Context: an optimization exercise on an open-source flow, tuned for small area and a short achievable clock period. The choices shown serve that exercise and are no tape-out recipe. RTL that was checked went through simulation tests only; none was proved equivalent to the original. Some runs may be left out. An edit can pass the tests and still lose a function that they never use. Only the layout flow was run in runs 2, 4, 5 and 10 to 12; the RTL was not checked for function there.

===== design.v =====
`timescale 1ns / 1ps
module get_conv_target_angle(
input signed [19:0] target_angle,
output reg signed [19:0] target_angle_conv,
output reg [2:0] quadrant_loc
    );
  always@(*)
    begin
        if ((target_angle >{16'd90,4'd0}) && (target_angle <= {16'd180,4'd0})) target_angle_conv = target_angle - {16'd90,4'd0};
        else if ((target_angle >{16'd180,4'd0}) && (target_angle <= {16'd270,4'd0})) target_angle_conv = target_angle - {16'd180,4'd0};
        else if ((target_angle > {16'd270,4'd0}) && (target_angle <= {16'd360,4'd0})) target_angle_conv = target_angle - {16'd360,4'd0};
        else target_angle_conv = target_angle;
    end 
  always@(*)
    begin
        if ((target_angle >{16'd90,4'd0}) && (target_angle <= {16'd180,4'd0})) quadrant_loc = 3'd2;
        else if ((target_angle >{16'd180,4'd0}) && (target_angle <= {16'd270,4'd0})) quadrant_loc = 3'd3;
        else if ((target_angle > {16'd270,4'd0}) && (target_angle <= {16'd360,4'd0})) quadrant_loc = 3'd4;
        else quadrant_loc = 3'd1;
    end    
endmodule
`timescale 1ns / 1ps
module output_mapping(
input signed [19:0] x, 
input signed [19:0] y,
input [2:0] quadrant_loc,
output reg signed [19:0] x_res,
output reg signed [19:0] y_res
    );
always@(*)
    begin
        if (quadrant_loc == 3'd2) x_res = -y;
        else if (quadrant_loc == 3'd3) x_res = -x;
        else  x_res = x; 
    end
 always@(*)
   begin
     if (quadrant_loc == 3'd2)       y_res = x;
     else if (quadrant_loc == 3'd3)  y_res = -y;
     else                            y_res = y; 
   end
endmodule
`timescale 1ns / 1ps
module cordic_sin_cos(clk,rst,target_angle,x_res,y_res);
 input clk,rst;   
 input signed [19:0] target_angle;    
 output reg signed [19:0] x_res;  
 output reg signed [19:0] y_res;  
 wire signed [19:0] x_res_comb;  
 wire signed [19:0] y_res_comb;  
 reg signed [19:0] x [9:0];   
 reg signed [19:0] y [9:0];   
 wire signed[19:0] arc_tan [8:0];   
 reg  signed[19:0] z[8:0];   
 reg  d[8:0];  
 wire signed [19:0] target_angle_conv;   
 wire [2:0] quadrant_loc;  
 assign arc_tan[0] = {{6{1'b0}},10'b0000101101,4'b0000};    
 assign arc_tan[1] = {{6{1'b0}},10'b0000011010,4'b1001};    
 assign arc_tan[2] = {{6{1'b0}},10'b0000001110,4'b0000};    
 assign arc_tan[3] = {{6{1'b0}},10'b0000000111,4'b0010};    
 assign arc_tan[4] = {{6{1'b0}},10'b0000000011,4'b1001};    
 assign arc_tan[5] = {{6{1'b0}},10'b0000000001,4'b1100};    
 assign arc_tan[6] = {{6{1'b0}},10'b0000000000,4'b1110};    
 assign arc_tan[7] = {{6{1'b0}},10'b0000000000,4'b0111};    
 assign arc_tan[8] = {{6{1'b0}},10'b0000000000,4'b0011};    
 get_conv_target_angle conv_angle(.target_angle(target_angle),.target_angle_conv(target_angle_conv),.quadrant_loc(quadrant_loc));
 output_mapping out_map(.x(x[9][19:0]),.y(y[9][19:0]),.quadrant_loc(quadrant_loc),.x_res(x_res_comb),.y_res(y_res_comb));
 always@(posedge clk)
  begin
    if (rst == 0)
       begin
         x_res [19:0]     <= 20'b0;
         y_res [19:0]     <= 20'b0;  
       end 
    else 
       begin
         x_res [19:0] <= x_res_comb;
         y_res [19:0] <= y_res_comb;
       end
  end
 always@(*)
   begin
      x[0] = 20'b00001001101101110001;  
      y[0] = 20'b00000000000000000000;  
      z[0] = target_angle_conv;  
      d[0] = (z[0][19] == 0) ? 1 : 0;   
   end
 always@(*)
   begin
     x[1] = (d[0] == 1) ? (x[0] - y[0]) : (x[0]+y[0]);
     y[1] = (d[0] == 1) ? (y[0] + x[0]) : (y[0]-x[0]);
     z[1] = (d[0] == 1) ? (z[0] - arc_tan[0]) : (z[0]+arc_tan[0]);
     d[1] = (z[1][19] == 0) ? 1 : 0;
     x[2] = (d[1] == 1) ? (x[1] - (y[1]>>>1)) : (x[1]+(y[1]>>>1));
     y[2] = (d[1] == 1) ? (y[1] + (x[1]>>>1)) : (y[1]-(x[1]>>>1));
     z[2] = (d[1] == 1) ? (z[1] - arc_tan[1]) : (z[1]+arc_tan[1]);
     d[2] = (z[2][19] == 0) ? 1 : 0;   
     x[3] = (d[2] == 1) ? (x[2] - (y[2]>>>2)) : (x[2]+(y[2]>>>2));
     y[3] = (d[2] == 1) ? (y[2] + (x[2]>>>2)) : (y[2]-(x[2]>>>2));
     z[3] = (d[2] == 1) ? (z[2] - arc_tan[2]) : (z[2]+arc_tan[2]);
     d[3] = (z[3][19] == 0) ? 1 : 0; 
     x[4] = (d[3] == 1) ? (x[3] - (y[3]>>>3)) : (x[3]+(y[3]>>>3));
     y[4] = (d[3] == 1) ? (y[3] + (x[3]>>>3)) : (y[3]-(x[3]>>>3));
     z[4] = (d[3] == 1) ? (z[3] - arc_tan[3]) : (z[3]+arc_tan[3]);
     d[4] = (z[4][19] == 0) ? 1 : 0; 
     x[5] = (d[4] == 1) ? (x[4] - (y[4]>>>4)) : (x[4]+(y[4]>>>4));
     y[5] = (d[4] == 1) ? (y[4] + (x[4]>>>4)) : (y[4]-(x[4]>>>4));
     z[5] = (d[4] == 1) ? (z[4] - arc_tan[4]) : (z[4]+arc_tan[4]);
     d[5] = (z[5][19] == 0) ? 1 : 0; 
     x[6] = (d[5] == 1) ? (x[5] - (y[5]>>>5)) : (x[5]+(y[5]>>>5));
     y[6] = (d[5] == 1) ? (y[5] + (x[5]>>>5)) : (y[5]-(x[5]>>>5));
     z[6] = (d[5] == 1) ? (z[5] - arc_tan[5]) : (z[5]+arc_tan[5]);
     d[6] = (z[6][19] == 0) ? 1 : 0; 
     x[7] = (d[6] == 1) ? (x[6] - (y[6]>>>6)) : (x[6]+(y[6]>>>6));
     y[7] = (d[6] == 1) ? (y[6] + (x[6]>>>6)) : (y[6]-(x[6]>>>6));
     z[7] = (d[6] == 1) ? (z[6] - arc_tan[6]) : (z[6]+arc_tan[6]);
     d[7] = (z[7][19] == 0) ? 1 : 0; 
     x[8] = (d[7] == 1) ? (x[7] - (y[7]>>>7)) : (x[7]+(y[7]>>>7));
     y[8] = (d[7] == 1) ? (y[7] + (x[7]>>>7)) : (y[7]-(x[7]>>>7));
     z[8] = (d[7] == 1) ? (z[7] - arc_tan[7]) : (z[7]+arc_tan[7]);
     d[8] = (z[8][19] == 0) ? 1 : 0; 
     x[9] = (d[8] == 1) ? (x[8] - (y[8]>>>8)) : (x[8]+(y[8]>>>8));
     y[9] = (d[8] == 1) ? (y[8] + (x[8]>>>8)) : (y[8]-(x[8]>>>8));
     z[9] = (d[8] == 1) ? (z[8] - arc_tan[8]) : (z[8]+arc_tan[8]);
     d[9] = (z[9][19] == 0) ? 1 : 0; 
   end
endmodule

===== run.sh =====
#!/bin/bash
# synth_recipe.tcl (not shown) runs the flow's synth.tcl, then flattens the netlist and writes it again
# the make line also repeats each setting of config.mk as NAME=value (left out here)
make -C /OpenROAD-flow-scripts/flow DESIGN_CONFIG=/design/flow/config.mk WORK_HOME=/design/flow/orfs CLKGATE_MAP_FILE= SYNTH_SCRIPT=/design/flow/synth_recipe.tcl finish

===== config.mk =====
export PLATFORM = sky130hd
export DESIGN_NAME = cordic_sin_cos
export DESIGN_NICKNAME = cordic_sin_cos
export VERILOG_FILES = /design/flow/design.v
export SDC_FILE = /design/flow/constraint.sdc
export NUM_CORES = 4
export LEC_CHECK = 0
export CAP_MARGIN = 20
export CORE_MARGIN = 2
export CORE_UTILIZATION = 40
export SLEW_MARGIN = 20

===== constraint.sdc =====
create_clock -name core_clock -period 35.0 [get_ports {clk}]
set_input_delay 7.0000 -clock core_clock [delete_from_list [all_inputs] [get_ports {clk}]]
set_output_delay 7.0000 -clock core_clock [all_outputs]
set_load 0.01 [all_outputs]

==> run_1/clocks.png <==
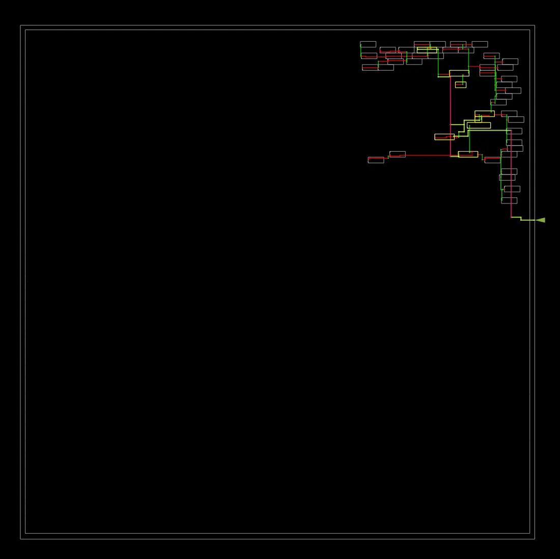
total CTS buffers: 5
number of clock sinks: 40
seq_cells: 40

==> run_1/ir_drop.png <==
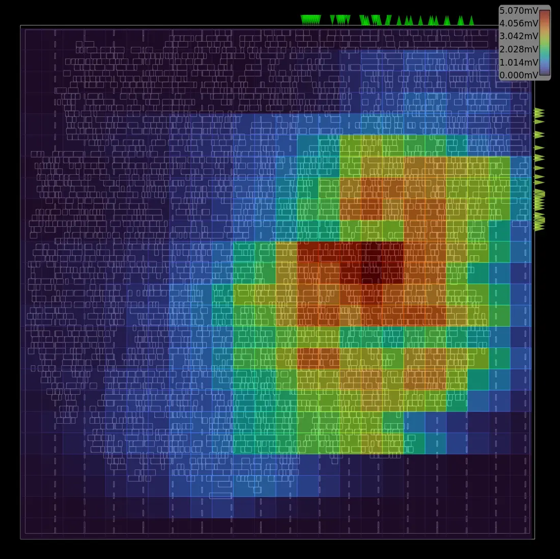

==> flow_metrics.env, run 1 <==
export IMPL_path_common_cell="a21oi_1"
export IMPL_firstDrtPassIters=9
export IMPL_crit_arrival_ns=33.33
export IMPL_synthFlopType="dfxtp_1"
export IMPL_worst_pin_slew_ns=1.105
export IMPL_multi_input_area_um2=21010
export IMPL_status="complete, no violations"
export IMPL_setup_viol=0
export IMPL_gp_congestion=0.9319
export IMPL_ant_nets=0
export IMPL_grt_use_total_pct=20.89
export IMPL_syn2layout_area_growth_pct=9.426
export IMPL_cts_tree="built"
export IMPL_crit_required_ns=35.22
export IMPL_dp_hpwl_um=54230
export IMPL_dieWidth_um=241.5
export IMPL_worst_path_max_delay_cell="or4_4"
export IMPL_maxSlewViolCount=0
export IMPL_final_util_pct=44.05
export IMPL_holdCritPathClass="primary input to register"
export IMPL_synthArstFlopShare_pct=0
export IMPL_drc=0
export IMPL_finalHoldViolations=0
export IMPL_grt_pass1_vias=20129
export IMPL_worstSetupEndpointType="register"
export IMPL_ctsHoldBuffers=0
export IMPL_setup_tns_ns=0
export IMPL_syn_area_um2=22570
export IMPL_fin_crit_ns=33.11
export IMPL_synth_edf_count=0
export IMPL_drt_total_wl_um=64240
export IMPL_num_antenna_cells=0
export IMPL_cts_root_buf="clkbuf_16"
==> run_1/detail.png <==
Window x 156 to 206, y 35 to 85 um. Cells in grey, sequential cells in the stronger grey; small squares are vias.
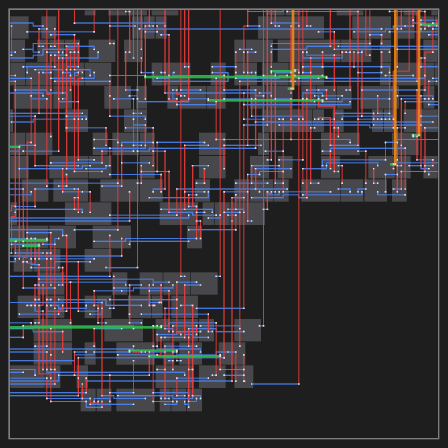
Red marks metal 2. Orange marks metal 4. Blue marks metal 1. Green marks metal 3.
Sequential cells in the window: 0. 137 logic cells have their middle in the window. Most frequent: ha_1 (18), o21ai_0 (13).

==> run_1/io_fan.png <==
(2 px per um)
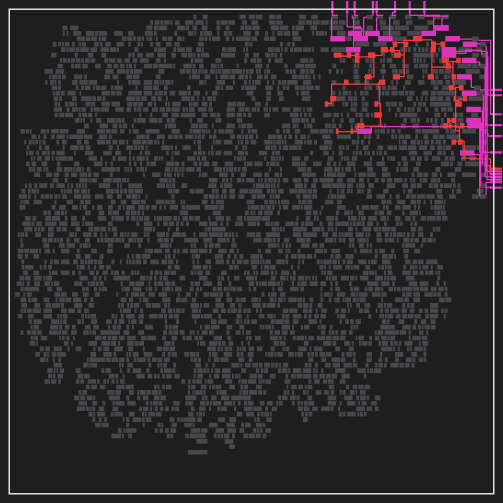
Magenta marks x_res, bits 20, direction output, end cells 20, buffers 20, wire 675 um. Red marks rst, bits 1, direction input, end cells 43, buffers 2, wire 335 um.
Port Buffers: 61
Ports: 62

run 1: critical path, delay by kind of cell:
kind,cells,cell delay (ns)
XOR/XNOR,8,1.56
adder cells (fa/ha/maj),9,3.06
AND/OR/NAND/NOR,34,7.83
buffers and inverters,9,1.79
AO/OA/AOI/OAI,65,12.05
run 1: layout by cell type (no fill, tap or decap), types with 58 or more instances in the layout:
master / instances
a21o_1: 104
o21ai_0: 197
nor2_1: 270
xnor2_1: 321
a21oi_1: 280
o21a_1: 70
nand2_1: 211
ha_1: 408
inv_1: 207
nor3_1: 70
clkdlybuf4s50_1: 58
o21bai_1: 77
xor2_1: 140
run 1: flip-flops by register name, summed over array words and instances (netlist names):
name	flops
x_res	20
y_res	20
run 1: per-layer routing:
metal  vias up  track usage [%]  share of wire [%]
met5         -                0                  0
met4         0            3.544                1.8
met3        62           0.5660                2.6
met2       402            37.13                 47
met1      9943            28.42                 48
li1      11349                -                  -
run 1: layout make-up:
type                            count  area share, %
Sequential cell                    40          3.243
Inverter                          215          3.329
Clock inverter                      2         0.1571
Timing Repair Buffer               97          3.805
Tap cell                          756          3.831
Multi-Input combinational cell   2804          85.07
Clock buffer                        6         0.5625
run 1: kinds of logic (layout without fill, tap and decap cells):
group	after synthesis	in the layout	synth area share, %
AOI/OAI and AO/OA	981	981	28.16
xor gates and xnor gates	470	470	18.51
adders and majority gates	427	427	24.31
buffers and inverters	270	320	4.513
DFF	40	40	3.549
muxes	29	29	1.414
other	1	1	0.01662
and+or+nand+nor	895	896	19.53
run 1: timing repair:
item	4_1_cts	5_1_grt
setup buffers	0	17
setup endpoints to repair	0	33
resized for setup	0	67
run 1: worst max path at each step:
stage | cells after the start | slack (ns) | endpoint | startpoint
after floorplan | 129 | 0.78 | x_res[18]$_SDFF_PN0_ | target_angle[0]
after global placement | 117 | 0.32 | x_res[18]$_SDFF_PN0_ | target_angle[7]
after detailed placement | 119 | 0.21 | x_res[19]$_SDFF_PN0_ | target_angle[7]
after CTS | 118 | 0.36 | x_res[19]$_SDFF_PN0_ | target_angle[7]
after global routing | 136 | -0.05 | x_res[18]$_SDFF_PN0_ | target_angle[1]
final | 125 | 1.89 | x_res[19]$_SDFF_PN0_ | target_angle[1]
run 1: metrics by stage:
step	cells	hold WS (ns)	worst slack (ns)
floorplan	3113	7.242	0.7773
global placement	3894	7.738	0.3223
detailed placement	3894	7.737	0.2148
CTS	3902	7.558	0.3610
global route	3920	7.599	-0.04561
finish	3920	7.561	1.890
run 1: Yosys cell counts (71+ instances only):
cell	number	share of area, %
ha_1	408	23
xnor2_1	324	13
a21oi_1	288	6.4
nor2_1	272	4.5
nand2_1	212	3.5
inv_1	210	3.5
o21ai_0	203	4.5
xor2_1	141	5.5
a21o_1	104	3.5
o21bai_1	78	2.6
nor3_1	73	1.6
o21a_1	71	2.4
==> run_1/layer_met4.png <==
(2 px per um) Supply wires on this layer in grey.
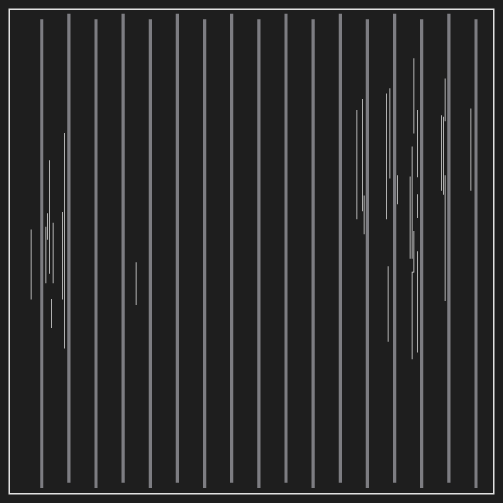

==> run 2: a larger rewrite; changed files in full <==
==> design.v <==
module get_conv_target_angle(
 input [19:0] target_angle,
 output [11:0] z0,
 output q2,
 output q3
);
 wire [19:0] a = target_angle;
 wire lowa = ~|a[19:13];
 wire gt1440 = (a[12] | (a[11] | (a[10] & (a[9] | (a[8] & (a[7] & (a[6] | (a[5] & (a[4] | (a[3] | (a[2] | (a[1] | a[0]))))))))))));
 wire gt2880 = (a[12] | (a[11] & (a[10] | (a[9] & (a[8] & (a[7] | (a[6] & (a[5] | (a[4] | (a[3] | (a[2] | (a[1] | a[0]))))))))))));
 wire gt4320 = (a[12] & (a[11] | (a[10] | (a[9] | (a[8] | (a[7] & (a[6] & (a[5] & (a[4] | (a[3] | (a[2] | (a[1] | a[0]))))))))))));
 wire gt5760 = (a[12] & (a[11] | (a[10] & (a[9] & (a[8] | (a[7] & (a[6] | (a[5] | (a[4] | (a[3] | (a[2] | (a[1] | a[0]))))))))))));
 assign q2 = lowa & gt1440 & ~gt2880;
 assign q3 = lowa & gt2880 & ~gt4320;
 wire q4 = lowa & gt4320 & ~gt5760;
 wire satp = ~a[19] & ~(lowa & ~gt5760);
 wire satn = a[19] & ~((a[18] & (a[17] & (a[16] & (a[15] & (a[14] & (a[13] & (a[12] & (a[11] & (a[10] | (a[9] | (a[8] & (a[7] & a[6])))))))))))));
 reg [6:0] zh;
 always @(*) begin
  if (satp) zh = 7'd50;
  else if (satn) zh = 7'd78;
  else if (q2) zh = a[11:5] - 7'd45;
  else if (q3) zh = a[11:5] - 7'd90;
  else if (q4) zh = a[11:5] - 7'd52;
  else zh = a[11:5];
 end
 assign z0 = {zh, a[4:0] & {5{~(satp | satn)}}};
endmodule
module output_mapping(
 input [16:0] x,
 input [16:0] y,
 input q2,
 input q3,
 output [16:0] x_res,
 output [16:0] y_res
);
 assign x_res = x + (q2 | q3);
 assign y_res = y + q3;
endmodule
module cordic_sin_cos(clk, rst, target_angle, x_res, y_res);
 input clk, rst;
 input [19:0] target_angle;
 output reg [19:0] x_res;
 output reg [19:0] y_res;
 wire [11:0] z0;
 wire q2, q3;
 get_conv_target_angle conv_angle(.target_angle(target_angle), .z0(z0), .q2(q2), .q3(q3));
 wire [8:0] d;   
 wire [11:0] zs0 = z0;
 wire [11:0] zs0_u = zs0 ^ 12'd2048;
 assign d[0] = ~zs0[11];
 reg dr1;
 always @(*) begin
  case (d[0:0])
   1'b0: dr1 = (zs0_u[11] | (zs0_u[10] & (zs0_u[9] | (zs0_u[8] & (zs0_u[7] | (zs0_u[6] | (zs0_u[5] & zs0_u[4])))))));
   1'b1: dr1 = (zs0_u[11] & (zs0_u[10] | (zs0_u[9] & (zs0_u[8] | (zs0_u[7] & (zs0_u[6] & (zs0_u[5] | zs0_u[4])))))));
  endcase
 end
 assign d[1] = dr1;
 reg dr2;
 always @(*) begin
  case (d[1:0])
   2'b00: dr2 = (zs0_u[11] | (zs0_u[10] | (zs0_u[9] & (zs0_u[8] & (zs0_u[7] & (zs0_u[6] | (zs0_u[5] | (zs0_u[4] | (zs0_u[3] | (zs0_u[2] & (zs0_u[1] & zs0_u[0])))))))))));
   2'b10: dr2 = (zs0_u[11] | (zs0_u[10] & (zs0_u[9] & (zs0_u[8] | (zs0_u[7] & (zs0_u[6] & (zs0_u[5] | (zs0_u[4] & (zs0_u[3] & (zs0_u[2] | (zs0_u[1] | zs0_u[0])))))))))));
   2'b01: dr2 = (zs0_u[11] & (zs0_u[10] | (zs0_u[9] | (zs0_u[8] & (zs0_u[7] | (zs0_u[6] | (zs0_u[5] & (zs0_u[4] | (zs0_u[3] | (zs0_u[2] & (zs0_u[1] & zs0_u[0])))))))))));
   2'b11: dr2 = (zs0_u[11] & (zs0_u[10] & (zs0_u[9] | (zs0_u[8] | (zs0_u[7] | (zs0_u[6] & (zs0_u[5] & (zs0_u[4] & (zs0_u[3] & (zs0_u[2] | (zs0_u[1] | zs0_u[0])))))))))));
  endcase
 end
 assign d[2] = dr2;
 reg dr3;
 always @(*) begin
  case (d[2:0])
   3'b000: dr3 = (zs0_u[11] | (zs0_u[10] | (zs0_u[9] & (zs0_u[8] | (zs0_u[7] & (zs0_u[6] | (zs0_u[5] & (zs0_u[4] | (zs0_u[3] | (zs0_u[2] & (zs0_u[1] & zs0_u[0])))))))))));
   3'b100: dr3 = (zs0_u[11] | (zs0_u[10] & (zs0_u[9] | (zs0_u[8] | (zs0_u[7] | (zs0_u[6] & (zs0_u[5] & (zs0_u[4] | (zs0_u[3] | (zs0_u[2] & (zs0_u[1] & zs0_u[0])))))))))));
   3'b010: dr3 = (zs0_u[11] | (zs0_u[10] & (zs0_u[9] | (zs0_u[8] & (zs0_u[7] & (zs0_u[6] & (zs0_u[5] & (zs0_u[4] & (zs0_u[3] & (zs0_u[2] | (zs0_u[1] | zs0_u[0])))))))))));
   3'b110: dr3 = (zs0_u[11] | (zs0_u[10] & (zs0_u[9] & (zs0_u[8] & (zs0_u[7] & (zs0_u[6] | (zs0_u[5] & (zs0_u[4] & (zs0_u[3] & (zs0_u[2] | (zs0_u[1] | zs0_u[0])))))))))));
   3'b001: dr3 = (zs0_u[11] & (zs0_u[10] | (zs0_u[9] | (zs0_u[8] | (zs0_u[7] | (zs0_u[6] & (zs0_u[5] | (zs0_u[4] | (zs0_u[3] | (zs0_u[2] & (zs0_u[1] & zs0_u[0])))))))))));
   3'b101: dr3 = (zs0_u[11] & (zs0_u[10] | (zs0_u[9] & (zs0_u[8] | (zs0_u[7] | (zs0_u[6] | (zs0_u[5] | (zs0_u[4] | (zs0_u[3] | (zs0_u[2] & (zs0_u[1] & zs0_u[0])))))))))));
   3'b011: dr3 = (zs0_u[11] & (zs0_u[10] | (zs0_u[9] & (zs0_u[8] & (zs0_u[7] & (zs0_u[6] | (zs0_u[5] | (zs0_u[4] & (zs0_u[3] & (zs0_u[2] | (zs0_u[1] | zs0_u[0])))))))))));
   3'b111: dr3 = (zs0_u[11] & (zs0_u[10] & (zs0_u[9] | (zs0_u[8] & (zs0_u[7] | (zs0_u[6] & (zs0_u[5] | (zs0_u[4] & (zs0_u[3] & (zs0_u[2] | (zs0_u[1] | zs0_u[0])))))))))));
  endcase
 end
 assign d[3] = dr3;
 reg [7:0] zk4;
 always @(*) begin
  case (d[3:0])
   4'b0000: zk4 = 8'd203;
   4'b1000: zk4 = 8'd231;
   4'b0100: zk4 = 8'd11;
   4'b1100: zk4 = 8'd39;
   4'b0010: zk4 = 8'd121;
   4'b1010: zk4 = 8'd149;
   4'b0110: zk4 = 8'd185;
   4'b1110: zk4 = 8'd213;
   4'b0001: zk4 = 8'd43;
   4'b1001: zk4 = 8'd71;
   4'b0101: zk4 = 8'd107;
   4'b1101: zk4 = 8'd135;
   4'b0011: zk4 = 8'd217;
   4'b1011: zk4 = 8'd245;
   4'b0111: zk4 = 8'd25;
   4'b1111: zk4 = 8'd53;
  endcase
 end
 wire [7:0] zs4 = zs0[7:0] + zk4;
 wire [7:0] zs4_u = zs4 ^ 8'd128;
 assign d[4] = ~zs4[7];
 reg dr5;
 always @(*) begin
  case (d[4:4])
   1'b0: dr5 = (zs4_u[7] | (zs4_u[6] & (zs4_u[5] | (zs4_u[4] | (zs4_u[3] | (zs4_u[2] & (zs4_u[1] & zs4_u[0])))))));
   1'b1: dr5 = (zs4_u[7] & (zs4_u[6] | (zs4_u[5] & (zs4_u[4] & (zs4_u[3] & (zs4_u[2] | (zs4_u[1] | zs4_u[0])))))));
  endcase
 end
 assign d[5] = dr5;
 reg dr6;
 always @(*) begin
  case (d[5:4])
   2'b00: dr6 = (zs4_u[7] | (zs4_u[6] | (zs4_u[5] & (zs4_u[4] | (zs4_u[3] & (zs4_u[2] | (zs4_u[1] & zs4_u[0])))))));
   2'b10: dr6 = (zs4_u[7] | (zs4_u[6] & (zs4_u[5] & (zs4_u[4] | (zs4_u[3] | (zs4_u[2] | (zs4_u[1] & zs4_u[0])))))));
   2'b01: dr6 = (zs4_u[7] & (zs4_u[6] | (zs4_u[5] | (zs4_u[4] & (zs4_u[3] & (zs4_u[2] & (zs4_u[1] | zs4_u[0])))))));
   2'b11: dr6 = (zs4_u[7] & (zs4_u[6] & (zs4_u[5] | (zs4_u[4] & (zs4_u[3] | (zs4_u[2] & (zs4_u[1] | zs4_u[0])))))));
  endcase
 end
 assign d[6] = dr6;
 reg [5:0] zk7;
 always @(*) begin
  case (d[6:4])
   3'b000: zk7 = 6'd35;
   3'b100: zk7 = 6'd7;
   3'b010: zk7 = 6'd43;
   3'b110: zk7 = 6'd15;
   3'b001: zk7 = 6'd49;
   3'b101: zk7 = 6'd21;
   3'b011: zk7 = 6'd57;
   3'b111: zk7 = 6'd29;
  endcase
 end
 wire [5:0] zs7 = zs4[5:0] + zk7;
 wire [5:0] zs7_u = zs7 ^ 6'd32;
 assign d[7] = ~zs7[5];
 reg dr8;
 always @(*) begin
  case (d[7:7])
   1'b0: dr8 = (zs7_u[5] | (zs7_u[4] & (zs7_u[3] & (zs7_u[2] | (zs7_u[1] | zs7_u[0])))));
   1'b1: dr8 = (zs7_u[5] & (zs7_u[4] | (zs7_u[3] | (zs7_u[2] & (zs7_u[1] & zs7_u[0])))));
  endcase
 end
 assign d[8] = dr8;
 wire [7:0] ti = {q3, q2, d[5:0]};
 wire [16:0] xt, yt;
 wire [255:0] tbx0 = 256'h302d4bf3302d4bf3302d4bf3302d4bf3daf46d09daf46d09cfd2b40ccfd2b40c;
 wire [255:0] tby0 = 256'hdaf46d09daf46d09daf46d09daf46d09cfd2b40ccfd2b40c250b92f6250b92f6;
 assign xt[0] = tbx0[ti];
 assign yt[0] = tby0[ti];
 wire [255:0] tbx1 = 256'h7e8a4ff96ce3264e7e8a4ff96ce3264eb08c9f283bb0a3e98175b006931cd9b1;
 wire [255:0] tby1 = 256'hb08c9f283bb0a3e9b08c9f283bb0a3e98175b006931cd9b14f7360d7c44f5c16;
 assign xt[1] = tbx1[ti];
 assign yt[1] = tby1[ti];
 wire [255:0] tbx2 = 256'ha52f6b6a35c4e59aa52f6b6a35c4e59ab74e4748fdadac1b5ad09495ca3b1a65;
 wire [255:0] tby2 = 256'hb74e4748fdadac1bb74e4748fdadac1b5ad09495ca3b1a6548b1b8b7025253e4;
 assign xt[2] = tbx2[ti];
 assign yt[2] = tby2[ti];
 wire [255:0] tbx3 = 256'h4ad0364e507e1b774ad0364e507e1b77c8b1e950e5c852e5b52fc9b1af81e488;
 wire [255:0] tby3 = 256'hc8b1e950e5c852e5c8b1e950e5c852e5b52fc9b1af81e488374e16af1a37ad1a;
 assign xt[3] = tbx3[ti];
 assign yt[3] = tby3[ti];
 wire [255:0] tbx4 = 256'h4623d7966bebc4624623d7966bebc462dc46bfbcc2829dc5b9dc286994143b9d;
 wire [255:0] tby4 = 256'hdc46bfbcc2829dc5dc46bfbcc2829dc5b9dc286994143b9d23b940433d7d623a;
 assign xt[4] = tbx4[ti];
 assign yt[4] = tby4[ti];
 wire [255:0] tbx5 = 256'h35258775aee1a4ac35258775aee1a4ac6f4f1fef08870d08cada788a511e5b53;
 wire [255:0] tby5 = 256'h6f4f1fef08870d086f4f1fef08870d08cada788a511e5b5390b0e010f778f2f7;
 assign xt[5] = tbx5[ti];
 assign yt[5] = tby5[ti];
 wire [255:0] tbx6 = 256'h2436286e76146c242436286e76146c244d6c40c8ec7dc94ddbc9d79189eb93db;
 wire [255:0] tby6 = 256'h4d6c40c8ec7dc94d4d6c40c8ec7dc94ddbc9d79189eb93dbb293bf37138236b2;
 assign xt[6] = tbx6[ti];
 assign yt[6] = tby6[ti];
 wire [255:0] tbx7 = 256'h69e0235e7ac4079669e0235e7ac40796c38546f8e09d5e3c961fdca1853bf869;
 wire [255:0] tby7 = 256'hc38546f8e09d5e3cc38546f8e09d5e3c961fdca1853bf8693c7ab9071f62a1c3;
 assign xt[7] = tbx7[ti];
 assign yt[7] = tby7[ti];
 wire [255:0] tbx8 = 256'h17703ab42d5c0ee817703ab42d5c0ee87ee5602d4bf95881e88fc54bd2a3f117;
 wire [255:0] tby8 = 256'h7ee5602d4bf958817ee5602d4bf95881e88fc54bd2a3f117811a9fd2b406a77e;
 assign xt[8] = tbx8[ti];
 assign yt[8] = tby8[ti];
 wire [255:0] tbx9 = 256'h76201a4c3258046e76201a4c3258046eec4570d964f15dc889dfe5b3cda7fb91;
 wire [255:0] tby9 = 256'hec4570d964f15dc8ec4570d964f15dc889dfe5b3cda7fb9113ba8f269b0ea237;
 assign xt[9] = tbx9[ti];
 assign yt[9] = tby9[ti];
 wire [255:0] tbx10 = 256'h8595a5edb7a5a9a18595a5edb7a5a9a11f3f0f8b2e0f03077a6a5a12485a565e;
 wire [255:0] tby10 = 256'h1f3f0f8b2e0f03071f3f0f8b2e0f03077a6a5a12485a565ee0c0f074d1f0fcf8;
 assign xt[10] = tbx10[ti];
 assign yt[10] = tby10[ti];
 wire [255:0] tbx11 = 256'h3e140c142830287c3e140c142830287c687d597d416541e9c1ebf3ebd7cfd783;
 wire [255:0] tby11 = 256'h687d597d416541e9687d597d416541e9c1ebf3ebd7cfd7839782a682be9abe16;
 assign xt[11] = tbx11[ti];
 assign yt[11] = tby11[ti];
 wire [255:0] tbx12 = 256'h119253dbca498800119253dbca4988057734f6b290d3115fee6dac2435b677f;
 wire [255:0] tby12 = 256'h57734f6b290d311557734f6b290d3115fee6dac2435b677fa88cb094d6f2ceea;
 assign xt[12] = tbx12[ti];
 assign yt[12] = tby12[ti];
 wire [255:0] tbx13 = 256'h89bd3004200cbd9189bd3004200cbd91132b655d45592b377642cffbdff3426e;
 wire [255:0] tby13 = 256'h132b655d45592b37132b655d45592b377642cffbdff3426eecd49aa2baa6d4c8;
 assign xt[13] = tbx13[ti];
 assign yt[13] = tby13[ti];
 wire [255:0] tbx14 = 256'h309911881188990c309911881188990c6533771177113359cf66ee77ee7766f3;
 wire [255:0] tby14 = 256'h65337711771133596533771177113359cf66ee77ee7766f39acc88ee88eecca6;
 assign xt[14] = tbx14[ti];
 assign yt[14] = tby14[ti];
 wire [255:0] tbx15 = 256'h98109900990819009810990099081905317533553351735f67ef66ff66f7e6f;
 wire [255:0] tby15 = 256'h53175335533517355317533553351735f67ef66ff66f7e6face8accaaccae8ca;
 assign xt[15] = tbx15[ti];
 assign yt[15] = tby15[ti];
 wire [255:0] tbx16 = 256'h7fff7ffe7ffefffe7fff7ffe7ffefffeeaaaeaa8eaa8aaa88000800180010001;
 wire [255:0] tby16 = 256'heaaaeaa8eaa8aaa8eaaaeaa8eaa8aaa880008001800100011555155715575557;
 assign xt[16] = tbx16[ti];
 assign yt[16] = tby16[ti];
 wire qn = q2 | q3;
 wire [16:0] tx6 = $signed(yt) >>> 6;
 wire [16:0] ty6 = $signed(xt) >>> 6;
 wire cx6 = d[6] ^ q3;
 wire cy6 = ~(d[6] ^ qn);
 wire [17:0] xs7 = {xt, 1'b1} + {tx6 ^ {17{d[6]}}, cx6};
 wire [17:0] ys7 = {yt, 1'b1} + {ty6 ^ {17{~d[6]}}, cy6};
 wire [16:0] x7 = xs7[17:1];
 wire [16:0] y7 = ys7[17:1];
 wire [16:0] tx7 = $signed(y7) >>> 7;
 wire [16:0] ty7 = $signed(x7) >>> 7;
 wire cx7 = d[7] ^ q3;
 wire cy7 = ~(d[7] ^ qn);
 wire [17:0] xs8 = {x7, 1'b1} + {tx7 ^ {17{d[7]}}, cx7};
 wire [17:0] ys8 = {y7, 1'b1} + {ty7 ^ {17{~d[7]}}, cy7};
 wire [16:0] x8 = xs8[17:1];
 wire [16:0] y8 = ys8[17:1];
 wire [16:0] tx8 = $signed(y8) >>> 8;
 wire [16:0] ty8 = $signed(x8) >>> 8;
 wire cx8 = d[8] ^ q3;
 wire cy8 = ~(d[8] ^ qn);
 wire [17:0] xs9 = {x8, 1'b1} + {tx8 ^ {17{d[8]}}, cx8};
 wire [17:0] ys9 = {y8, 1'b1} + {ty8 ^ {17{~d[8]}}, cy8};
 wire [16:0] x9 = xs9[17:1];
 wire [16:0] y9 = ys9[17:1];
 wire [16:0] xo, yo;
 output_mapping out_map(.x(x9), .y(y9), .q2(q2), .q3(q3), .x_res(xo), .y_res(yo));
 always @(posedge clk) begin
  if (rst == 1'b0) begin
   x_res <= 20'd0;
   y_res <= 20'd0;
  end else begin
   x_res <= {{3{xo[16]}}, xo};
   y_res <= {{3{yo[16]}}, yo};
  end
 end
endmodule
==> run_2/layer_met4.png <==
(3 px per um) Supply wires on this layer in grey.
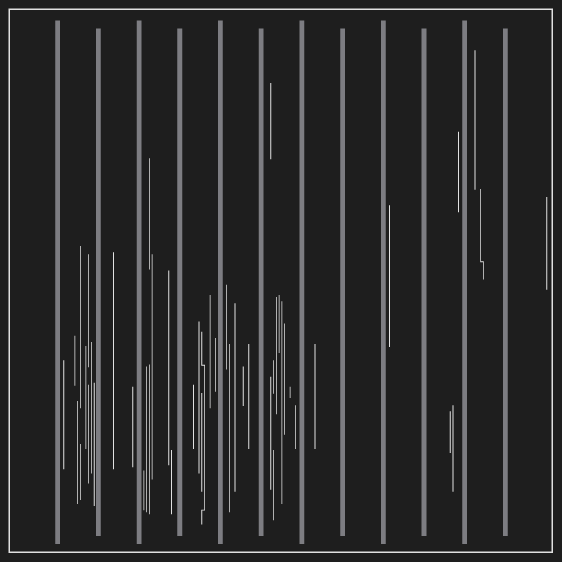
The layer carries 1710 um of wire. The longest straight run is 74.8 um. The wires run mostly vertical.

==> run_2/cell_density.png <==
(2 px per um) 18 x 18 tiles, from dark purple (low) to yellow (high), 0 to 100% covered.
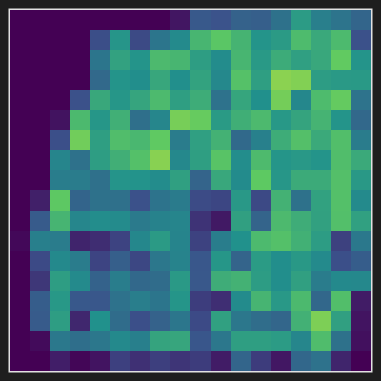
The fullest tile reaches 82%. The emptiest ninth of the die: top left. 13% of the tiles are nearly empty.

==> flow_metrics.env, run 2 <==
export IMPL_synth_edf_count=0
export IMPL_drc=0
export IMPL_final_util_pct=44.08
export IMPL_synth_top_area_share_pct=12.55
export IMPL_ant_nets=0
export IMPL_placed_cells=2230
export IMPL_io_pins=62
export IMPL_final_cell_mix="nor2_1 (186), a21oi_1 (183), nand2_1 (160)"
export IMPL_multi_input_area_um2=11140
export IMPL_crit_arrival_ns=25.35
export IMPL_num_antenna_cells=0
export IMPL_mostFrequentLayoutCell="nor2_1"
export IMPL_cts_buffers=5
export IMPL_status="complete, no violations"
export IMPL_grt_use_total_pct=27.94
export IMPL_setup_viol=0
export IMPL_gp_congestion=1.024
export IMPL_yosys_area_share_adder_pct=13.67
export IMPL_finalHoldViolations=0
export IMPL_reg_top3="x_res x17, y_res x17"
export IMPL_maxSlewViolCount=0
export IMPL_worst_path_max_delay_cell="clkdlybuf4s50_1"
export IMPL_synthTopCellsByCount="nor2_1 (188), a21oi_1 (183), nand2_1 (160)"
export IMPL_cts_resized=0
export IMPL_drt_total_wl_um=47220
export IMPL_syn_area_um2=12460
export IMPL_synth_most_common_cell="nor2_1"
export IMPL_syn2layout_area_growth_pct=8.474
export IMPL_firstDrtPassIters=6
export IMPL_path_common_cell="a21o_1"
export IMPL_synth_top_family_by_area="compound AO/OA/AOI/OAI gates"
export IMPL_cts_tree="built"
export IMPL_setup_tns_ns=0
==> run 2: routing by layer <==
layer | track usage (%) | wire, um
met4 | 10.10 | 1706
met2 | 42.99 | 20220
met1 | 40.16 | 21460
met3 | 2.890 | 3832
met5 | 0 | 0
==> run 2: cell families (layout without fill, tap and decap cells) <==
kind of cell / count (synthesis) / in the layout
flops: 34 / 34
buf+inv: 162 / 159
xor+xnor: 195 / 195
fa+ha+maj: 132 / 132
compound gates: 640 / 640
simple gates: 664 / 664
mux: 18 / 18
==> run 2: cell type report <==
class	instances	area share (%)
Multi-Input combinational cell	1649	82.39
Tap cell	396	3.665
Clock inverter	1	0.03702
Inverter	63	1.805
Sequential cell	34	5.035
Timing Repair Buffer	88	6.016
Clock buffer	7	1.055
==> run 2: how the worst max path moves through the flow <==
stage / startpoint / endpoint / slack [ns] / cells after the start
2_1_floorplan: target_angle[15] / x_res[16]$_SDFF_PN0_ / 13.46 / 76
3_3_place_gp: target_angle[8] / x_res[16]$_SDFF_PN0_ / 9.92 / 74
3_5_place_dp: target_angle[8] / x_res[16]$_SDFF_PN0_ / 10.09 / 70
4_1_cts: target_angle[8] / x_res[16]$_SDFF_PN0_ / 10.23 / 70
5_1_grt: target_angle[8] / y_res[16]$_SDFF_PN0_ / 8.61 / 73
6_report: target_angle[8] / x_res[16]$_SDFF_PN0_ / 9.82 / 70
==> run 2: critical path: cells and delay by family <==
kind | cells | cell delay, ns
AO/OA/AOI/OAI | 36 | 8.93
buffers and inverters | 8 | 2.74
AND/OR/NAND/NOR | 14 | 3.52
XOR/XNOR | 8 | 1.79
adder cells (fa/ha/maj) | 4 | 1.26
==> run 2: per-stage QoR <==
step	setup WS (ns)	hold slack, ns
after detailed placement	10.09	7.733
after global routing	8.610	8.049
after CTS	10.23	8.013
final	9.824	8.008
after global placement	9.918	7.735
after floorplan	13.46	7.154
==> run_2/clocks.png <==
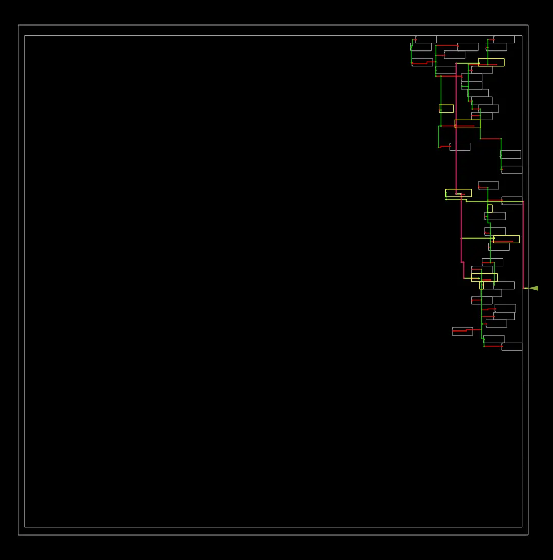

--- run 3 (diff from run 2) ---
--- a/design.v
+++ b/design.v
@@ -218,24 +218,24 @@
  assign xt[16] = tbx16[ti];
  assign yt[16] = tby16[ti];
  wire qn = q2 | q3;
- wire [16:0] tx6 = $signed(yt) >>> 6;
- wire [16:0] ty6 = $signed(xt) >>> 6;
+ wire [16:0] tx6 = {{6{yt[16]}}, yt[16:6]};
+ wire [16:0] ty6 = {{6{xt[16]}}, xt[16:6]};
  wire cx6 = d[6] ^ q3;
  wire cy6 = ~(d[6] ^ qn);
  wire [17:0] xs7 = {xt, 1'b1} + {tx6 ^ {17{d[6]}}, cx6};
  wire [17:0] ys7 = {yt, 1'b1} + {ty6 ^ {17{~d[6]}}, cy6};
  wire [16:0] x7 = xs7[17:1];
  wire [16:0] y7 = ys7[17:1];
- wire [16:0] tx7 = $signed(y7) >>> 7;
- wire [16:0] ty7 = $signed(x7) >>> 7;
+ wire [16:0] tx7 = {{7{y7[16]}}, y7[16:7]};
+ wire [16:0] ty7 = {{7{x7[16]}}, x7[16:7]};
  wire cx7 = d[7] ^ q3;
  wire cy7 = ~(d[7] ^ qn);
  wire [17:0] xs8 = {x7, 1'b1} + {tx7 ^ {17{d[7]}}, cx7};
  wire [17:0] ys8 = {y7, 1'b1} + {ty7 ^ {17{~d[7]}}, cy7};
  wire [16:0] x8 = xs8[17:1];
  wire [16:0] y8 = ys8[17:1];
- wire [16:0] tx8 = $signed(y8) >>> 8;
- wire [16:0] ty8 = $signed(x8) >>> 8;
+ wire [16:0] tx8 = {{8{y8[16]}}, y8[16:8]};
+ wire [16:0] ty8 = {{8{x8[16]}}, x8[16:8]};
  wire cx8 = d[8] ^ q3;
  wire cy8 = ~(d[8] ^ qn);
  wire [17:0] xs9 = {x8, 1'b1} + {tx8 ^ {17{d[8]}}, cx8};
==> run_3/clocks.png <==
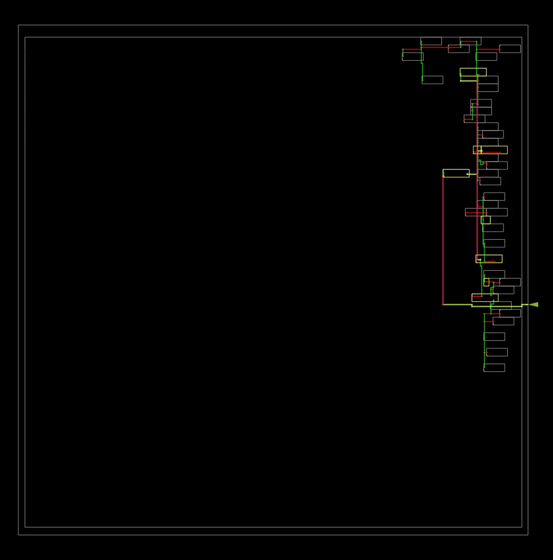
seq_cells: 34
number of clock sinks: 34

==> flow_metrics.env, run 3 <==
export IMPL_worst_pin_slew_ns=1.198
export IMPL_synthFlopType="dfxtp_1"
export IMPL_maxSlewViolCount=0
export IMPL_dp_hpwl_um=36150
export IMPL_crit_required_ns=35.17
export IMPL_worstSetupEndpointType="register"
export IMPL_dieWidth_um=178.3
export IMPL_fin_crit_ns=26.73
export IMPL_syn_area_um2=12160
export IMPL_num_antenna_cells=0
export IMPL_setup_tns_ns=0
export IMPL_io_buffers=61
export IMPL_post_cts_buffers=0
export IMPL_firstDrtPassIters=7
export IMPL_syn2layout_area_growth_pct=8.749
export IMPL_placed_cells=2145
export IMPL_status="complete, no violations"
export IMPL_synth_most_common_cell="a21oi_1"
export IMPL_holdCritPathClass="primary input to register"
export IMPL_cts_tree="built"
export IMPL_cts_buffers=5
export IMPL_synth_compound_area_share_pct=37.75
export IMPL_synthArstFlopShare_pct=0
export IMPL_yosys_mux_area_fraction_pct=0.5043
export IMPL_synth_simple_area_share_pct=23.05
export IMPL_yosys_area_share_adder_pct=14.12
export IMPL_path_common_cell="a21o_1"
export IMPL_mostFrequentLayoutCell="a21oi_1"
export IMPL_drt_total_wl_um=45280
export IMPL_synth_area_top_cells="ha_1 (13%), xnor2_1 (8.7%), a21oi_1 (7.2%), dfxtp_1 (5.6%), nand2_1 (4.8%)"
export IMPL_ant_nets=0
export IMPL_synth_edf_count=0
export IMPL_synth_top_area_cell="ha_1"
export IMPL_grt_pass1_vias=12644
export IMPL_setup_viol=0
export IMPL_synth_top_area_share_pct=12.97
export IMPL_io_pins=62
export IMPL_final_cell_mix="a21oi_1 (175), nand2_1 (154), nor2_1 (150)"
export IMPL_drc=0
==> run_3/ir_drop.png <==
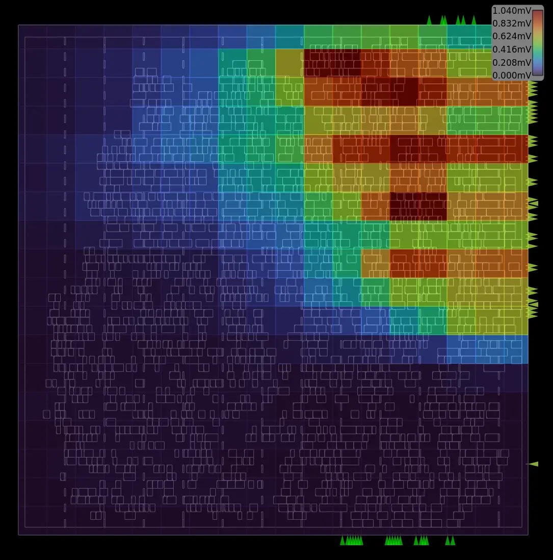

run 3: changes by cell type after synthesis, moves of 10 or more:
cell      change
nand4_1      -19
o21ai_0      -25
xnor2_1      -10
clkbuf_1     -15
nor2_1       -35
nor3_1       -10
nand3_1      -12
and2_1       -20
a31oi_1      +13
run 3: path summary, 6_finish.rpt:
kind | slack (ns) | cells after the start | to | startpoint
worst min-delay path | 7.95 | 2 | y_res[11]$_SDFF_PN0_ | rst
worst max-delay path | 8.27 | 80 | x_res[16]$_SDFF_PN0_ | target_angle[2]
run 3: critical path: cells and delay by family:
| family | cells | cell delay [ns] |
|---|---|---|
| compound gates | 40 | 8.87 |
| xor+xnor | 6 | 1.17 |
| fa+ha+maj | 4 | 1.34 |
| buf+inv | 8 | 3.10 |
| mux | 1 | 0.21 |
| simple gates | 21 | 5.14 |
run 3: per-layer routing:
layer / track usage [%] / part of all wire (%) / routed length, um
met2: 44.08 / 42 / 19210
met1: 40.28 / 46 / 20970
met3: 3.176 / 8.0 / 3643
met4: 8.299 / 3.2 / 1456
met5: 0 / 0 / 0
run 3: through the flow:
stage / hold WS [ns] / worst slack, ns / util, %
floorplan: 7.154 / 11.99 / -
global placement: 7.734 / 8.732 / 43.88
detailed placement: 7.736 / 8.649 / 43.88
CTS: 7.959 / 8.820 / 44.37
global route: 8.050 / 6.848 / 44.37
finish: 7.947 / 8.266 / 44.37
run 3: final cells by class:
cell class                 count  area (um^2)
tap                          390        488.0
clock inverter                 3        21.27
inverter                      71        266.5
timing repair buffer          88        813.3
sequential                    34        680.7
clock buffer                   5        125.1
fill                        3115        16580
multi-input combinational   1562        10830
run 3: cell families after synthesis:
group / Yosys count
multiplexers: 6
buffers and inverters: 162
XOR/XNOR: 186
adder cells (fa/ha/maj): 133
AND/OR/NAND/NOR: 570
AO/OA/AOI/OAI: 667
flip-flops: 34
--- run 4 (diff from run 3) ---
--- a/design.v
+++ b/design.v
@@ -29,13 +29,11 @@
 module output_mapping(
  input [16:0] x,
  input [16:0] y,
- input q2,
- input q3,
  output [16:0] x_res,
  output [16:0] y_res
 );
- assign x_res = x + (q2 | q3);
- assign y_res = y + q3;
+ assign x_res = x;
+ assign y_res = y;
 endmodule
 module cordic_sin_cos(clk, rst, target_angle, x_res, y_res);
  input clk, rst;
@@ -149,32 +147,32 @@
  assign d[8] = dr8;
  wire [7:0] ti = {q3, q2, d[5:0]};
  wire [16:0] xt, yt;
- wire [255:0] tbx0 = 256'h302d4bf3302d4bf3302d4bf3302d4bf3daf46d09daf46d09cfd2b40ccfd2b40c;
- wire [255:0] tby0 = 256'hdaf46d09daf46d09daf46d09daf46d09cfd2b40ccfd2b40c250b92f6250b92f6;
+ wire [255:0] tbx0 = 256'hcfd2b40ccfd2b40ccfd2b40ccfd2b40c250b92f6250b92f6cfd2b40ccfd2b40c;
+ wire [255:0] tby0 = 256'h250b92f6250b92f6250b92f6250b92f6cfd2b40ccfd2b40c250b92f6250b92f6;
  assign xt[0] = tbx0[ti];
  assign yt[0] = tby0[ti];
- wire [255:0] tbx1 = 256'h7e8a4ff96ce3264e7e8a4ff96ce3264eb08c9f283bb0a3e98175b006931cd9b1;
- wire [255:0] tby1 = 256'hb08c9f283bb0a3e9b08c9f283bb0a3e98175b006931cd9b14f7360d7c44f5c16;
+ wire [255:0] tbx1 = 256'h4ea7040a5cce6dbd4ea7040a5cce6dbd6a78f221e144cee08175b006931cd9b1;
+ wire [255:0] tby1 = 256'h6a78f221e144cee06a78f221e144cee08175b006931cd9b14f7360d7c44f5c16;
  assign xt[1] = tbx1[ti];
  assign yt[1] = tby1[ti];
- wire [255:0] tbx2 = 256'ha52f6b6a35c4e59aa52f6b6a35c4e59ab74e4748fdadac1b5ad09495ca3b1a65;
- wire [255:0] tby2 = 256'hb74e4748fdadac1bb74e4748fdadac1b5ad09495ca3b1a6548b1b8b7025253e4;
+ wire [255:0] tbx2 = 256'h9527209b15e5e7d89527209b15e5e7d827ca4a40e71d8d125ad09495ca3b1a65;
+ wire [255:0] tby2 = 256'h27ca4a40e71d8d1227ca4a40e71d8d125ad09495ca3b1a6548b1b8b7025253e4;
  assign xt[2] = tbx2[ti];
  assign yt[2] = tby2[ti];
- wire [255:0] tbx3 = 256'h4ad0364e507e1b774ad0364e507e1b77c8b1e950e5c852e5b52fc9b1af81e488;
- wire [255:0] tby3 = 256'hc8b1e950e5c852e5c8b1e950e5c852e5b52fc9b1af81e488374e16af1a37ad1a;
+ wire [255:0] tbx3 = 256'h6ad87d2e707e1b756ad87d2e707e1b7558b5ec58fd6872ecb52fc9b1af81e488;
+ wire [255:0] tby3 = 256'h58b5ec58fd6872ec58b5ec58fd6872ecb52fc9b1af81e488374e16af1a37ad1a;
  assign xt[3] = tbx3[ti];
  assign yt[3] = tby3[ti];
- wire [255:0] tbx4 = 256'h4623d7966bebc4624623d7966bebc462dc46bfbcc2829dc5b9dc286994143b9d;
- wire [255:0] tby4 = 256'hdc46bfbcc2829dc5dc46bfbcc2829dc5b9dc286994143b9d23b940433d7d623a;
+ wire [255:0] tbx4 = 256'h4623d5d66bebc4604623d5d66bebc4605c46bebcc2029dc4b9dc286994143b9d;
+ wire [255:0] tby4 = 256'h5c46bebcc2029dc45c46bebcc2029dc4b9dc286994143b9d23b940433d7d623a;
  assign xt[4] = tbx4[ti];
  assign yt[4] = tby4[ti];
- wire [255:0] tbx5 = 256'h35258775aee1a4ac35258775aee1a4ac6f4f1fef08870d08cada788a511e5b53;
- wire [255:0] tby5 = 256'h6f4f1fef08870d086f4f1fef08870d08cada788a511e5b5390b0e010f778f2f7;
+ wire [255:0] tbx5 = 256'h35258575aee1a4ae35258575aee1a4aeef4f1eef08070d09cada788a511e5b53;
+ wire [255:0] tby5 = 256'hef4f1eef08070d09ef4f1eef08070d09cada788a511e5b5390b0e010f778f2f7;
  assign xt[5] = tbx5[ti];
  assign yt[5] = tby5[ti];
- wire [255:0] tbx6 = 256'h2436286e76146c242436286e76146c244d6c40c8ec7dc94ddbc9d79189eb93db;
- wire [255:0] tby6 = 256'h4d6c40c8ec7dc94d4d6c40c8ec7dc94ddbc9d79189eb93dbb293bf37138236b2;
+ wire [255:0] tbx6 = 256'h24362a6e76146c2424362a6e76146c244d6c41c8ecfdc94ddbc9d79189eb93db;
+ wire [255:0] tby6 = 256'h4d6c41c8ecfdc94d4d6c41c8ecfdc94ddbc9d79189eb93dbb293bf37138236b2;
  assign xt[6] = tbx6[ti];
  assign yt[6] = tby6[ti];
  wire [255:0] tbx7 = 256'h69e0235e7ac4079669e0235e7ac40796c38546f8e09d5e3c961fdca1853bf869;
@@ -220,30 +218,30 @@
  wire qn = q2 | q3;
  wire [16:0] tx6 = {{6{yt[16]}}, yt[16:6]};
  wire [16:0] ty6 = {{6{xt[16]}}, xt[16:6]};
- wire cx6 = d[6] ^ q3;
- wire cy6 = ~(d[6] ^ qn);
- wire [17:0] xs7 = {xt, 1'b1} + {tx6 ^ {17{d[6]}}, cx6};
- wire [17:0] ys7 = {yt, 1'b1} + {ty6 ^ {17{~d[6]}}, cy6};
- wire [16:0] x7 = xs7[17:1];
- wire [16:0] y7 = ys7[17:1];
+ wire zx6 = ~|xt[5:0];
+ wire zy6 = ~|yt[5:0];
+ wire cx6 = q3 ? ~(d[6] ^ zy6) : d[6];
+ wire cy6 = qn ? (d[6] ^ zx6) : ~d[6];
+ wire [16:0] x7 = xt + (tx6 ^ {17{d[6]}}) + cx6;
+ wire [16:0] y7 = yt + (ty6 ^ {17{~d[6]}}) + cy6;
  wire [16:0] tx7 = {{7{y7[16]}}, y7[16:7]};
  wire [16:0] ty7 = {{7{x7[16]}}, x7[16:7]};
- wire cx7 = d[7] ^ q3;
- wire cy7 = ~(d[7] ^ qn);
- wire [17:0] xs8 = {x7, 1'b1} + {tx7 ^ {17{d[7]}}, cx7};
- wire [17:0] ys8 = {y7, 1'b1} + {ty7 ^ {17{~d[7]}}, cy7};
- wire [16:0] x8 = xs8[17:1];
- wire [16:0] y8 = ys8[17:1];
+ wire zx7 = ~|x7[6:0];
+ wire zy7 = ~|y7[6:0];
+ wire cx7 = q3 ? ~(d[7] ^ zy7) : d[7];
+ wire cy7 = qn ? (d[7] ^ zx7) : ~d[7];
+ wire [16:0] x8 = x7 + (tx7 ^ {17{d[7]}}) + cx7;
+ wire [16:0] y8 = y7 + (ty7 ^ {17{~d[7]}}) + cy7;
  wire [16:0] tx8 = {{8{y8[16]}}, y8[16:8]};
  wire [16:0] ty8 = {{8{x8[16]}}, x8[16:8]};
- wire cx8 = d[8] ^ q3;
- wire cy8 = ~(d[8] ^ qn);
- wire [17:0] xs9 = {x8, 1'b1} + {tx8 ^ {17{d[8]}}, cx8};
- wire [17:0] ys9 = {y8, 1'b1} + {ty8 ^ {17{~d[8]}}, cy8};
- wire [16:0] x9 = xs9[17:1];
- wire [16:0] y9 = ys9[17:1];
+ wire zx8 = ~|x8[7:0];
+ wire zy8 = ~|y8[7:0];
+ wire cx8 = q3 ? ~(d[8] ^ zy8) : d[8];
+ wire cy8 = qn ? (d[8] ^ zx8) : ~d[8];
+ wire [16:0] x9 = x8 + (tx8 ^ {17{d[8]}}) + cx8;
+ wire [16:0] y9 = y8 + (ty8 ^ {17{~d[8]}}) + cy8;
  wire [16:0] xo, yo;
- output_mapping out_map(.x(x9), .y(y9), .q2(q2), .q3(q3), .x_res(xo), .y_res(yo));
+ output_mapping out_map(.x(x9), .y(y9), .x_res(xo), .y_res(yo));
  always @(posedge clk) begin
   if (rst == 1'b0) begin
    x_res <= 20'd0;
--- a/config.mk
+++ b/config.mk
@@ -5,6 +5,7 @@
 export SDC_FILE = /design/flow/constraint.sdc
 export NUM_CORES = 4
 export LEC_CHECK = 0
+export ABC_AREA = 1
 export CAP_MARGIN = 20
 export CORE_MARGIN = 2
 export CORE_UTILIZATION = 40
==> run_4/io_fan.png <==
(3 px per um)
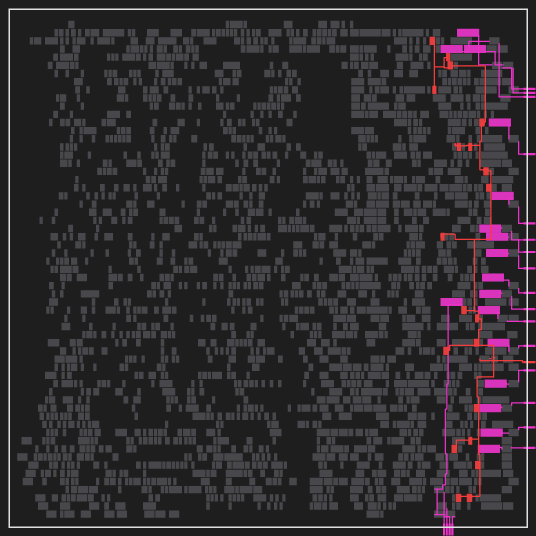
Red marks rst, bits 1, direction input, end cells 20, buffers 2, wire 284 um. Magenta marks x_res, bits 20, direction output, end cells 17, buffers 20, wire 302 um.

==> flow_metrics.env, run 4 <==
export IMPL_status="complete, no violations"
export IMPL_crit_required_ns=35.17
export IMPL_top_usage_layer="met2"
export IMPL_synth_edf_count=0
export IMPL_crit_arrival_ns=25.36
export IMPL_ctsHoldBuffers=0
export IMPL_regArea_um2=680.7
export IMPL_final_cell_mix="nand2_1 (400), inv_1 (213), nor2_1 (183)"
export IMPL_worst_slack_ns=9.805
export IMPL_syn_area_um2=11310
export IMPL_synthFlopType="dfxtp_1"
export IMPL_mostFrequentLayoutCell="nand2_1"
export IMPL_io_pins=62
export IMPL_cp_top_family="simple AND/OR/NAND/NOR gates"
export IMPL_synth_top_area_share_pct=13.28
export IMPL_cp_num_cells=83
export IMPL_grt_pass1_vias=12498
export IMPL_setup_viol=0
export IMPL_syn2layout_area_growth_pct=8.122
export IMPL_synth_most_common_cell="nand2_1"
export IMPL_cts_root_buf="clkbuf_16"
export IMPL_hold_slack_ns=7.477
export IMPL_grt_use_total_pct=33.52
export IMPL_maxSlewViolCount=0
export IMPL_globalRouteMet3Util_pct=3.319
export IMPL_fin_crit_ns=25.19
export IMPL_cts_tree="built"
export IMPL_synth_top_area_cell="nand2_1"
export IMPL_dp_worst_setup_slack_ns=9.868
export IMPL_ant_nets=0
export IMPL_fmax_mhz=39.69
export IMPL_io_buffers=61
export IMPL_cts_resized=0
export IMPL_cts_buffers=5
export IMPL_hold_start="rst"
export IMPL_dp_hpwl_um=41090
export IMPL_path_common_cell="nand2_1"
export IMPL_synthTopCellsByCount="nand2_1 (400), inv_1 (213), nor2_1 (183)"
export IMPL_crit_buf_inv=8
export IMPL_reg_top3="x_res x17, y_res x17"
export IMPL_grt_util_met2_pct=55.19
export IMPL_worstSetupEndpointType="register"
export IMPL_hold_end="y_res[0]$_SDFF_PN0_"
export IMPL_nFillCells=3120
export IMPL_setup_tns_ns=0
export IMPL_num_antenna_cells=0
export IMPL_drc=0
==> run_4/layer_met4.png <==
(3 px per um) Supply wires on this layer in grey.
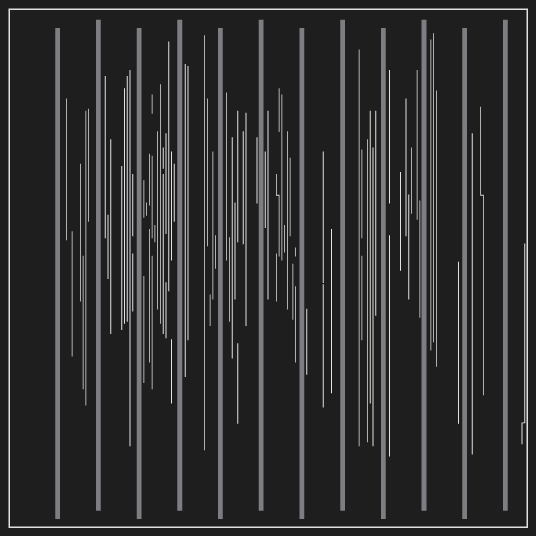
The layer carries 4300 um of wire. The layer holds 8.6% of the routed length.

## run 4: changes by cell type in the layout (fill, tap and decap cells not counted), sizes merged, moves of 28 or more
cell,previous run,this run
inv,70,241
and2,35,0
nand2,154,438
xor2,65,103
nor3,48,20
a21o,55,2
nand3,51,142
nor2,154,198
xnor2,121,24
## run 4: how the worst max path moves through the flow
stage / startpoint / end
after floorplan: target_angle[8] / x_res[15]$_SDFF_PN0_
after global placement: target_angle[8] / x_res[16]$_SDFF_PN0_
after detailed placement: target_angle[8] / x_res[16]$_SDFF_PN0_
after CTS: target_angle[8] / x_res[16]$_SDFF_PN0_
after global routing: target_angle[8] / x_res[16]$_SDFF_PN0_
final: target_angle[8] / x_res[16]$_SDFF_PN0_
## run 4: layer usage
layer	routed length (um)	vias up
met2	22440	654
met4	4296	0
met3	3571	188
met5	0	-
met1	19450	6086
li1	-	6426
## run 4: layout make-up
class / instances / area share [%]
Clock buffer: 6 / 1.136
Sequential cell: 34 / 5.567
Tap cell: 378 / 3.869
Multi-Input combinational cell: 1556 / 76.19
Clock inverter: 2 / 0.1023
Timing Repair Buffer: 69 / 5.486
Inverter: 248 / 7.645
## run 4: through the flow
| step | area, um^2 | instances | utilization, % |
|---|---|---|---|
| 4_1_cts | 12230 | 2293 | 44.01 |
| 3_3_place_gp | 12070 | 2285 | 43.46 |
| 3_5_place_dp | 12070 | 2285 | 43.46 |
| 2_1_floorplan | 11310 | 1909 | - |
| 6_report | 12230 | 2293 | 44.01 |
| 5_1_grt | 12230 | 2293 | 44.01 |
## run 4: kinds of logic (layout without fill, tap and decap cells)
family                   after synthesis  count (layout)  share of synthesized area, %
AO/OA/AOI/OAI                        472             472                         24.70
XOR/XNOR                             127             127                         9.837
adder cells (fa/ha/maj)              128             128                         15.03
buffers and inverters                319             325                         11.60
flip-flops                            34              34                         6.020
multiplexers                           1               1                       0.08853
AND/OR/NAND/NOR                      828             828                         32.73
--- run 5 (diff from run 4) ---
--- a/design.v
+++ b/design.v
@@ -145,85 +145,101 @@
   endcase
  end
  assign d[8] = dr8;
- wire [7:0] ti = {q3, q2, d[5:0]};
+ wire [5:0] ti = {q3, q2, d[3:0]};
  wire [16:0] xt, yt;
- wire [255:0] tbx0 = 256'hcfd2b40ccfd2b40ccfd2b40ccfd2b40c250b92f6250b92f6cfd2b40ccfd2b40c;
- wire [255:0] tby0 = 256'h250b92f6250b92f6250b92f6250b92f6cfd2b40ccfd2b40c250b92f6250b92f6;
+ wire [63:0] tbx0 = 64'hf0f0f0f01a1af0f0;
+ wire [63:0] tby0 = 64'h1a1a1a1af0f01a1a;
  assign xt[0] = tbx0[ti];
  assign yt[0] = tby0[ti];
- wire [255:0] tbx1 = 256'h4ea7040a5cce6dbd4ea7040a5cce6dbd6a78f221e144cee08175b006931cd9b1;
- wire [255:0] tby1 = 256'h6a78f221e144cee06a78f221e144cee08175b006931cd9b14f7360d7c44f5c16;
+ wire [63:0] tbx1 = 64'h828d828d33d6727d;
+ wire [63:0] tby1 = 64'h33d633d6727d29cc;
  assign xt[1] = tbx1[ti];
  assign yt[1] = tby1[ti];
- wire [255:0] tbx2 = 256'h9527209b15e5e7d89527209b15e5e7d827ca4a40e71d8d125ad09495ca3b1a65;
- wire [255:0] tby2 = 256'h27ca4a40e71d8d1227ca4a40e71d8d125ad09495ca3b1a6548b1b8b7025253e4;
+ wire [63:0] tbx2 = 64'h3eff3effeea9cc02;
+ wire [63:0] tby2 = 64'heea9eea9cc02d577;
  assign xt[2] = tbx2[ti];
  assign yt[2] = tby2[ti];
- wire [255:0] tbx3 = 256'h6ad87d2e707e1b756ad87d2e707e1b7558b5ec58fd6872ecb52fc9b1af81e488;
- wire [255:0] tby3 = 256'h58b5ec58fd6872ec58b5ec58fd6872ecb52fc9b1af81e488374e16af1a37ad1a;
+ wire [63:0] tbx3 = 64'h40824082d714be7d;
+ wire [63:0] tby3 = 64'hd714d714be7d28eb;
  assign xt[3] = tbx3[ti];
  assign yt[3] = tby3[ti];
- wire [255:0] tbx4 = 256'h4623d5d66bebc4604623d5d66bebc4605c46bebcc2029dc4b9dc286994143b9d;
- wire [255:0] tby4 = 256'h5c46bebcc2029dc45c46bebcc2029dc4b9dc286994143b9d23b940433d7d623a;
+ wire [63:0] tbx4 = 64'h4ad24ad2d2b4b42d;
+ wire [63:0] tby4 = 64'hd2b4d2b4b42d2d4b;
  assign xt[4] = tbx4[ti];
  assign yt[4] = tby4[ti];
- wire [255:0] tbx5 = 256'h35258575aee1a4ae35258575aee1a4aeef4f1eef08070d09cada788a511e5b53;
- wire [255:0] tby5 = 256'hef4f1eef08070d09ef4f1eef08070d09cada788a511e5b5390b0e010f778f2f7;
+ wire [63:0] tbx5 = 64'hc893c8939336366c;
+ wire [63:0] tby5 = 64'h93369336366c6cc9;
  assign xt[5] = tbx5[ti];
  assign yt[5] = tby5[ti];
- wire [255:0] tbx6 = 256'h24362a6e76146c2424362a6e76146c244d6c41c8ecfdc94ddbc9d79189eb93db;
- wire [255:0] tby6 = 256'h4d6c41c8ecfdc94d4d6c41c8ecfdc94ddbc9d79189eb93dbb293bf37138236b2;
+ wire [63:0] tbx6 = 64'h76ee76eeee888811;
+ wire [63:0] tby6 = 64'hee88ee8888111177;
  assign xt[6] = tbx6[ti];
  assign yt[6] = tby6[ti];
- wire [255:0] tbx7 = 256'h69e0235e7ac4079669e0235e7ac40796c38546f8e09d5e3c961fdca1853bf869;
- wire [255:0] tby7 = 256'hc38546f8e09d5e3cc38546f8e09d5e3c961fdca1853bf8693c7ab9071f62a1c3;
+ wire [63:0] tbx7 = 64'h4ad24ad2d2b4b42d;
+ wire [63:0] tby7 = 64'hd2b4d2b4b42d2d4b;
  assign xt[7] = tbx7[ti];
  assign yt[7] = tby7[ti];
- wire [255:0] tbx8 = 256'h17703ab42d5c0ee817703ab42d5c0ee87ee5602d4bf95881e88fc54bd2a3f117;
- wire [255:0] tby8 = 256'h7ee5602d4bf958817ee5602d4bf95881e88fc54bd2a3f117811a9fd2b406a77e;
+ wire [63:0] tbx8 = 64'h376c376c6cc9c993;
+ wire [63:0] tby8 = 64'h6cc96cc9c9939336;
  assign xt[8] = tbx8[ti];
  assign yt[8] = tby8[ti];
- wire [255:0] tbx9 = 256'h76201a4c3258046e76201a4c3258046eec4570d964f15dc889dfe5b3cda7fb91;
- wire [255:0] tby9 = 256'hec4570d964f15dc8ec4570d964f15dc889dfe5b3cda7fb9113ba8f269b0ea237;
+ wire [63:0] tbx9 = 64'h28142814417dd7eb;
+ wire [63:0] tby9 = 64'h417d417dd7ebbe82;
  assign xt[9] = tbx9[ti];
  assign yt[9] = tby9[ti];
- wire [255:0] tbx10 = 256'h8595a5edb7a5a9a18595a5edb7a5a9a11f3f0f8b2e0f03077a6a5a12485a565e;
- wire [255:0] tby10 = 256'h1f3f0f8b2e0f03071f3f0f8b2e0f03077a6a5a12485a565ee0c0f074d1f0fcf8;
+ wire [63:0] tbx10 = 64'h93c993c936936c36;
+ wire [63:0] tby10 = 64'h369336936c36c96c;
  assign xt[10] = tbx10[ti];
  assign yt[10] = tby10[ti];
- wire [255:0] tbx11 = 256'h3e140c142830287c3e140c142830287c687d597d416541e9c1ebf3ebd7cfd783;
- wire [255:0] tby11 = 256'h687d597d416541e9687d597d416541e9c1ebf3ebd7cfd7839782a682be9abe16;
+ wire [63:0] tbx11 = 64'hb5adb5ad2f0b4a52;
+ wire [63:0] tby11 = 64'h2f0b2f0b4a52d0f4;
  assign xt[11] = tbx11[ti];
  assign yt[11] = tby11[ti];
- wire [255:0] tbx12 = 256'h119253dbca498800119253dbca4988057734f6b290d3115fee6dac2435b677f;
- wire [255:0] tby12 = 256'h57734f6b290d311557734f6b290d3115fee6dac2435b677fa88cb094d6f2ceea;
+ wire [63:0] tbx12 = 64'h3c3c3c3c6969c3c3;
+ wire [63:0] tby12 = 64'h69696969c3c39696;
  assign xt[12] = tbx12[ti];
  assign yt[12] = tby12[ti];
- wire [255:0] tbx13 = 256'h89bd3004200cbd9189bd3004200cbd91132b655d45592b377642cffbdff3426e;
- wire [255:0] tby13 = 256'h132b655d45592b37132b655d45592b377642cffbdff3426eecd49aa2baa6d4c8;
+ wire [63:0] tbx13 = 64'h20042004455ddffb;
+ wire [63:0] tby13 = 64'h455d455ddffbbaa2;
  assign xt[13] = tbx13[ti];
  assign yt[13] = tby13[ti];
- wire [255:0] tbx14 = 256'h309911881188990c309911881188990c6533771177113359cf66ee77ee7766f3;
- wire [255:0] tby14 = 256'h65337711771133596533771177113359cf66ee77ee7766f39acc88ee88eecca6;
+ wire [63:0] tbx14 = 64'h118811887711ee77;
+ wire [63:0] tby14 = 64'h77117711ee7788ee;
  assign xt[14] = tbx14[ti];
  assign yt[14] = tby14[ti];
- wire [255:0] tbx15 = 256'h98109900990819009810990099081905317533553351735f67ef66ff66f7e6f;
- wire [255:0] tby15 = 256'h53175335533517355317533553351735f67ef66ff66f7e6face8accaaccae8ca;
+ wire [63:0] tbx15 = 64'h99009905335f66f;
+ wire [63:0] tby15 = 64'h53355335f66facca;
  assign xt[15] = tbx15[ti];
  assign yt[15] = tby15[ti];
- wire [255:0] tbx16 = 256'h7fff7ffe7ffefffe7fff7ffe7ffefffeeaaaeaa8eaa8aaa88000800180010001;
- wire [255:0] tby16 = 256'heaaaeaa8eaa8aaa8eaaaeaa8eaa8aaa880008001800100011555155715575557;
+ wire [63:0] tbx16 = 64'h7ffe7ffeeaa88001;
+ wire [63:0] tby16 = 64'heaa8eaa880011557;
  assign xt[16] = tbx16[ti];
  assign yt[16] = tby16[ti];
  wire qn = q2 | q3;
- wire [16:0] tx6 = {{6{yt[16]}}, yt[16:6]};
- wire [16:0] ty6 = {{6{xt[16]}}, xt[16:6]};
- wire zx6 = ~|xt[5:0];
- wire zy6 = ~|yt[5:0];
+ wire [16:0] tx4 = {{4{yt[16]}}, yt[16:4]};
+ wire [16:0] ty4 = {{4{xt[16]}}, xt[16:4]};
+ wire zx4 = ~|xt[3:0];
+ wire zy4 = ~|yt[3:0];
+ wire cx4 = q3 ? ~(d[4] ^ zy4) : d[4];
+ wire cy4 = qn ? (d[4] ^ zx4) : ~d[4];
+ wire [16:0] x5 = xt + (tx4 ^ {17{d[4]}}) + cx4;
+ wire [16:0] y5 = yt + (ty4 ^ {17{~d[4]}}) + cy4;
+ wire [16:0] tx5 = {{5{y5[16]}}, y5[16:5]};
+ wire [16:0] ty5 = {{5{x5[16]}}, x5[16:5]};
+ wire zx5 = ~|x5[4:0];
+ wire zy5 = ~|y5[4:0];
+ wire cx5 = q3 ? ~(d[5] ^ zy5) : d[5];
+ wire cy5 = qn ? (d[5] ^ zx5) : ~d[5];
+ wire [16:0] x6 = x5 + (tx5 ^ {17{d[5]}}) + cx5;
+ wire [16:0] y6 = y5 + (ty5 ^ {17{~d[5]}}) + cy5;
+ wire [16:0] tx6 = {{6{y6[16]}}, y6[16:6]};
+ wire [16:0] ty6 = {{6{x6[16]}}, x6[16:6]};
+ wire zx6 = ~|x6[5:0];
+ wire zy6 = ~|y6[5:0];
  wire cx6 = q3 ? ~(d[6] ^ zy6) : d[6];
  wire cy6 = qn ? (d[6] ^ zx6) : ~d[6];
- wire [16:0] x7 = xt + (tx6 ^ {17{d[6]}}) + cx6;
- wire [16:0] y7 = yt + (ty6 ^ {17{~d[6]}}) + cy6;
+ wire [16:0] x7 = x6 + (tx6 ^ {17{d[6]}}) + cx6;
+ wire [16:0] y7 = y6 + (ty6 ^ {17{~d[6]}}) + cy6;
  wire [16:0] tx7 = {{7{y7[16]}}, y7[16:7]};
  wire [16:0] ty7 = {{7{x7[16]}}, x7[16:7]};
  wire zx7 = ~|x7[6:0];
==> run_5/layer_met4.png <==
(3 px per um) Supply wires on this layer in grey.
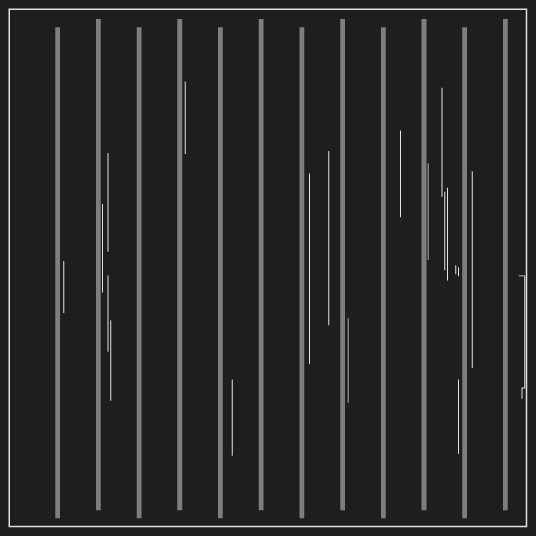
The layer carries 620 um of wire. The layer holds 2.0% of the routed length. The longest straight run is 65.3 um. 19 nets have wire on it. The wires run mostly vertical.

==> flow_metrics.env, run 5 <==
export IMPL_drt_total_wl_um=30740
export IMPL_cts_root_buf="clkbuf_16"
export IMPL_path_common_cell="a21oi_1"
export IMPL_ant_nets=0
export IMPL_setup_tns_ns=0
export IMPL_mostFrequentLayoutCell="inv_1"
export IMPL_hold_end="y_res[16]$_SDFF_PN0_"
export IMPL_cts_resized=0
export IMPL_dp_hpwl_um=26870
export IMPL_drc=0
export IMPL_synth_top_area_cell="ha_1"
export IMPL_hold_depth=3
export IMPL_ctsHoldBuffers=0
export IMPL_syn_area_um2=11280
export IMPL_io_buffers=61
export IMPL_worst_pin_slew_ns=0.8717
export IMPL_cts_tree="built"
export IMPL_grt_pass1_vias=10305
export IMPL_io_pins=62
export IMPL_status="complete, no violations"
export IMPL_synthTopCellsByCount="inv_1 (263), nand2_1 (239), xor2_1 (205)"
export IMPL_finalHoldViolations=0
export IMPL_gp_congestion=0.9292
export IMPL_fin_crit_ns=25.63
export IMPL_final_cell_mix="inv_1 (263), nand2_1 (239), xor2_1 (205)"
==> run_5/ir_drop.png <==
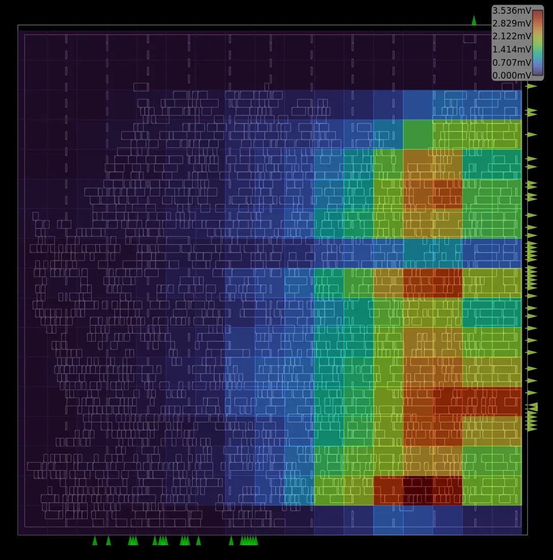

-- run 5: worst max-delay path by stage --
stage	from	end	slack (ns)	cells past startpoint
2_1_floorplan	target_angle[9]	x_res[16]$_SDFF_PN0_	13.47	96
3_3_place_gp	target_angle[8]	y_res[15]$_SDFF_PN0_	9.22	103
3_5_place_dp	target_angle[8]	y_res[15]$_SDFF_PN0_	9.17	105
4_1_cts	target_angle[8]	y_res[15]$_SDFF_PN0_	9.39	105
5_1_grt	target_angle[8]	y_res[15]$_SDFF_PN0_	7.41	103
6_report	target_angle[8]	y_res[15]$_SDFF_PN0_	9.37	103
-- run 5: stage by stage --
| stage | hold WS [ns] | util (%) | std cells | worst slack [ns] |
|---|---|---|---|---|
| after floorplan | 7.138 | - | 1703 | 13.47 |
| after global placement | 7.735 | 43.83 | 2108 | 9.216 |
| after detailed placement | 7.735 | 43.83 | 2108 | 9.170 |
| after CTS | 7.832 | 44.36 | 2116 | 9.386 |
| after global routing | 7.908 | 44.36 | 2116 | 7.410 |
| final | 7.828 | 44.36 | 2116 | 9.369 |
-- run 5: layout make-up --
cell class / instances / area, um^2 / area share [%]
clock inverters: 1 / 5.005 / 0.04061
well taps: 378 / 473.0 / 3.838
repair buffers: 61 / 610.6 / 4.954
multi-input cells: 1346 / 9325 / 75.67
flip-flops and latches: 34 / 680.7 / 5.523
inverters: 289 / 1087 / 8.822
clock buffers: 7 / 142.6 / 1.157
-- run 5: cell families after synthesis --
family / after synthesis / synth area share (%)
XOR/XNOR: 250 / 19.61
buffers and inverters: 323 / 11.28
flip-flops: 34 / 6.035
adder cells (fa/ha/maj): 190 / 22.48
AO/OA/AOI/OAI: 394 / 20.38
AND/OR/NAND/NOR: 512 / 20.21
-- run 5: critical path: cells and delay by family --
| family | cells | cell delay, ns |
|---|---|---|
| adders and majority gates | 7 | 2.66 |
| xor gates and xnor gates | 9 | 2.79 |
| and+or+nand+nor | 30 | 3.72 |
| AOI/OAI and AO/OA | 41 | 6.87 |
| buffers and inverters | 16 | 2.73 |
-- run 5: layer usage --
metal	GRT usage [%]	part of all wire [%]	vias to the layer above
met5	0	0	-
met4	4.750	2.0	0
met3	0.5722	3.5	44
met2	39.99	50	282
met1	26.03	45	4853
li1	-	-	5656
--- run 6 (diff from run 5) ---
--- a/design.v
+++ b/design.v
@@ -145,101 +145,88 @@
   endcase
  end
  assign d[8] = dr8;
- wire [5:0] ti = {q3, q2, d[3:0]};
- wire [16:0] xt, yt;
- wire [63:0] tbx0 = 64'hf0f0f0f01a1af0f0;
- wire [63:0] tby0 = 64'h1a1a1a1af0f01a1a;
- assign xt[0] = tbx0[ti];
- assign yt[0] = tby0[ti];
- wire [63:0] tbx1 = 64'h828d828d33d6727d;
- wire [63:0] tby1 = 64'h33d633d6727d29cc;
- assign xt[1] = tbx1[ti];
- assign yt[1] = tby1[ti];
- wire [63:0] tbx2 = 64'h3eff3effeea9cc02;
- wire [63:0] tby2 = 64'heea9eea9cc02d577;
- assign xt[2] = tbx2[ti];
- assign yt[2] = tby2[ti];
- wire [63:0] tbx3 = 64'h40824082d714be7d;
- wire [63:0] tby3 = 64'hd714d714be7d28eb;
- assign xt[3] = tbx3[ti];
- assign yt[3] = tby3[ti];
- wire [63:0] tbx4 = 64'h4ad24ad2d2b4b42d;
- wire [63:0] tby4 = 64'hd2b4d2b4b42d2d4b;
- assign xt[4] = tbx4[ti];
- assign yt[4] = tby4[ti];
- wire [63:0] tbx5 = 64'hc893c8939336366c;
- wire [63:0] tby5 = 64'h93369336366c6cc9;
- assign xt[5] = tbx5[ti];
- assign yt[5] = tby5[ti];
- wire [63:0] tbx6 = 64'h76ee76eeee888811;
- wire [63:0] tby6 = 64'hee88ee8888111177;
- assign xt[6] = tbx6[ti];
- assign yt[6] = tby6[ti];
- wire [63:0] tbx7 = 64'h4ad24ad2d2b4b42d;
- wire [63:0] tby7 = 64'hd2b4d2b4b42d2d4b;
- assign xt[7] = tbx7[ti];
- assign yt[7] = tby7[ti];
- wire [63:0] tbx8 = 64'h376c376c6cc9c993;
- wire [63:0] tby8 = 64'h6cc96cc9c9939336;
- assign xt[8] = tbx8[ti];
- assign yt[8] = tby8[ti];
- wire [63:0] tbx9 = 64'h28142814417dd7eb;
- wire [63:0] tby9 = 64'h417d417dd7ebbe82;
- assign xt[9] = tbx9[ti];
- assign yt[9] = tby9[ti];
- wire [63:0] tbx10 = 64'h93c993c936936c36;
- wire [63:0] tby10 = 64'h369336936c36c96c;
- assign xt[10] = tbx10[ti];
- assign yt[10] = tby10[ti];
- wire [63:0] tbx11 = 64'hb5adb5ad2f0b4a52;
- wire [63:0] tby11 = 64'h2f0b2f0b4a52d0f4;
- assign xt[11] = tbx11[ti];
- assign yt[11] = tby11[ti];
- wire [63:0] tbx12 = 64'h3c3c3c3c6969c3c3;
- wire [63:0] tby12 = 64'h69696969c3c39696;
- assign xt[12] = tbx12[ti];
- assign yt[12] = tby12[ti];
- wire [63:0] tbx13 = 64'h20042004455ddffb;
- wire [63:0] tby13 = 64'h455d455ddffbbaa2;
- assign xt[13] = tbx13[ti];
- assign yt[13] = tby13[ti];
- wire [63:0] tbx14 = 64'h118811887711ee77;
- wire [63:0] tby14 = 64'h77117711ee7788ee;
- assign xt[14] = tbx14[ti];
- assign yt[14] = tby14[ti];
- wire [63:0] tbx15 = 64'h99009905335f66f;
- wire [63:0] tby15 = 64'h53355335f66facca;
- assign xt[15] = tbx15[ti];
- assign yt[15] = tby15[ti];
- wire [63:0] tbx16 = 64'h7ffe7ffeeaa88001;
- wire [63:0] tby16 = 64'heaa8eaa880011557;
- assign xt[16] = tbx16[ti];
- assign yt[16] = tby16[ti];
+ wire [5:0] ti = d[5:0];
+ wire [16:0] xm;
+ wire [63:0] txm0 = 64'hcfd2b40ccfd2b40c;
+ assign xm[0] = txm0[ti];
+ wire [63:0] txm1 = 64'h8175b006931cd9b1;
+ assign xm[1] = txm1[ti];
+ wire [63:0] txm2 = 64'h5ad09495ca3b1a65;
+ assign xm[2] = txm2[ti];
+ wire [63:0] txm3 = 64'hb52fc9b1af81e488;
+ assign xm[3] = txm3[ti];
+ wire [63:0] txm4 = 64'hb9dc286994143b9d;
+ assign xm[4] = txm4[ti];
+ wire [63:0] txm5 = 64'hcada788a511e5b53;
+ assign xm[5] = txm5[ti];
+ wire [63:0] txm6 = 64'hdbc9d79189eb93db;
+ assign xm[6] = txm6[ti];
+ wire [63:0] txm7 = 64'h961fdca1853bf869;
+ assign xm[7] = txm7[ti];
+ wire [63:0] txm8 = 64'he88fc54bd2a3f117;
+ assign xm[8] = txm8[ti];
+ wire [63:0] txm9 = 64'h89dfe5b3cda7fb91;
+ assign xm[9] = txm9[ti];
+ wire [63:0] txm10 = 64'h7a6a5a12485a565e;
+ assign xm[10] = txm10[ti];
+ wire [63:0] txm11 = 64'hc1ebf3ebd7cfd783;
+ assign xm[11] = txm11[ti];
+ wire [63:0] txm12 = 64'hfee6dac2435b677f;
+ assign xm[12] = txm12[ti];
+ wire [63:0] txm13 = 64'h7642cffbdff3426e;
+ assign xm[13] = txm13[ti];
+ wire [63:0] txm14 = 64'hcf66ee77ee7766f3;
+ assign xm[14] = txm14[ti];
+ wire [63:0] txm15 = 64'hf67ef66ff66f7e6f;
+ assign xm[15] = txm15[ti];
+ wire [63:0] txm16 = 64'h8000800180010001;
+ assign xm[16] = txm16[ti];
+ wire [16:0] ym;
+ wire [63:0] tym0 = 64'h250b92f6250b92f6;
+ assign ym[0] = tym0[ti];
+ wire [63:0] tym1 = 64'h4f7360d7c44f5c16;
+ assign ym[1] = tym1[ti];
+ wire [63:0] tym2 = 64'h48b1b8b7025253e4;
+ assign ym[2] = tym2[ti];
+ wire [63:0] tym3 = 64'h374e16af1a37ad1a;
+ assign ym[3] = tym3[ti];
+ wire [63:0] tym4 = 64'h23b940433d7d623a;
+ assign ym[4] = tym4[ti];
+ wire [63:0] tym5 = 64'h90b0e010f778f2f7;
+ assign ym[5] = tym5[ti];
+ wire [63:0] tym6 = 64'hb293bf37138236b2;
+ assign ym[6] = tym6[ti];
+ wire [63:0] tym7 = 64'h3c7ab9071f62a1c3;
+ assign ym[7] = tym7[ti];
+ wire [63:0] tym8 = 64'h811a9fd2b406a77e;
+ assign ym[8] = tym8[ti];
+ wire [63:0] tym9 = 64'h13ba8f269b0ea237;
+ assign ym[9] = tym9[ti];
+ wire [63:0] tym10 = 64'he0c0f074d1f0fcf8;
+ assign ym[10] = tym10[ti];
+ wire [63:0] tym11 = 64'h9782a682be9abe16;
+ assign ym[11] = tym11[ti];
+ wire [63:0] tym12 = 64'ha88cb094d6f2ceea;
+ assign ym[12] = tym12[ti];
+ wire [63:0] tym13 = 64'hecd49aa2baa6d4c8;
+ assign ym[13] = tym13[ti];
+ wire [63:0] tym14 = 64'h9acc88ee88eecca6;
+ assign ym[14] = tym14[ti];
+ wire [63:0] tym15 = 64'hace8accaaccae8ca;
+ assign ym[15] = tym15[ti];
+ wire [63:0] tym16 = 64'h1555155715575557;
+ assign ym[16] = tym16[ti];
+ wire [16:0] xt = ((q2 ? ym : xm) ^ {17{q2 | q3}}) + (q2 | q3);
+ wire [16:0] yt = ((q2 ? xm : ym) ^ {17{q3}}) + q3;
  wire qn = q2 | q3;
- wire [16:0] tx4 = {{4{yt[16]}}, yt[16:4]};
- wire [16:0] ty4 = {{4{xt[16]}}, xt[16:4]};
- wire zx4 = ~|xt[3:0];
- wire zy4 = ~|yt[3:0];
- wire cx4 = q3 ? ~(d[4] ^ zy4) : d[4];
- wire cy4 = qn ? (d[4] ^ zx4) : ~d[4];
- wire [16:0] x5 = xt + (tx4 ^ {17{d[4]}}) + cx4;
- wire [16:0] y5 = yt + (ty4 ^ {17{~d[4]}}) + cy4;
- wire [16:0] tx5 = {{5{y5[16]}}, y5[16:5]};
- wire [16:0] ty5 = {{5{x5[16]}}, x5[16:5]};
- wire zx5 = ~|x5[4:0];
- wire zy5 = ~|y5[4:0];
- wire cx5 = q3 ? ~(d[5] ^ zy5) : d[5];
- wire cy5 = qn ? (d[5] ^ zx5) : ~d[5];
- wire [16:0] x6 = x5 + (tx5 ^ {17{d[5]}}) + cx5;
- wire [16:0] y6 = y5 + (ty5 ^ {17{~d[5]}}) + cy5;
- wire [16:0] tx6 = {{6{y6[16]}}, y6[16:6]};
- wire [16:0] ty6 = {{6{x6[16]}}, x6[16:6]};
- wire zx6 = ~|x6[5:0];
- wire zy6 = ~|y6[5:0];
+ wire [16:0] tx6 = {{6{yt[16]}}, yt[16:6]};
+ wire [16:0] ty6 = {{6{xt[16]}}, xt[16:6]};
+ wire zx6 = ~|xt[5:0];
+ wire zy6 = ~|yt[5:0];
  wire cx6 = q3 ? ~(d[6] ^ zy6) : d[6];
  wire cy6 = qn ? (d[6] ^ zx6) : ~d[6];
- wire [16:0] x7 = x6 + (tx6 ^ {17{d[6]}}) + cx6;
- wire [16:0] y7 = y6 + (ty6 ^ {17{~d[6]}}) + cy6;
+ wire [16:0] x7 = xt + (tx6 ^ {17{d[6]}}) + cx6;
+ wire [16:0] y7 = yt + (ty6 ^ {17{~d[6]}}) + cy6;
  wire [16:0] tx7 = {{7{y7[16]}}, y7[16:7]};
  wire [16:0] ty7 = {{7{x7[16]}}, x7[16:7]};
  wire zx7 = ~|x7[6:0];
==> run_6/cell_density.png <==
(2 px per um) 17 x 17 tiles, from dark purple (low) to yellow (high), 0 to 100% covered.
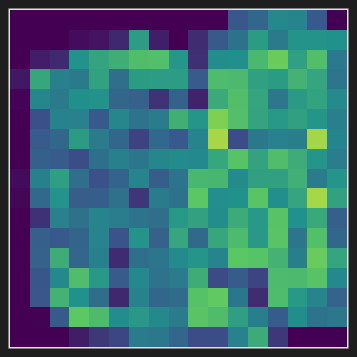
2.4% of the tiles are over 75% full. 12% of the tiles are nearly empty. The mean over all tiles is 40%. The emptiest ninth of the die: top left. The densest ninth of the die: right middle.
core area: 26730 um^2
initial core utilization: 40.50%

==> flow_metrics.env, run 6 <==
export IMPL_cp_top_family="simple AND/OR/NAND/NOR gates"
export IMPL_drt_total_wl_um=40400
export IMPL_synth_most_common_cell="nand2_1"
export IMPL_num_antenna_cells=0
export IMPL_synthArstFlopShare_pct=0
export IMPL_place_area_um2=11570
export IMPL_firstDrtPassIters=7
export IMPL_worst_pin_slew_ns=0.9355
export IMPL_fin_crit_ns=23.95
export IMPL_cts_buffers=5
export IMPL_cp_num_cells=98
export IMPL_drc=0
export IMPL_synth_top_area_cell="nand2_1"
export IMPL_dp_hpwl_um=33170
export IMPL_setup_tns_ns=0
export IMPL_cp_startpoint="target_angle[9]"
export IMPL_ctsHoldBuffers=0
export IMPL_setup_viol=0
export IMPL_status="complete, no violations"
export IMPL_io_buffers=61
export IMPL_syn2layout_area_growth_pct=8.300
export IMPL_synth_area_top_cells="nand2_1 (16%), ha_1 (14%), xor2_1 (10%), nand3_1 (6.9%), inv_1 (6.6%)"
export IMPL_cts_tree="built"
export IMPL_gp_congestion=1.061
export IMPL_crit_end="x_res[16]$_SDFF_PN0_"
export IMPL_maxSlewViolCount=0
export IMPL_synthFlopType="dfxtp_1"
export IMPL_fmax_mhz=41.75
export IMPL_path_common_cell="nand2_1"
export IMPL_hold_slack_ns=7.886
export IMPL_crit_buf_inv=14
export IMPL_cts_resized=0
export IMPL_crit_required_ns=35.17
export IMPL_crit_arrival_ns=24.12
export IMPL_io_pins=62
export IMPL_cts_root_buf="clkbuf_16"
export IMPL_worstSetupEndpointType="register"
export IMPL_mostFrequentLayoutCell="nand2_1"
export IMPL_final_cell_mix="nand2_1 (455), inv_1 (189), nor2_1 (154)"
export IMPL_overflow=0
export IMPL_grt_pass1_vias=11667
export IMPL_holdCritPathClass="primary input to register"
export IMPL_final_util_pct=43.86
==> run_6/layer_met4.png <==
(3 px per um) Supply wires on this layer in grey.
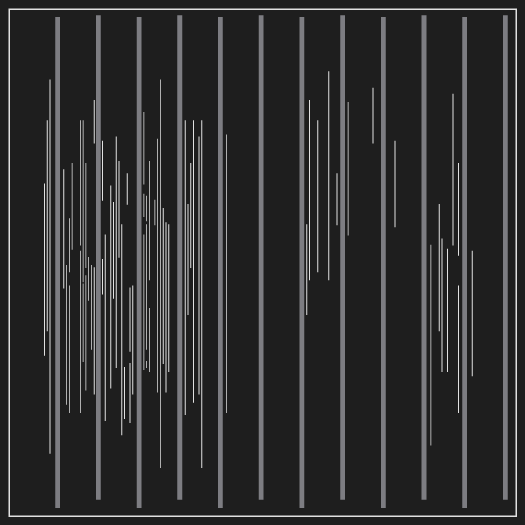
The longest straight run is 129 um. The layer carries 3050 um of wire.

-- run 6: cell types whose count changed after synthesis, moves of 42 or more --
cell,delta
ha_1,-51
inv_1,-74
a21oi_1,-42
o21ai_0,+42
nand2_1,+216
nand3_1,+70
xor2_1,-80
-- run 6: how the worst min path moves through the flow --
stage | cells after the start | from | to | slack [ns]
after global placement | 1 | y_res[8]$_SDFF_PN0_ | y_res[8] | 7.74
final | 3 | rst | y_res[1]$_SDFF_PN0_ | 7.89
after CTS | 3 | rst | y_res[1]$_SDFF_PN0_ | 7.88
after global routing | 3 | rst | y_res[1]$_SDFF_PN0_ | 7.95
after detailed placement | 1 | x_res[12]$_SDFF_PN0_ | x_res[12] | 7.73
after floorplan | 2 | rst | x_res[2]$_SDFF_PN0_ | 7.14
-- run 6: stage by stage --
step                      worst slack (ns)  instances
after detailed placement             11.08       2174
after floorplan                      15.40       1825
final                                11.05       2182
after global placement               11.14       2174
after global routing                 9.397       2182
after CTS                            11.26       2182
-- run 6: cell families after synthesis --
group	Yosys count	share of synthesized area, %
DFF	34	6.289
AOI/OAI and AO/OA	381	20.03
muxes	1	0.09249
adders and majority gates	131	16.05
buffers and inverters	280	10.87
xor gates and xnor gates	149	12.30
and+or+nand+nor	849	34.37
-- run 6: layer usage --
layer	share of wire [%]	up-vias	routed length (um)	track usage, %
met4	7.5	0	3047	18.93
met3	5.1	145	2068	1.590
met1	41	5393	16700	34.18
met2	46	512	18590	48.97
met5	0	-	0	0
li1	-	6048	-	-
-- run 6: layout make-up --
cell class | instances | area [um^2]
Fill cell | 2929 | 15000
Multi-Input combinational cell | 1511 | 8966
Inverter | 219 | 825.8
Sequential cell | 34 | 680.7
Timing Repair Buffer | 69 | 670.6
Tap cell | 341 | 426.7
Clock buffer | 6 | 138.9
Clock inverter | 2 | 12.51
--- run 7 (diff from run 6) ---
--- a/config.mk
+++ b/config.mk
@@ -6,7 +6,7 @@
 export NUM_CORES = 4
 export LEC_CHECK = 0
 export ABC_AREA = 1
-export CAP_MARGIN = 20
+export CAP_MARGIN = 85
 export CORE_MARGIN = 2
 export CORE_UTILIZATION = 40
-export SLEW_MARGIN = 20
+export SLEW_MARGIN = 85
==> run_7/detail.png <==
Window x 101 to 151, y 17 to 67 um. Cells in grey, sequential cells in the stronger grey; small squares are vias.
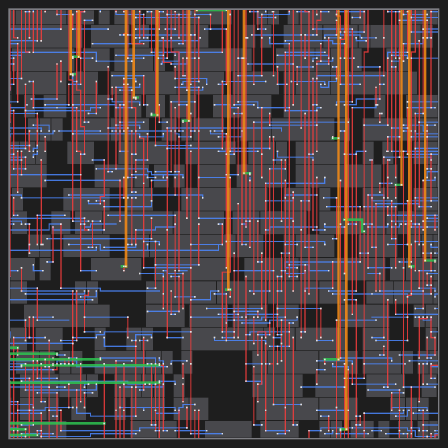
Green marks metal 3. Orange marks metal 4. Blue marks metal 1. Red marks metal 2.
Most frequent: nand2_1 (29), ha_1 (24), inv_1 (23). 219 logic cells have their middle in the window. Sequential cells in the window: 0.

==> run_7/layer_met4.png <==
(3 px per um) Supply wires on this layer in grey.
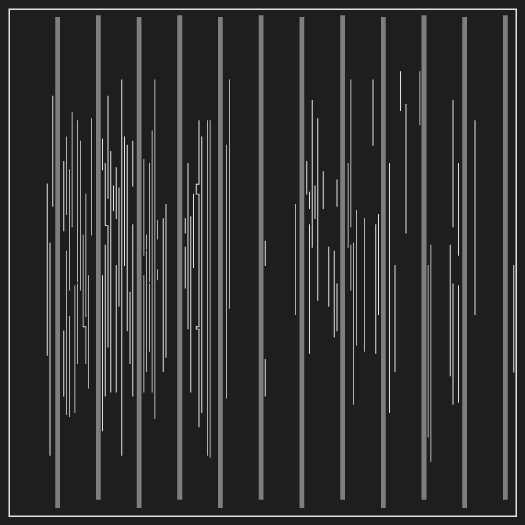
The layer carries 3950 um of wire. The longest straight run is 125 um. 88 nets have wire on it. The layer holds 9.0% of the routed length.

==> flow_metrics.env, run 7 <==
export IMPL_status="complete, no violations"
export IMPL_fin_area_um2=15870
export IMPL_cts_tree="built"
export IMPL_syn_area_um2=10820
export IMPL_dieWidth_um=168.5
export IMPL_worstSetupEndpointType="register"
export IMPL_final_util_pct=59.37
export IMPL_setup_tns_ns=0
export IMPL_place_area_um2=14950
export IMPL_synth_area_top_cells="nand2_1 (16%), ha_1 (14%), xor2_1 (10%), nand3_1 (6.9%), inv_1 (6.6%)"
export IMPL_drc=0
export IMPL_reg_top3="x_res x17, y_res x17"
export IMPL_core_area_um2=26730
export IMPL_crit_arrival_ns=23.58
export IMPL_hold_depth=3
export IMPL_ant_nets=0
export IMPL_fin_crit_ns=23.37
export IMPL_setup_viol=0
export IMPL_syn2layout_area_growth_pct=46.60
export IMPL_grt_pass1_vias=12740
export IMPL_cts_resized=0
export IMPL_path_common_cell="nand2_1"
export IMPL_mostFrequentLayoutCell="nand2_1"
export IMPL_drt_total_wl_um=43880
export IMPL_synthTopCellsByCount="nand2_1 (455), inv_1 (189), nor2_1 (154)"
export IMPL_synth_most_common_cell="nand2_1"
export IMPL_maxSlewViolCount=0
export IMPL_crit_required_ns=35.21
export IMPL_num_antenna_cells=0
run 7: final cells by class:
class | instances | area, um^2
Inverter | 219 | 890.9
Tap cell | 341 | 426.7
Clock buffer | 6 | 138.9
Clock inverter | 2 | 12.51
Multi-Input combinational cell | 1511 | 12100
Timing Repair Buffer | 182 | 1615
Fill cell | 2386 | 10860
Sequential cell | 34 | 680.7
run 7: logic make-up (layout without fill, tap and decap cells):
family                     Yosys count  in the layout  share of synthesized area [%]
AOI/OAI and AO/OA                  381            381                          20.03
xor gates and xnor gates           149            149                          12.30
muxes                                1              1                        0.09249
and+or+nand+nor                    849            849                          34.37
buffers and inverters              280            409                          10.87
DFF                                 34             34                          6.289
adders and majority gates          131            131                          16.05
run 7: how the worst max path moves through the flow:
stage / from / endpoint / slack, ns / cells after the start
2_1_floorplan: target_angle[9] / x_res[16]$_SDFF_PN0_ / 15.40 / 110
3_3_place_gp: target_angle[9] / x_res[16]$_SDFF_PN0_ / 11.14 / 96
3_5_place_dp: target_angle[4] / x_res[16]$_SDFF_PN0_ / 12.08 / 103
4_1_cts: target_angle[4] / x_res[16]$_SDFF_PN0_ / 12.27 / 99
5_1_grt: target_angle[4] / x_res[16]$_SDFF_PN0_ / 10.50 / 105
6_report: target_angle[4] / x_res[16]$_SDFF_PN0_ / 11.63 / 104
run 7: layer usage:
layer	vias up	wire length (um)	GRT usage [%]
li1	6234	-	-
met1	5952	16640	34.03
met2	551	20970	52.28
met3	204	2315	2.665
met4	0	3952	23.80
met5	-	0	0
run 7: worst max-delay path, delay by kind of cell:
| kind | cells | cell delay (ns) |
|---|---|---|
| fa+ha+maj | 9 | 3.29 |
| simple gates | 54 | 5.99 |
| buf+inv | 21 | 4.22 |
| xor+xnor | 5 | 0.82 |
| compound gates | 15 | 2.19 |
run 7: through the flow:
stage                     hold slack, ns  setup slack (ns)  instances
after detailed placement           7.322             12.08       2276
final                              7.041             11.63       2295
after floorplan                    7.138             15.40       1825
after global placement             7.736             11.14       2174
after global routing               7.050             10.50       2295
after CTS                          7.034             12.27       2284
--- run 8 (diff from run 7) ---
--- a/config.mk
+++ b/config.mk
@@ -6,7 +6,7 @@
 export NUM_CORES = 4
 export LEC_CHECK = 0
 export ABC_AREA = 1
-export CAP_MARGIN = 85
+export CAP_MARGIN = 60
 export CORE_MARGIN = 2
 export CORE_UTILIZATION = 40
-export SLEW_MARGIN = 85
+export SLEW_MARGIN = 60
==> run_8/detail.png <==
Window x 101 to 151, y 17 to 67 um. Cells in grey, sequential cells in the stronger grey; small squares are vias.
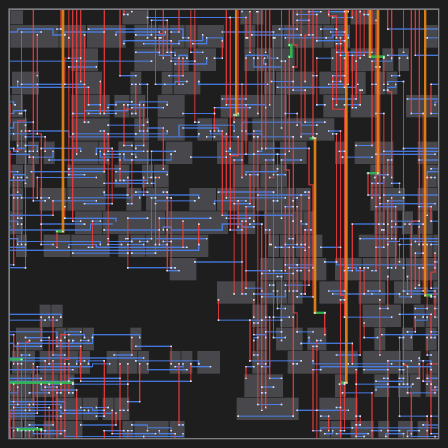
Blue marks metal 1. Green marks metal 3. Orange marks metal 4. Red marks metal 2.
Sequential cells in the window: 0. 199 logic cells have their middle in the window. Most frequent: xor2_1 (34), nand2_1 (32), ha_1 (28).

==> run_8/io_fan.png <==
(3 px per um)
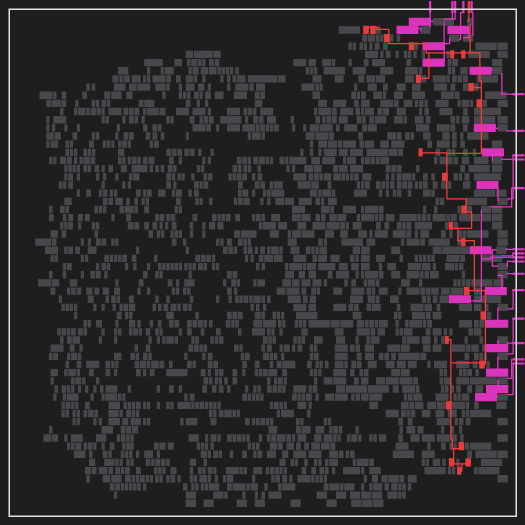
Red marks rst, bits 1, direction input, end cells 23, buffers 1, wire 299 um. Magenta marks x_res, bits 20, direction output, end cells 17, buffers 20, wire 266 um.

==> flow_metrics.env, run 8 <==
export IMPL_firstDrtPassIters=5
export IMPL_crit_arrival_ns=23.51
export IMPL_post_cts_buffers=0
export IMPL_drc=0
export IMPL_num_antenna_cells=0
export IMPL_yosys_mux_area_fraction_pct=0.09249
export IMPL_cts_buffers=5
export IMPL_synth_top_area_share_pct=15.78
export IMPL_worst_pin_slew_ns=0.5710
export IMPL_io_buffers=61
export IMPL_crit_buf_inv=17
export IMPL_crit_end="x_res[16]$_SDFF_PN0_"
export IMPL_finalHoldViolations=0
export IMPL_hold_slack_ns=7.161
export IMPL_synth_xor_area_share_pct=12.30
export IMPL_synth_area_top_cells="nand2_1 (16%), ha_1 (14%), xor2_1 (10%), nand3_1 (6.9%), inv_1 (6.6%)"
export IMPL_worst_path_max_delay_cell="nand2_1"
export IMPL_maxSlewViolCount=0
export IMPL_fin_crit_ns=23.34
export IMPL_dp_hpwl_um=33180
export IMPL_ctsHoldBuffers=0
export IMPL_gp_congestion=1.061
export IMPL_cts_resized=0
export IMPL_cp_startpoint="target_angle[4]"
export IMPL_mostFrequentLayoutCell="nand2_1"
export IMPL_synthArstFlopShare_pct=0
export IMPL_synth_top_family_by_area="simple AND/OR/NAND/NOR gates"
export IMPL_setup_tns_ns=0
export IMPL_io_pins=62
export IMPL_setup_viol=0
export IMPL_synth_top_area_cell="nand2_1"
export IMPL_reg_top3="x_res x17, y_res x17"
export IMPL_syn_area_um2=10820
export IMPL_grt_pass1_vias=11783
export IMPL_syn2layout_area_growth_pct=9.191
export IMPL_cp_top_family="simple AND/OR/NAND/NOR gates"
export IMPL_status="complete, no violations"
[run 8: cell counts after synthesis]
Identical to the previous run, type by type.
[run 8: metrics by stage]
stage          utilization [%]  worst slack [ns]  instances  area [um^2]
2_1_floorplan                -             15.40       1825        10820
3_3_place_gp             43.29             11.14       2174        11570
3_5_place_dp             43.56             11.56       2174        11640
4_1_cts                  44.12             11.73       2182        11790
5_1_grt                  44.22             9.996       2183        11820
6_report                 44.22             11.66       2183        11820
[run 8: worst min-delay path by stage]
stage,startpoint,endpoint
after floorplan,rst,x_res[2]$_SDFF_PN0_
after global placement,y_res[8]$_SDFF_PN0_,y_res[8]
after detailed placement,rst,y_res[1]$_SDFF_PN0_
after CTS,rst,y_res[1]$_SDFF_PN0_
after global routing,rst,y_res[1]$_SDFF_PN0_
final,rst,y_res[1]$_SDFF_PN0_
[run 8: cell type report]
class                           instances  area, um^2  area share (%)
Clock buffer                            6       138.9           1.175
Clock inverter                          2       12.51          0.1059
Inverter                              219       827.0           6.998
Multi-Input combinational cell       1511        9042           76.52
Sequential cell                        34       680.7           5.760
Tap cell                              341       426.7           3.610
Timing Repair Buffer                   70       689.4           5.834
[run 8: cells by family (layout without fill, tap and decap cells)]
kind of cell | count (synthesis) | count (layout)
xor+xnor | 149 | 149
compound gates | 381 | 381
mux | 1 | 1
flops | 34 | 34
fa+ha+maj | 131 | 131
buf+inv | 280 | 297
simple gates | 849 | 849
[run 8: per-layer routing]
layer / vias up / share of wire [%] / global-route usage, %
met2: 497 / 46 / 49.20
li1: 6032 / - / -
met5: - / 0 / 0
met4: 0 / 8.1 / 19.45
met1: 5413 / 40 / 33.35
met3: 147 / 5.4 / 2.338
--- run 9 (diff from run 8) ---
--- a/config.mk
+++ b/config.mk
@@ -8,5 +8,6 @@
 export ABC_AREA = 1
 export CAP_MARGIN = 60
 export CORE_MARGIN = 2
-export CORE_UTILIZATION = 40
+export CORE_UTILIZATION = 70
+export PLACE_DENSITY = 0.85
 export SLEW_MARGIN = 60
==> flow_metrics.env, run 9 <==
export IMPL_reg_top3="x_res x17, y_res x17"
export IMPL_final_cell_mix="nand2_1 (453), inv_1 (188), nor2_1 (151)"
export IMPL_mostFrequentLayoutCell="nand2_1"
export IMPL_num_antenna_cells=0
export IMPL_grt_use_total_pct=46.21
export IMPL_syn_area_um2=10820
export IMPL_post_cts_buffers=0
export IMPL_crit_arrival_ns=24.12
export IMPL_synthTopCellsByCount="nand2_1 (455), inv_1 (189), nor2_1 (154)"
export IMPL_yosys_mux_area_fraction_pct=0.09249
export IMPL_path_common_cell="nand2_1"
export IMPL_setup_tns_ns=0
export IMPL_worstSetupEndpointType="register"
export IMPL_status="complete, no violations"
export IMPL_fmax_mhz=41.84
export IMPL_cts_resized=0
export IMPL_cts_root_buf="clkbuf_16"
export IMPL_maxSlewViolCount=0
export IMPL_synth_top_area_cell="nand2_1"
export IMPL_synth_compound_area_share_pct=20.03
export IMPL_core_area_um2=15150
export IMPL_cap_violations=0
export IMPL_synthFlopType="dfxtp_1"
export IMPL_cp_top_family="simple AND/OR/NAND/NOR gates"
export IMPL_place_area_um2=11420
export IMPL_synth_simple_area_share_pct=34.37
export IMPL_nFillCells=1134
export IMPL_ant_nets=0
export IMPL_synth_top_area_share_pct=15.78
export IMPL_cts_tree="built"
export IMPL_worst_path_max_delay_cell="clkdlybuf4s50_1"
export IMPL_yosys_area_share_adder_pct=16.05
export IMPL_die_h_um=128.3
export IMPL_ctsHoldBuffers=0
export IMPL_gp_congestion=1.196
export IMPL_synth_most_common_cell="nand2_1"
export IMPL_synth_edf_count=0
export IMPL_final_util_pct=76.97
export IMPL_io_pins=62
export IMPL_firstDrtPassIters=14
export IMPL_holdCritPathClass="primary input to register"
export IMPL_overflow=0
export IMPL_cts_sinks=34
export IMPL_finalHoldViolations=0
export IMPL_synthArstFlopShare_pct=0
export IMPL_worst_pin_slew_ns=0.6046
export IMPL_cts_buffers=5
export IMPL_syn2layout_area_growth_pct=7.711
export IMPL_synth_top_family_by_area="simple AND/OR/NAND/NOR gates"
export IMPL_io_buffers=61
export IMPL_hold_slack_ns=7.519
export IMPL_crit_buf_inv=17
export IMPL_drc=0
export IMPL_setup_viol=0
export IMPL_fin_crit_ns=23.90
export IMPL_crit_required_ns=35.22
run 9: cell counts after synthesis:
Identical to the previous run, type by type.
run 9: path summary, 6_finish.rpt:
kind	start	to	slack [ns]	depth (start not counted)
hold / removal	rst	y_res[1]$_SDFF_PN0_	7.52	4
setup / recovery	target_angle[8]	x_res[16]$_SDFF_PN0_	11.10	105
run 9: kinds of logic (layout without fill, tap and decap cells):
kind of cell | after synthesis | in the layout
compound gates | 381 | 381
xor+xnor | 149 | 149
fa+ha+maj | 131 | 131
buf+inv | 280 | 297
flops | 34 | 34
mux | 1 | 1
simple gates | 849 | 849
run 9: area by class of cell:
class | instances | area, um^2 | share of cell area (%)
clock buffers | 5 | 125.1 | 1.073
clock inverters | 3 | 68.82 | 0.5903
inverters | 219 | 825.8 | 7.084
multi-input cells | 1511 | 9040 | 77.55
flip-flops and latches | 34 | 680.7 | 5.839
well taps | 188 | 235.2 | 2.018
repair buffers | 70 | 681.9 | 5.850
run 9: metal layers:
| metal | share of wire [%] | GRT usage [%] |
|---|---|---|
| met5 | 0 | 0 |
| met1 | 36 | 52.26 |
| met4 | 8.4 | 33.42 |
| met2 | 45 | 75.78 |
| met3 | 11 | 11.73 |
run 9: worst min-delay path, stage by stage:
cell	delay [ns]
clkdlybuf4s50_1	0.40
buf_4	0.22
nand2_1	0.09
inv_1	0.04
run 9: stage by stage:
stage          setup slack, ns  instances
3_3_place_gp             11.83       2020
6_report                 11.10       2030
2_1_floorplan            15.40       1825
4_1_cts                  11.69       2030
5_1_grt                  9.974       2030
3_5_place_dp             11.82       2022
==> run_9/io_fan.png <==
(4 px per um)
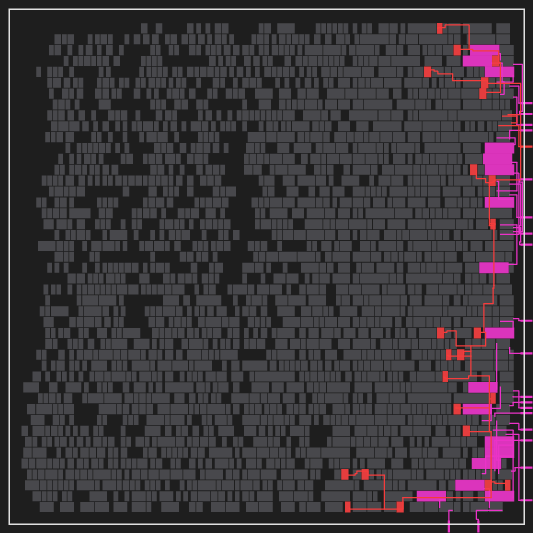
Magenta marks x_res, bits 20, direction output, end cells 17, buffers 20, wire 351 um. Red marks rst, bits 1, direction input, end cells 23, buffers 2, wire 328 um.

==> run_9/layer_met4.png <==
(4 px per um) Supply wires on this layer in grey.
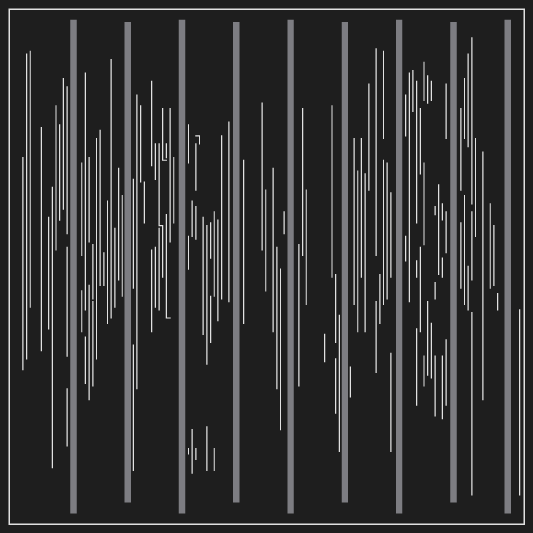
120 nets have wire on it. The wires run mostly vertical. The layer holds 8.4% of the routed length. The longest straight run is 76.2 um.
Routed WL: 38670 um
DR vias: 13182

==> run 10: too many edits to list; what changed since run 9 <==
design.v: 257 -> 252 lines; modules unchanged: 1
  output_mapping: edited, 9 -> 11 lines
  cordic_sin_cos: edited, 220 -> 213 lines
==> module output_mapping as of run 10 <==
module output_mapping(
 input [16:0] x,
 input [16:0] y,
 input q2,
 input q3,
 output [16:0] x_res,
 output [16:0] y_res
);
 assign x_res = x + (q2 | q3);
 assign y_res = y + q3;
endmodule
--- a/config.mk
+++ b/config.mk
@@ -7,7 +7,6 @@
 export LEC_CHECK = 0
 export ABC_AREA = 1
-export CAP_MARGIN = 60
+export CAP_MARGIN = 20
 export CORE_MARGIN = 2
-export CORE_UTILIZATION = 70
-export PLACE_DENSITY = 0.85
-export SLEW_MARGIN = 60
+export CORE_UTILIZATION = 40
+export SLEW_MARGIN = 20
==> run_10/io_fan.png <==
(3 px per um)
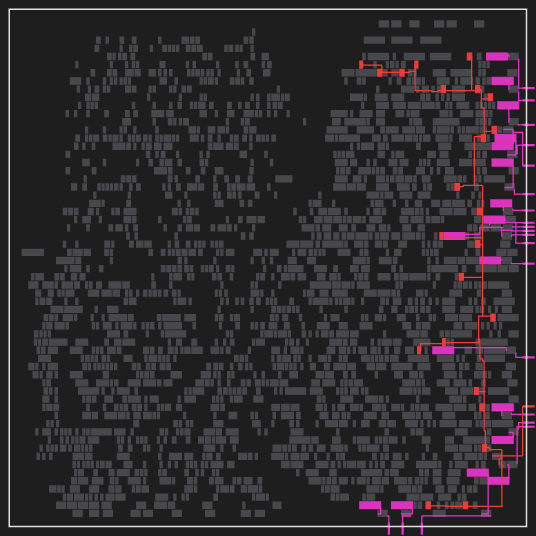
Magenta marks x_res, bits 20, direction output, end cells 17, buffers 20, wire 275 um. Red marks rst, bits 1, direction input, end cells 23, buffers 2, wire 345 um.

==> run_10/detail.png <==
Window x 104 to 154, y 18 to 68 um. Cells in grey, sequential cells in the stronger grey; small squares are vias.
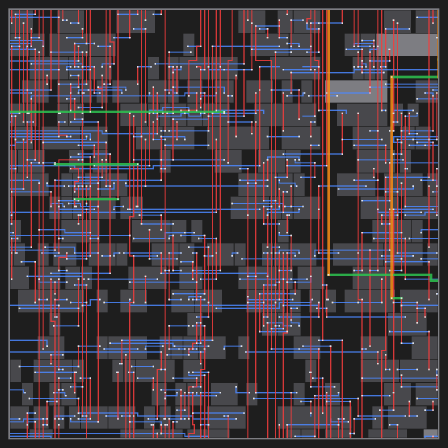
Orange marks metal 4. Green marks metal 3. Blue marks metal 1. Red marks metal 2.
192 logic cells have their middle in the window. Most frequent: inv_1 (45), ha_1 (36), xor2_1 (31). Sequential cells in the window: 2. Netlist names of flops here include x_res (1), y_res (1).

==> flow_metrics.env, run 10 <==
export IMPL_crit_buf_inv=15
export IMPL_cts_sinks=34
export IMPL_setup_viol=0
export IMPL_final_cells=2176
export IMPL_synth_top_area_share_pct=16.20
export IMPL_num_antenna_cells=0
export IMPL_cap_violations=0
export IMPL_grt_pass1_vias=11404
export IMPL_setup_tns_ns=0
export IMPL_globalRouteMet3Util_pct=3.182
export IMPL_fmax_mhz=43.02
export IMPL_synthArstFlopShare_pct=0
export IMPL_placed_cells=2169
export IMPL_synth_edf_count=0
export IMPL_dieWidth_um=171.9
export IMPL_crit_required_ns=35.18
export IMPL_ctsHoldBuffers=0
export IMPL_firstDrtPassIters=7
export IMPL_io_buffers=61
export IMPL_synth_most_common_cell="nand2_1"
export IMPL_drt_total_wl_um=41060
export IMPL_maxSlewViolCount=0
export IMPL_grtUsageMet1_pct=33.52
export IMPL_hold_slack_ns=7.489
export IMPL_gp_congestion=1.054
export IMPL_overflow=0
export IMPL_core_area_um2=27780
export IMPL_dp_worst_setup_slack_ns=11.73
export IMPL_finalHoldViolations=0
export IMPL_final_cell_mix="nand2_1 (346), inv_1 (253), ha_1 (146)"
export IMPL_synthTopCellsByCount="nand2_1 (346), inv_1 (253), ha_1 (146)"
export IMPL_cts_resized=0
export IMPL_status="complete, no violations"
export IMPL_worstSetupEndpointType="register"
export IMPL_ant_nets=0
export IMPL_synth_area_top_cells="ha_1 (16%), nand2_1 (12%), xor2_1 (8.9%), inv_1 (8.4%), o21ai_0 (6.3%)"
export IMPL_drc=0
export IMPL_cts_tree="built"
export IMPL_holdCritPathClass="primary input to register"
export IMPL_io_pins=62
export IMPL_synthFlopType="dfxtp_1"
export IMPL_reg_top3="x_res x17, y_res x17"
==> run 10: metal layers <==
metal  part of all wire [%]  vias up
met1                     41     5440
met4                    5.2        0
met3                    6.6      135
met5                      0        -
met2                     47      491
li1                       -     5870
==> run 10: layout make-up <==
| cell class | count | area, um^2 |
|---|---|---|
| Clock buffer | 7 | 132.6 |
| Fill cell | 3028 | 15620 |
| Inverter | 290 | 1106 |
| Multi-Input combinational cell | 1403 | 9139 |
| Sequential cell | 34 | 680.7 |
| Tap cell | 378 | 473.0 |
| Timing Repair Buffer | 64 | 633.1 |
==> run 10: tightest hold or removal path, stage by stage <==
cell and delay [ns]:
clkdlybuf4s50_1 0.40, buf_4 0.21, nand2_1 0.08, inv_1 0.03
==> run 10: cells by family after synthesis <==
kind of cell | count (synthesis) | synth area share [%]
and+or+nand+nor | 673 | 28.32
AOI/OAI and AO/OA | 416 | 21.72
buffers and inverters | 348 | 12.91
adders and majority gates | 159 | 18.51
xor gates and xnor gates | 155 | 12.51
DFF | 34 | 6.037
==> run 10: worst paths after layout <==
check,from,endpoint,depth (start not counted)
max,target_angle[9],x_res[16]$_SDFF_PN0_,89
min,rst,x_res[0]$_SDFF_PN0_,4
==> run 10: stage by stage <==
step | instance area [um^2] | utilization (%)
2_1_floorplan | 11270 | -
3_3_place_gp | 12030 | 43.31
3_5_place_dp | 12030 | 43.31
4_1_cts | 12160 | 43.78
5_1_grt | 12160 | 43.78
6_report | 12160 | 43.78
--- run 11 (diff from run 10) ---
--- a/config.mk
+++ b/config.mk
@@ -5,7 +5,6 @@
 export SDC_FILE = /design/flow/constraint.sdc
 export NUM_CORES = 4
 export LEC_CHECK = 0
-export ABC_AREA = 1
 export CAP_MARGIN = 20
 export CORE_MARGIN = 2
 export CORE_UTILIZATION = 40
==> flow_metrics.env, run 11 <==
export IMPL_gp_congestion=1.023
export IMPL_synthFlopType="dfxtp_1"
export IMPL_worst_pin_slew_ns=1.087
export IMPL_synthArstFlopShare_pct=0
export IMPL_fmax_mhz=37.96
export IMPL_setup_tns_ns=0
export IMPL_hold_depth=2
export IMPL_final_cell_mix="ha_1 (146), a21oi_1 (132), xnor2_1 (128)"
export IMPL_hold_slack_ns=7.757
export IMPL_dp_hpwl_um=36210
export IMPL_synth_edf_count=0
export IMPL_synth_top_area_share_pct=15.05
export IMPL_crit_arrival_ns=26.50
export IMPL_syn2layout_area_growth_pct=8.329
export IMPL_worstSetupEndpointType="register"
export IMPL_cts_buffers=5
export IMPL_firstDrtPassIters=6
export IMPL_synth_top_area_cell="ha_1"
export IMPL_overflow=0
export IMPL_cts_root_buf="clkbuf_16"
export IMPL_initial_core_util_pct=40.74
export IMPL_crit_required_ns=35.16
export IMPL_path_common_cell="o21ai_0"
export IMPL_synthTopCellsByCount="ha_1 (146), a21oi_1 (133), nor2_1 (130)"
export IMPL_core_area_um2=29800
export IMPL_grt_use_total_pct=29.05
export IMPL_finalHoldViolations=0
export IMPL_synth_most_common_cell="ha_1"
export IMPL_cap_violations=0
export IMPL_num_antenna_cells=0
export IMPL_cp_num_cells=66
export IMPL_ant_nets=0
export IMPL_fin_crit_ns=26.35
export IMPL_status="complete, no violations"
export IMPL_io_pins=62
export IMPL_syn_area_um2=12140
export IMPL_holdCritPathClass="primary input to register"
export IMPL_io_buffers=61
export IMPL_mostFrequentLayoutCell="ha_1"
export IMPL_grt_pass1_vias=12632
export IMPL_cp_top_family="compound AO/OA/AOI/OAI gates"
export IMPL_worst_path_max_delay_cell="a21oi_2"
export IMPL_ctsHoldBuffers=0
export IMPL_crit_buf_inv=4
==> run 11: final timing paths <==
check	slack [ns]	start	to
worst max-delay path	8.65	target_angle[5]	x_res[16]$_SDFF_PN0_
worst min-delay path	7.76	rst	x_res[5]$_SDFF_PN0_
==> run 11: final cells by class <==
type,count,area [um^2]
Inverter,110,412.9
Timing Repair Buffer,88,813.3
Clock buffer,7,142.6
Multi-Input combinational cell,1423,10610
Tap cell,390,488.0
Clock inverter,1,5.005
Sequential cell,34,680.7
Fill cell,3064,16650
==> run 11: logic make-up (layout without fill, tap and decap cells) <==
group                    Yosys count  count (layout)  share of synthesized area, %
adder cells (fa/ha/maj)          159             159                         17.19
multiplexers                      37              37                         3.226
AO/OA/AOI/OAI                    587             587                         34.87
XOR/XNOR                         166             166                         12.45
buffers and inverters            203             206                         7.195
AND/OR/NAND/NOR                  474             474                         19.45
flip-flops                        34              34                         5.608
==> run 11: layer usage <==
layer,vias to the layer above,global-route usage (%),routed length (um)
li1,6158,-,-
met1,6180,36.27,18470
met2,760,47.84,20760
met3,177,6.820,4853
met4,0,12.16,2172
met5,-,0,0
==> run 11: through the flow <==
step	cells	util, %	worst slack [ns]
final	2053	44.13	8.655
after global routing	2053	44.13	6.873
after CTS	2053	44.12	8.964
after detailed placement	2045	43.62	8.748
after global placement	2045	43.62	9.133
after floorplan	1660	-	13.80
==> run_11/io_fan.png <==
(3 px per um)
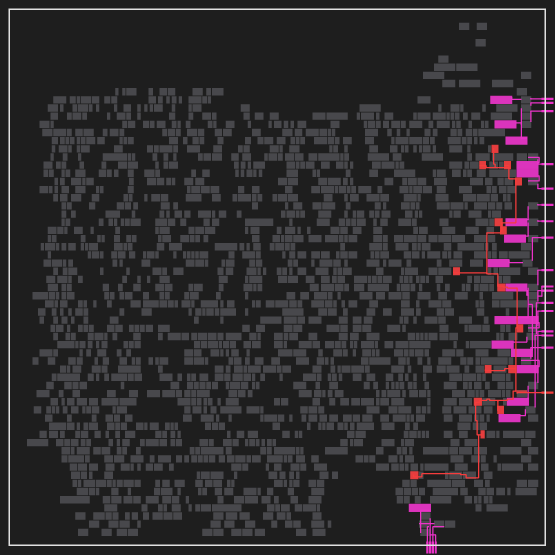
Magenta marks x_res, bits 20, direction output, end cells 17, buffers 20, wire 284 um. Red marks rst, bits 1, direction input, end cells 15, buffers 1, wire 226 um.

==> run_11/layer_met4.png <==
(3 px per um) Supply wires on this layer in grey.
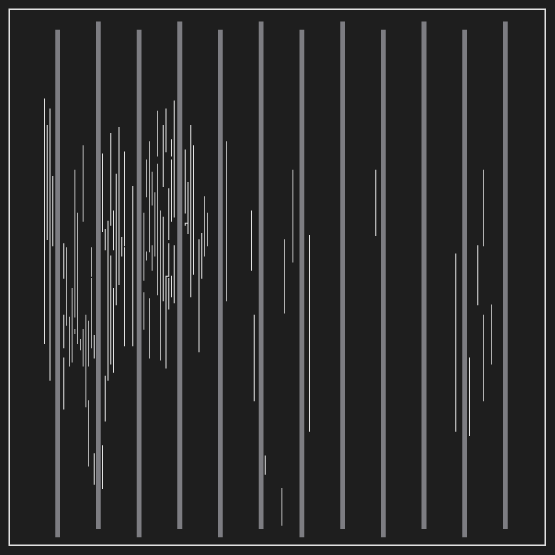
The layer carries 2170 um of wire. The wires run mostly vertical. The longest straight run is 90.4 um. 69 nets have wire on it.
DR vias: 13275
Routed WL: 46260 um

--- run 12 (diff from run 11) ---
--- a/config.mk
+++ b/config.mk
@@ -5,7 +5,8 @@
 export SDC_FILE = /design/flow/constraint.sdc
 export NUM_CORES = 4
 export LEC_CHECK = 0
+export ABC_AREA = 1
 export CAP_MARGIN = 20
 export CORE_MARGIN = 2
-export CORE_UTILIZATION = 40
+export CORE_UTILIZATION = 60
 export SLEW_MARGIN = 20
==> flow_metrics.env, run 12 <==
export IMPL_worst_path_max_delay_cell="clkdlybuf4s50_1"
export IMPL_synth_area_top_cells="ha_1 (16%), nand2_1 (12%), xor2_1 (8.9%), inv_1 (8.4%), o21ai_0 (6.3%)"
export IMPL_path_common_cell="nand2_1"
export IMPL_cp_startpoint="target_angle[8]"
export IMPL_drt_total_wl_um=36290
export IMPL_grt_use_total_pct=36.15
export IMPL_hold_start="rst"
export IMPL_crit_required_ns=35.17
export IMPL_cts_buffers=5
export IMPL_cts_tree="built"
export IMPL_syn_area_um2=11270
export IMPL_vias=12199
export IMPL_core_area_um2=18580
export IMPL_worst_pin_slew_ns=0.8806
export IMPL_synth_edf_count=0
export IMPL_synth_top_area_cell="ha_1"
export IMPL_maxSlewViolCount=0
export IMPL_post_cts_buffers=0
export IMPL_grt_pass1_vias=11570
export IMPL_synth_most_common_cell="nand2_1"
export IMPL_hold_slack_ns=7.860
export IMPL_worstSetupEndpointType="register"
export IMPL_finalHoldViolations=0
export IMPL_holdCritPathClass="primary input to register"
export IMPL_status="complete, no violations"
export IMPL_drc=0
export IMPL_final_util_pct=64.83
export IMPL_synthTopCellsByCount="nand2_1 (346), inv_1 (253), ha_1 (146)"
export IMPL_regArea_um2=680.7
export IMPL_initial_core_util_pct=60.68
export IMPL_num_antenna_cells=0
export IMPL_synthFlopType="dfxtp_1"
export IMPL_fin_crit_ns=23.37
export IMPL_fmax_mhz=42.79
export IMPL_nFillCells=1723
export IMPL_cts_root_buf="clkbuf_16"
export IMPL_io_buffers=61
export IMPL_overflow=0
export IMPL_cap_violations=0
run 12: changes by cell type after synthesis, sizes merged, moves of 27 or more:
| cell | before | now |
|---|---|---|
| a211oi | 31 | 1 |
| nand3 | 46 | 92 |
| o21ai | 122 | 155 |
| nor3 | 39 | 12 |
| nand2 | 121 | 396 |
| xnor2 | 128 | 34 |
| xor2 | 34 | 121 |
| inv | 109 | 288 |
| mux2i | 32 | 0 |
run 12: final cells by class:
cell class / instances / share of cell area, %
Timing Repair Buffer: 64 / 5.256
Tap cell: 234 / 2.431
Sequential cell: 34 / 5.651
Inverter: 290 / 9.183
Multi-Input combinational cell: 1403 / 75.87
Clock buffer: 5 / 1.039
Clock inverter: 3 / 0.5713
run 12: final timing paths:
kind / to / slack [ns] / cells past startpoint
min: x_res[0]$_SDFF_PN0_ / 7.86 / 3
max: x_res[16]$_SDFF_PN0_ / 11.63 / 87
run 12: cell families (layout without fill, tap and decap cells):
| logic type | count (synthesis) | count (layout) | synth area share (%) |
|---|---|---|---|
| AOI/OAI and AO/OA | 416 | 416 | 21.72 |
| xor gates and xnor gates | 155 | 155 | 12.51 |
| adders and majority gates | 159 | 159 | 18.51 |
| buffers and inverters | 348 | 362 | 12.91 |
| DFF | 34 | 34 | 6.037 |
| and+or+nand+nor | 673 | 673 | 28.32 |
run 12: metrics by stage:
step | setup WS [ns] | instance area, um^2 | cells
floorplan | 15.62 | 11270 | 1785
CTS | 11.87 | 12050 | 2033
finish | 11.63 | 12050 | 2033
detailed placement | 11.64 | 11850 | 2025
global route | 10.21 | 12050 | 2033
global placement | 11.95 | 11850 | 2025
run 12: critical path: cells and delay by family:
family / cells / cell delay, ns
and+or+nand+nor: 40 / 5.67
AOI/OAI and AO/OA: 19 / 3.76
adders and majority gates: 7 / 2.81
buffers and inverters: 14 / 2.62
xor gates and xnor gates: 7 / 1.60
run 12: per-layer routing:
metal | vias to the layer above | GRT usage, % | wire length [um]
met5 | - | 0 | 0
met3 | 167 | 5.537 | 2852
met4 | 0 | 19.79 | 2346
met1 | 5548 | 42.89 | 14280
li1 | 5881 | - | -
met2 | 603 | 62.47 | 16820
==> run_12/cell_density.png <==
(3 px per um) 14 x 14 tiles, from dark purple (low) to yellow (high), 0 to 100% covered.
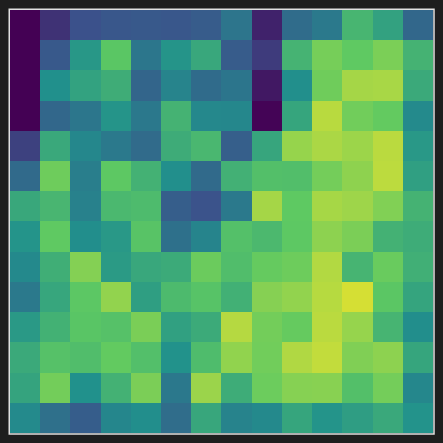
2.6% of the tiles are nearly empty. The emptiest ninth of the die: top left. 29% of the tiles are over 75% full. The fullest tile reaches 94%. The mean over all tiles is 59%.

==> run_12/ir_drop.png <==
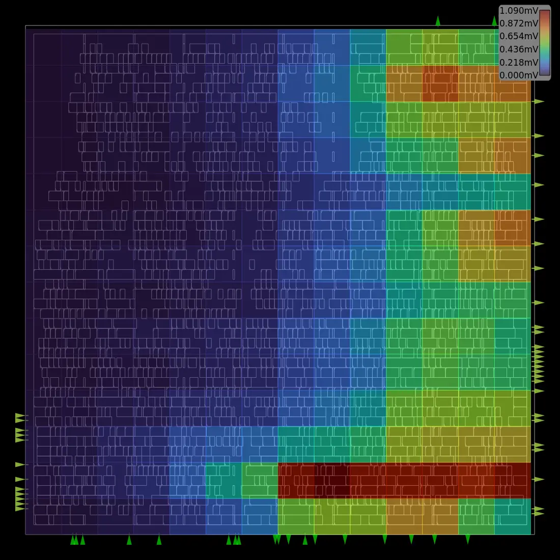

## static timing again, ports no longer ideal
The results above use ideal ports. As a check the final layouts listed here were re-extracted and re-timed, cells and wires unchanged. Step 1, drivers: a clkbuf_16 drives clk and a buf_2 each remaining input, both assumed. Step 2 also shifts input and output timing later by t, the mid clock arrival at the registers, as if the neighbouring blocks saw the same clock. a / b / c = no drivers / after step 1 / after step 2; a / b = the first two.
| run | shift t [ns] | setup slack, ns | worst setup path after step 2 |
|---|---|---|---|
| run 1 | 0.321 | 1.890 / 1.899 / 1.578 | input to register |
| run 2 | 0.309 | 9.824 / 9.830 / 9.521 | input to register |
| run 3 | 0.310 | 8.266 / 8.279 / 7.969 | input to register |
| run 4 | 0.312 | 9.805 / 9.818 / 9.506 | input to register |
| run 5 | 0.307 | 9.369 / 9.378 / 9.071 | input to register |
| run 6 | 0.317 | 11.049 / 11.058 / 10.741 | input to register |
| run 7 | 0.307 | 11.628 / 11.641 / 11.333 | input to register |
| run 8 | 0.310 | 11.663 / 11.672 / 11.362 | input to register |
| run 9 | 0.321 | 11.097 / 11.114 / 10.793 | input to register |
| run 10 | 0.323 | 11.755 / 11.764 / 11.442 | input to register |
| run 11 | 0.315 | 8.655 / 8.671 / 8.356 | input to register |
| run 12 | 0.322 | 11.630 / 11.647 / 11.325 | input to register |
After both steps every run listed still meets setup and hold. For run 10, which loses most, drivers alone change the setup slack by +0.009 ns; drivers and shift together by -0.313 ns.
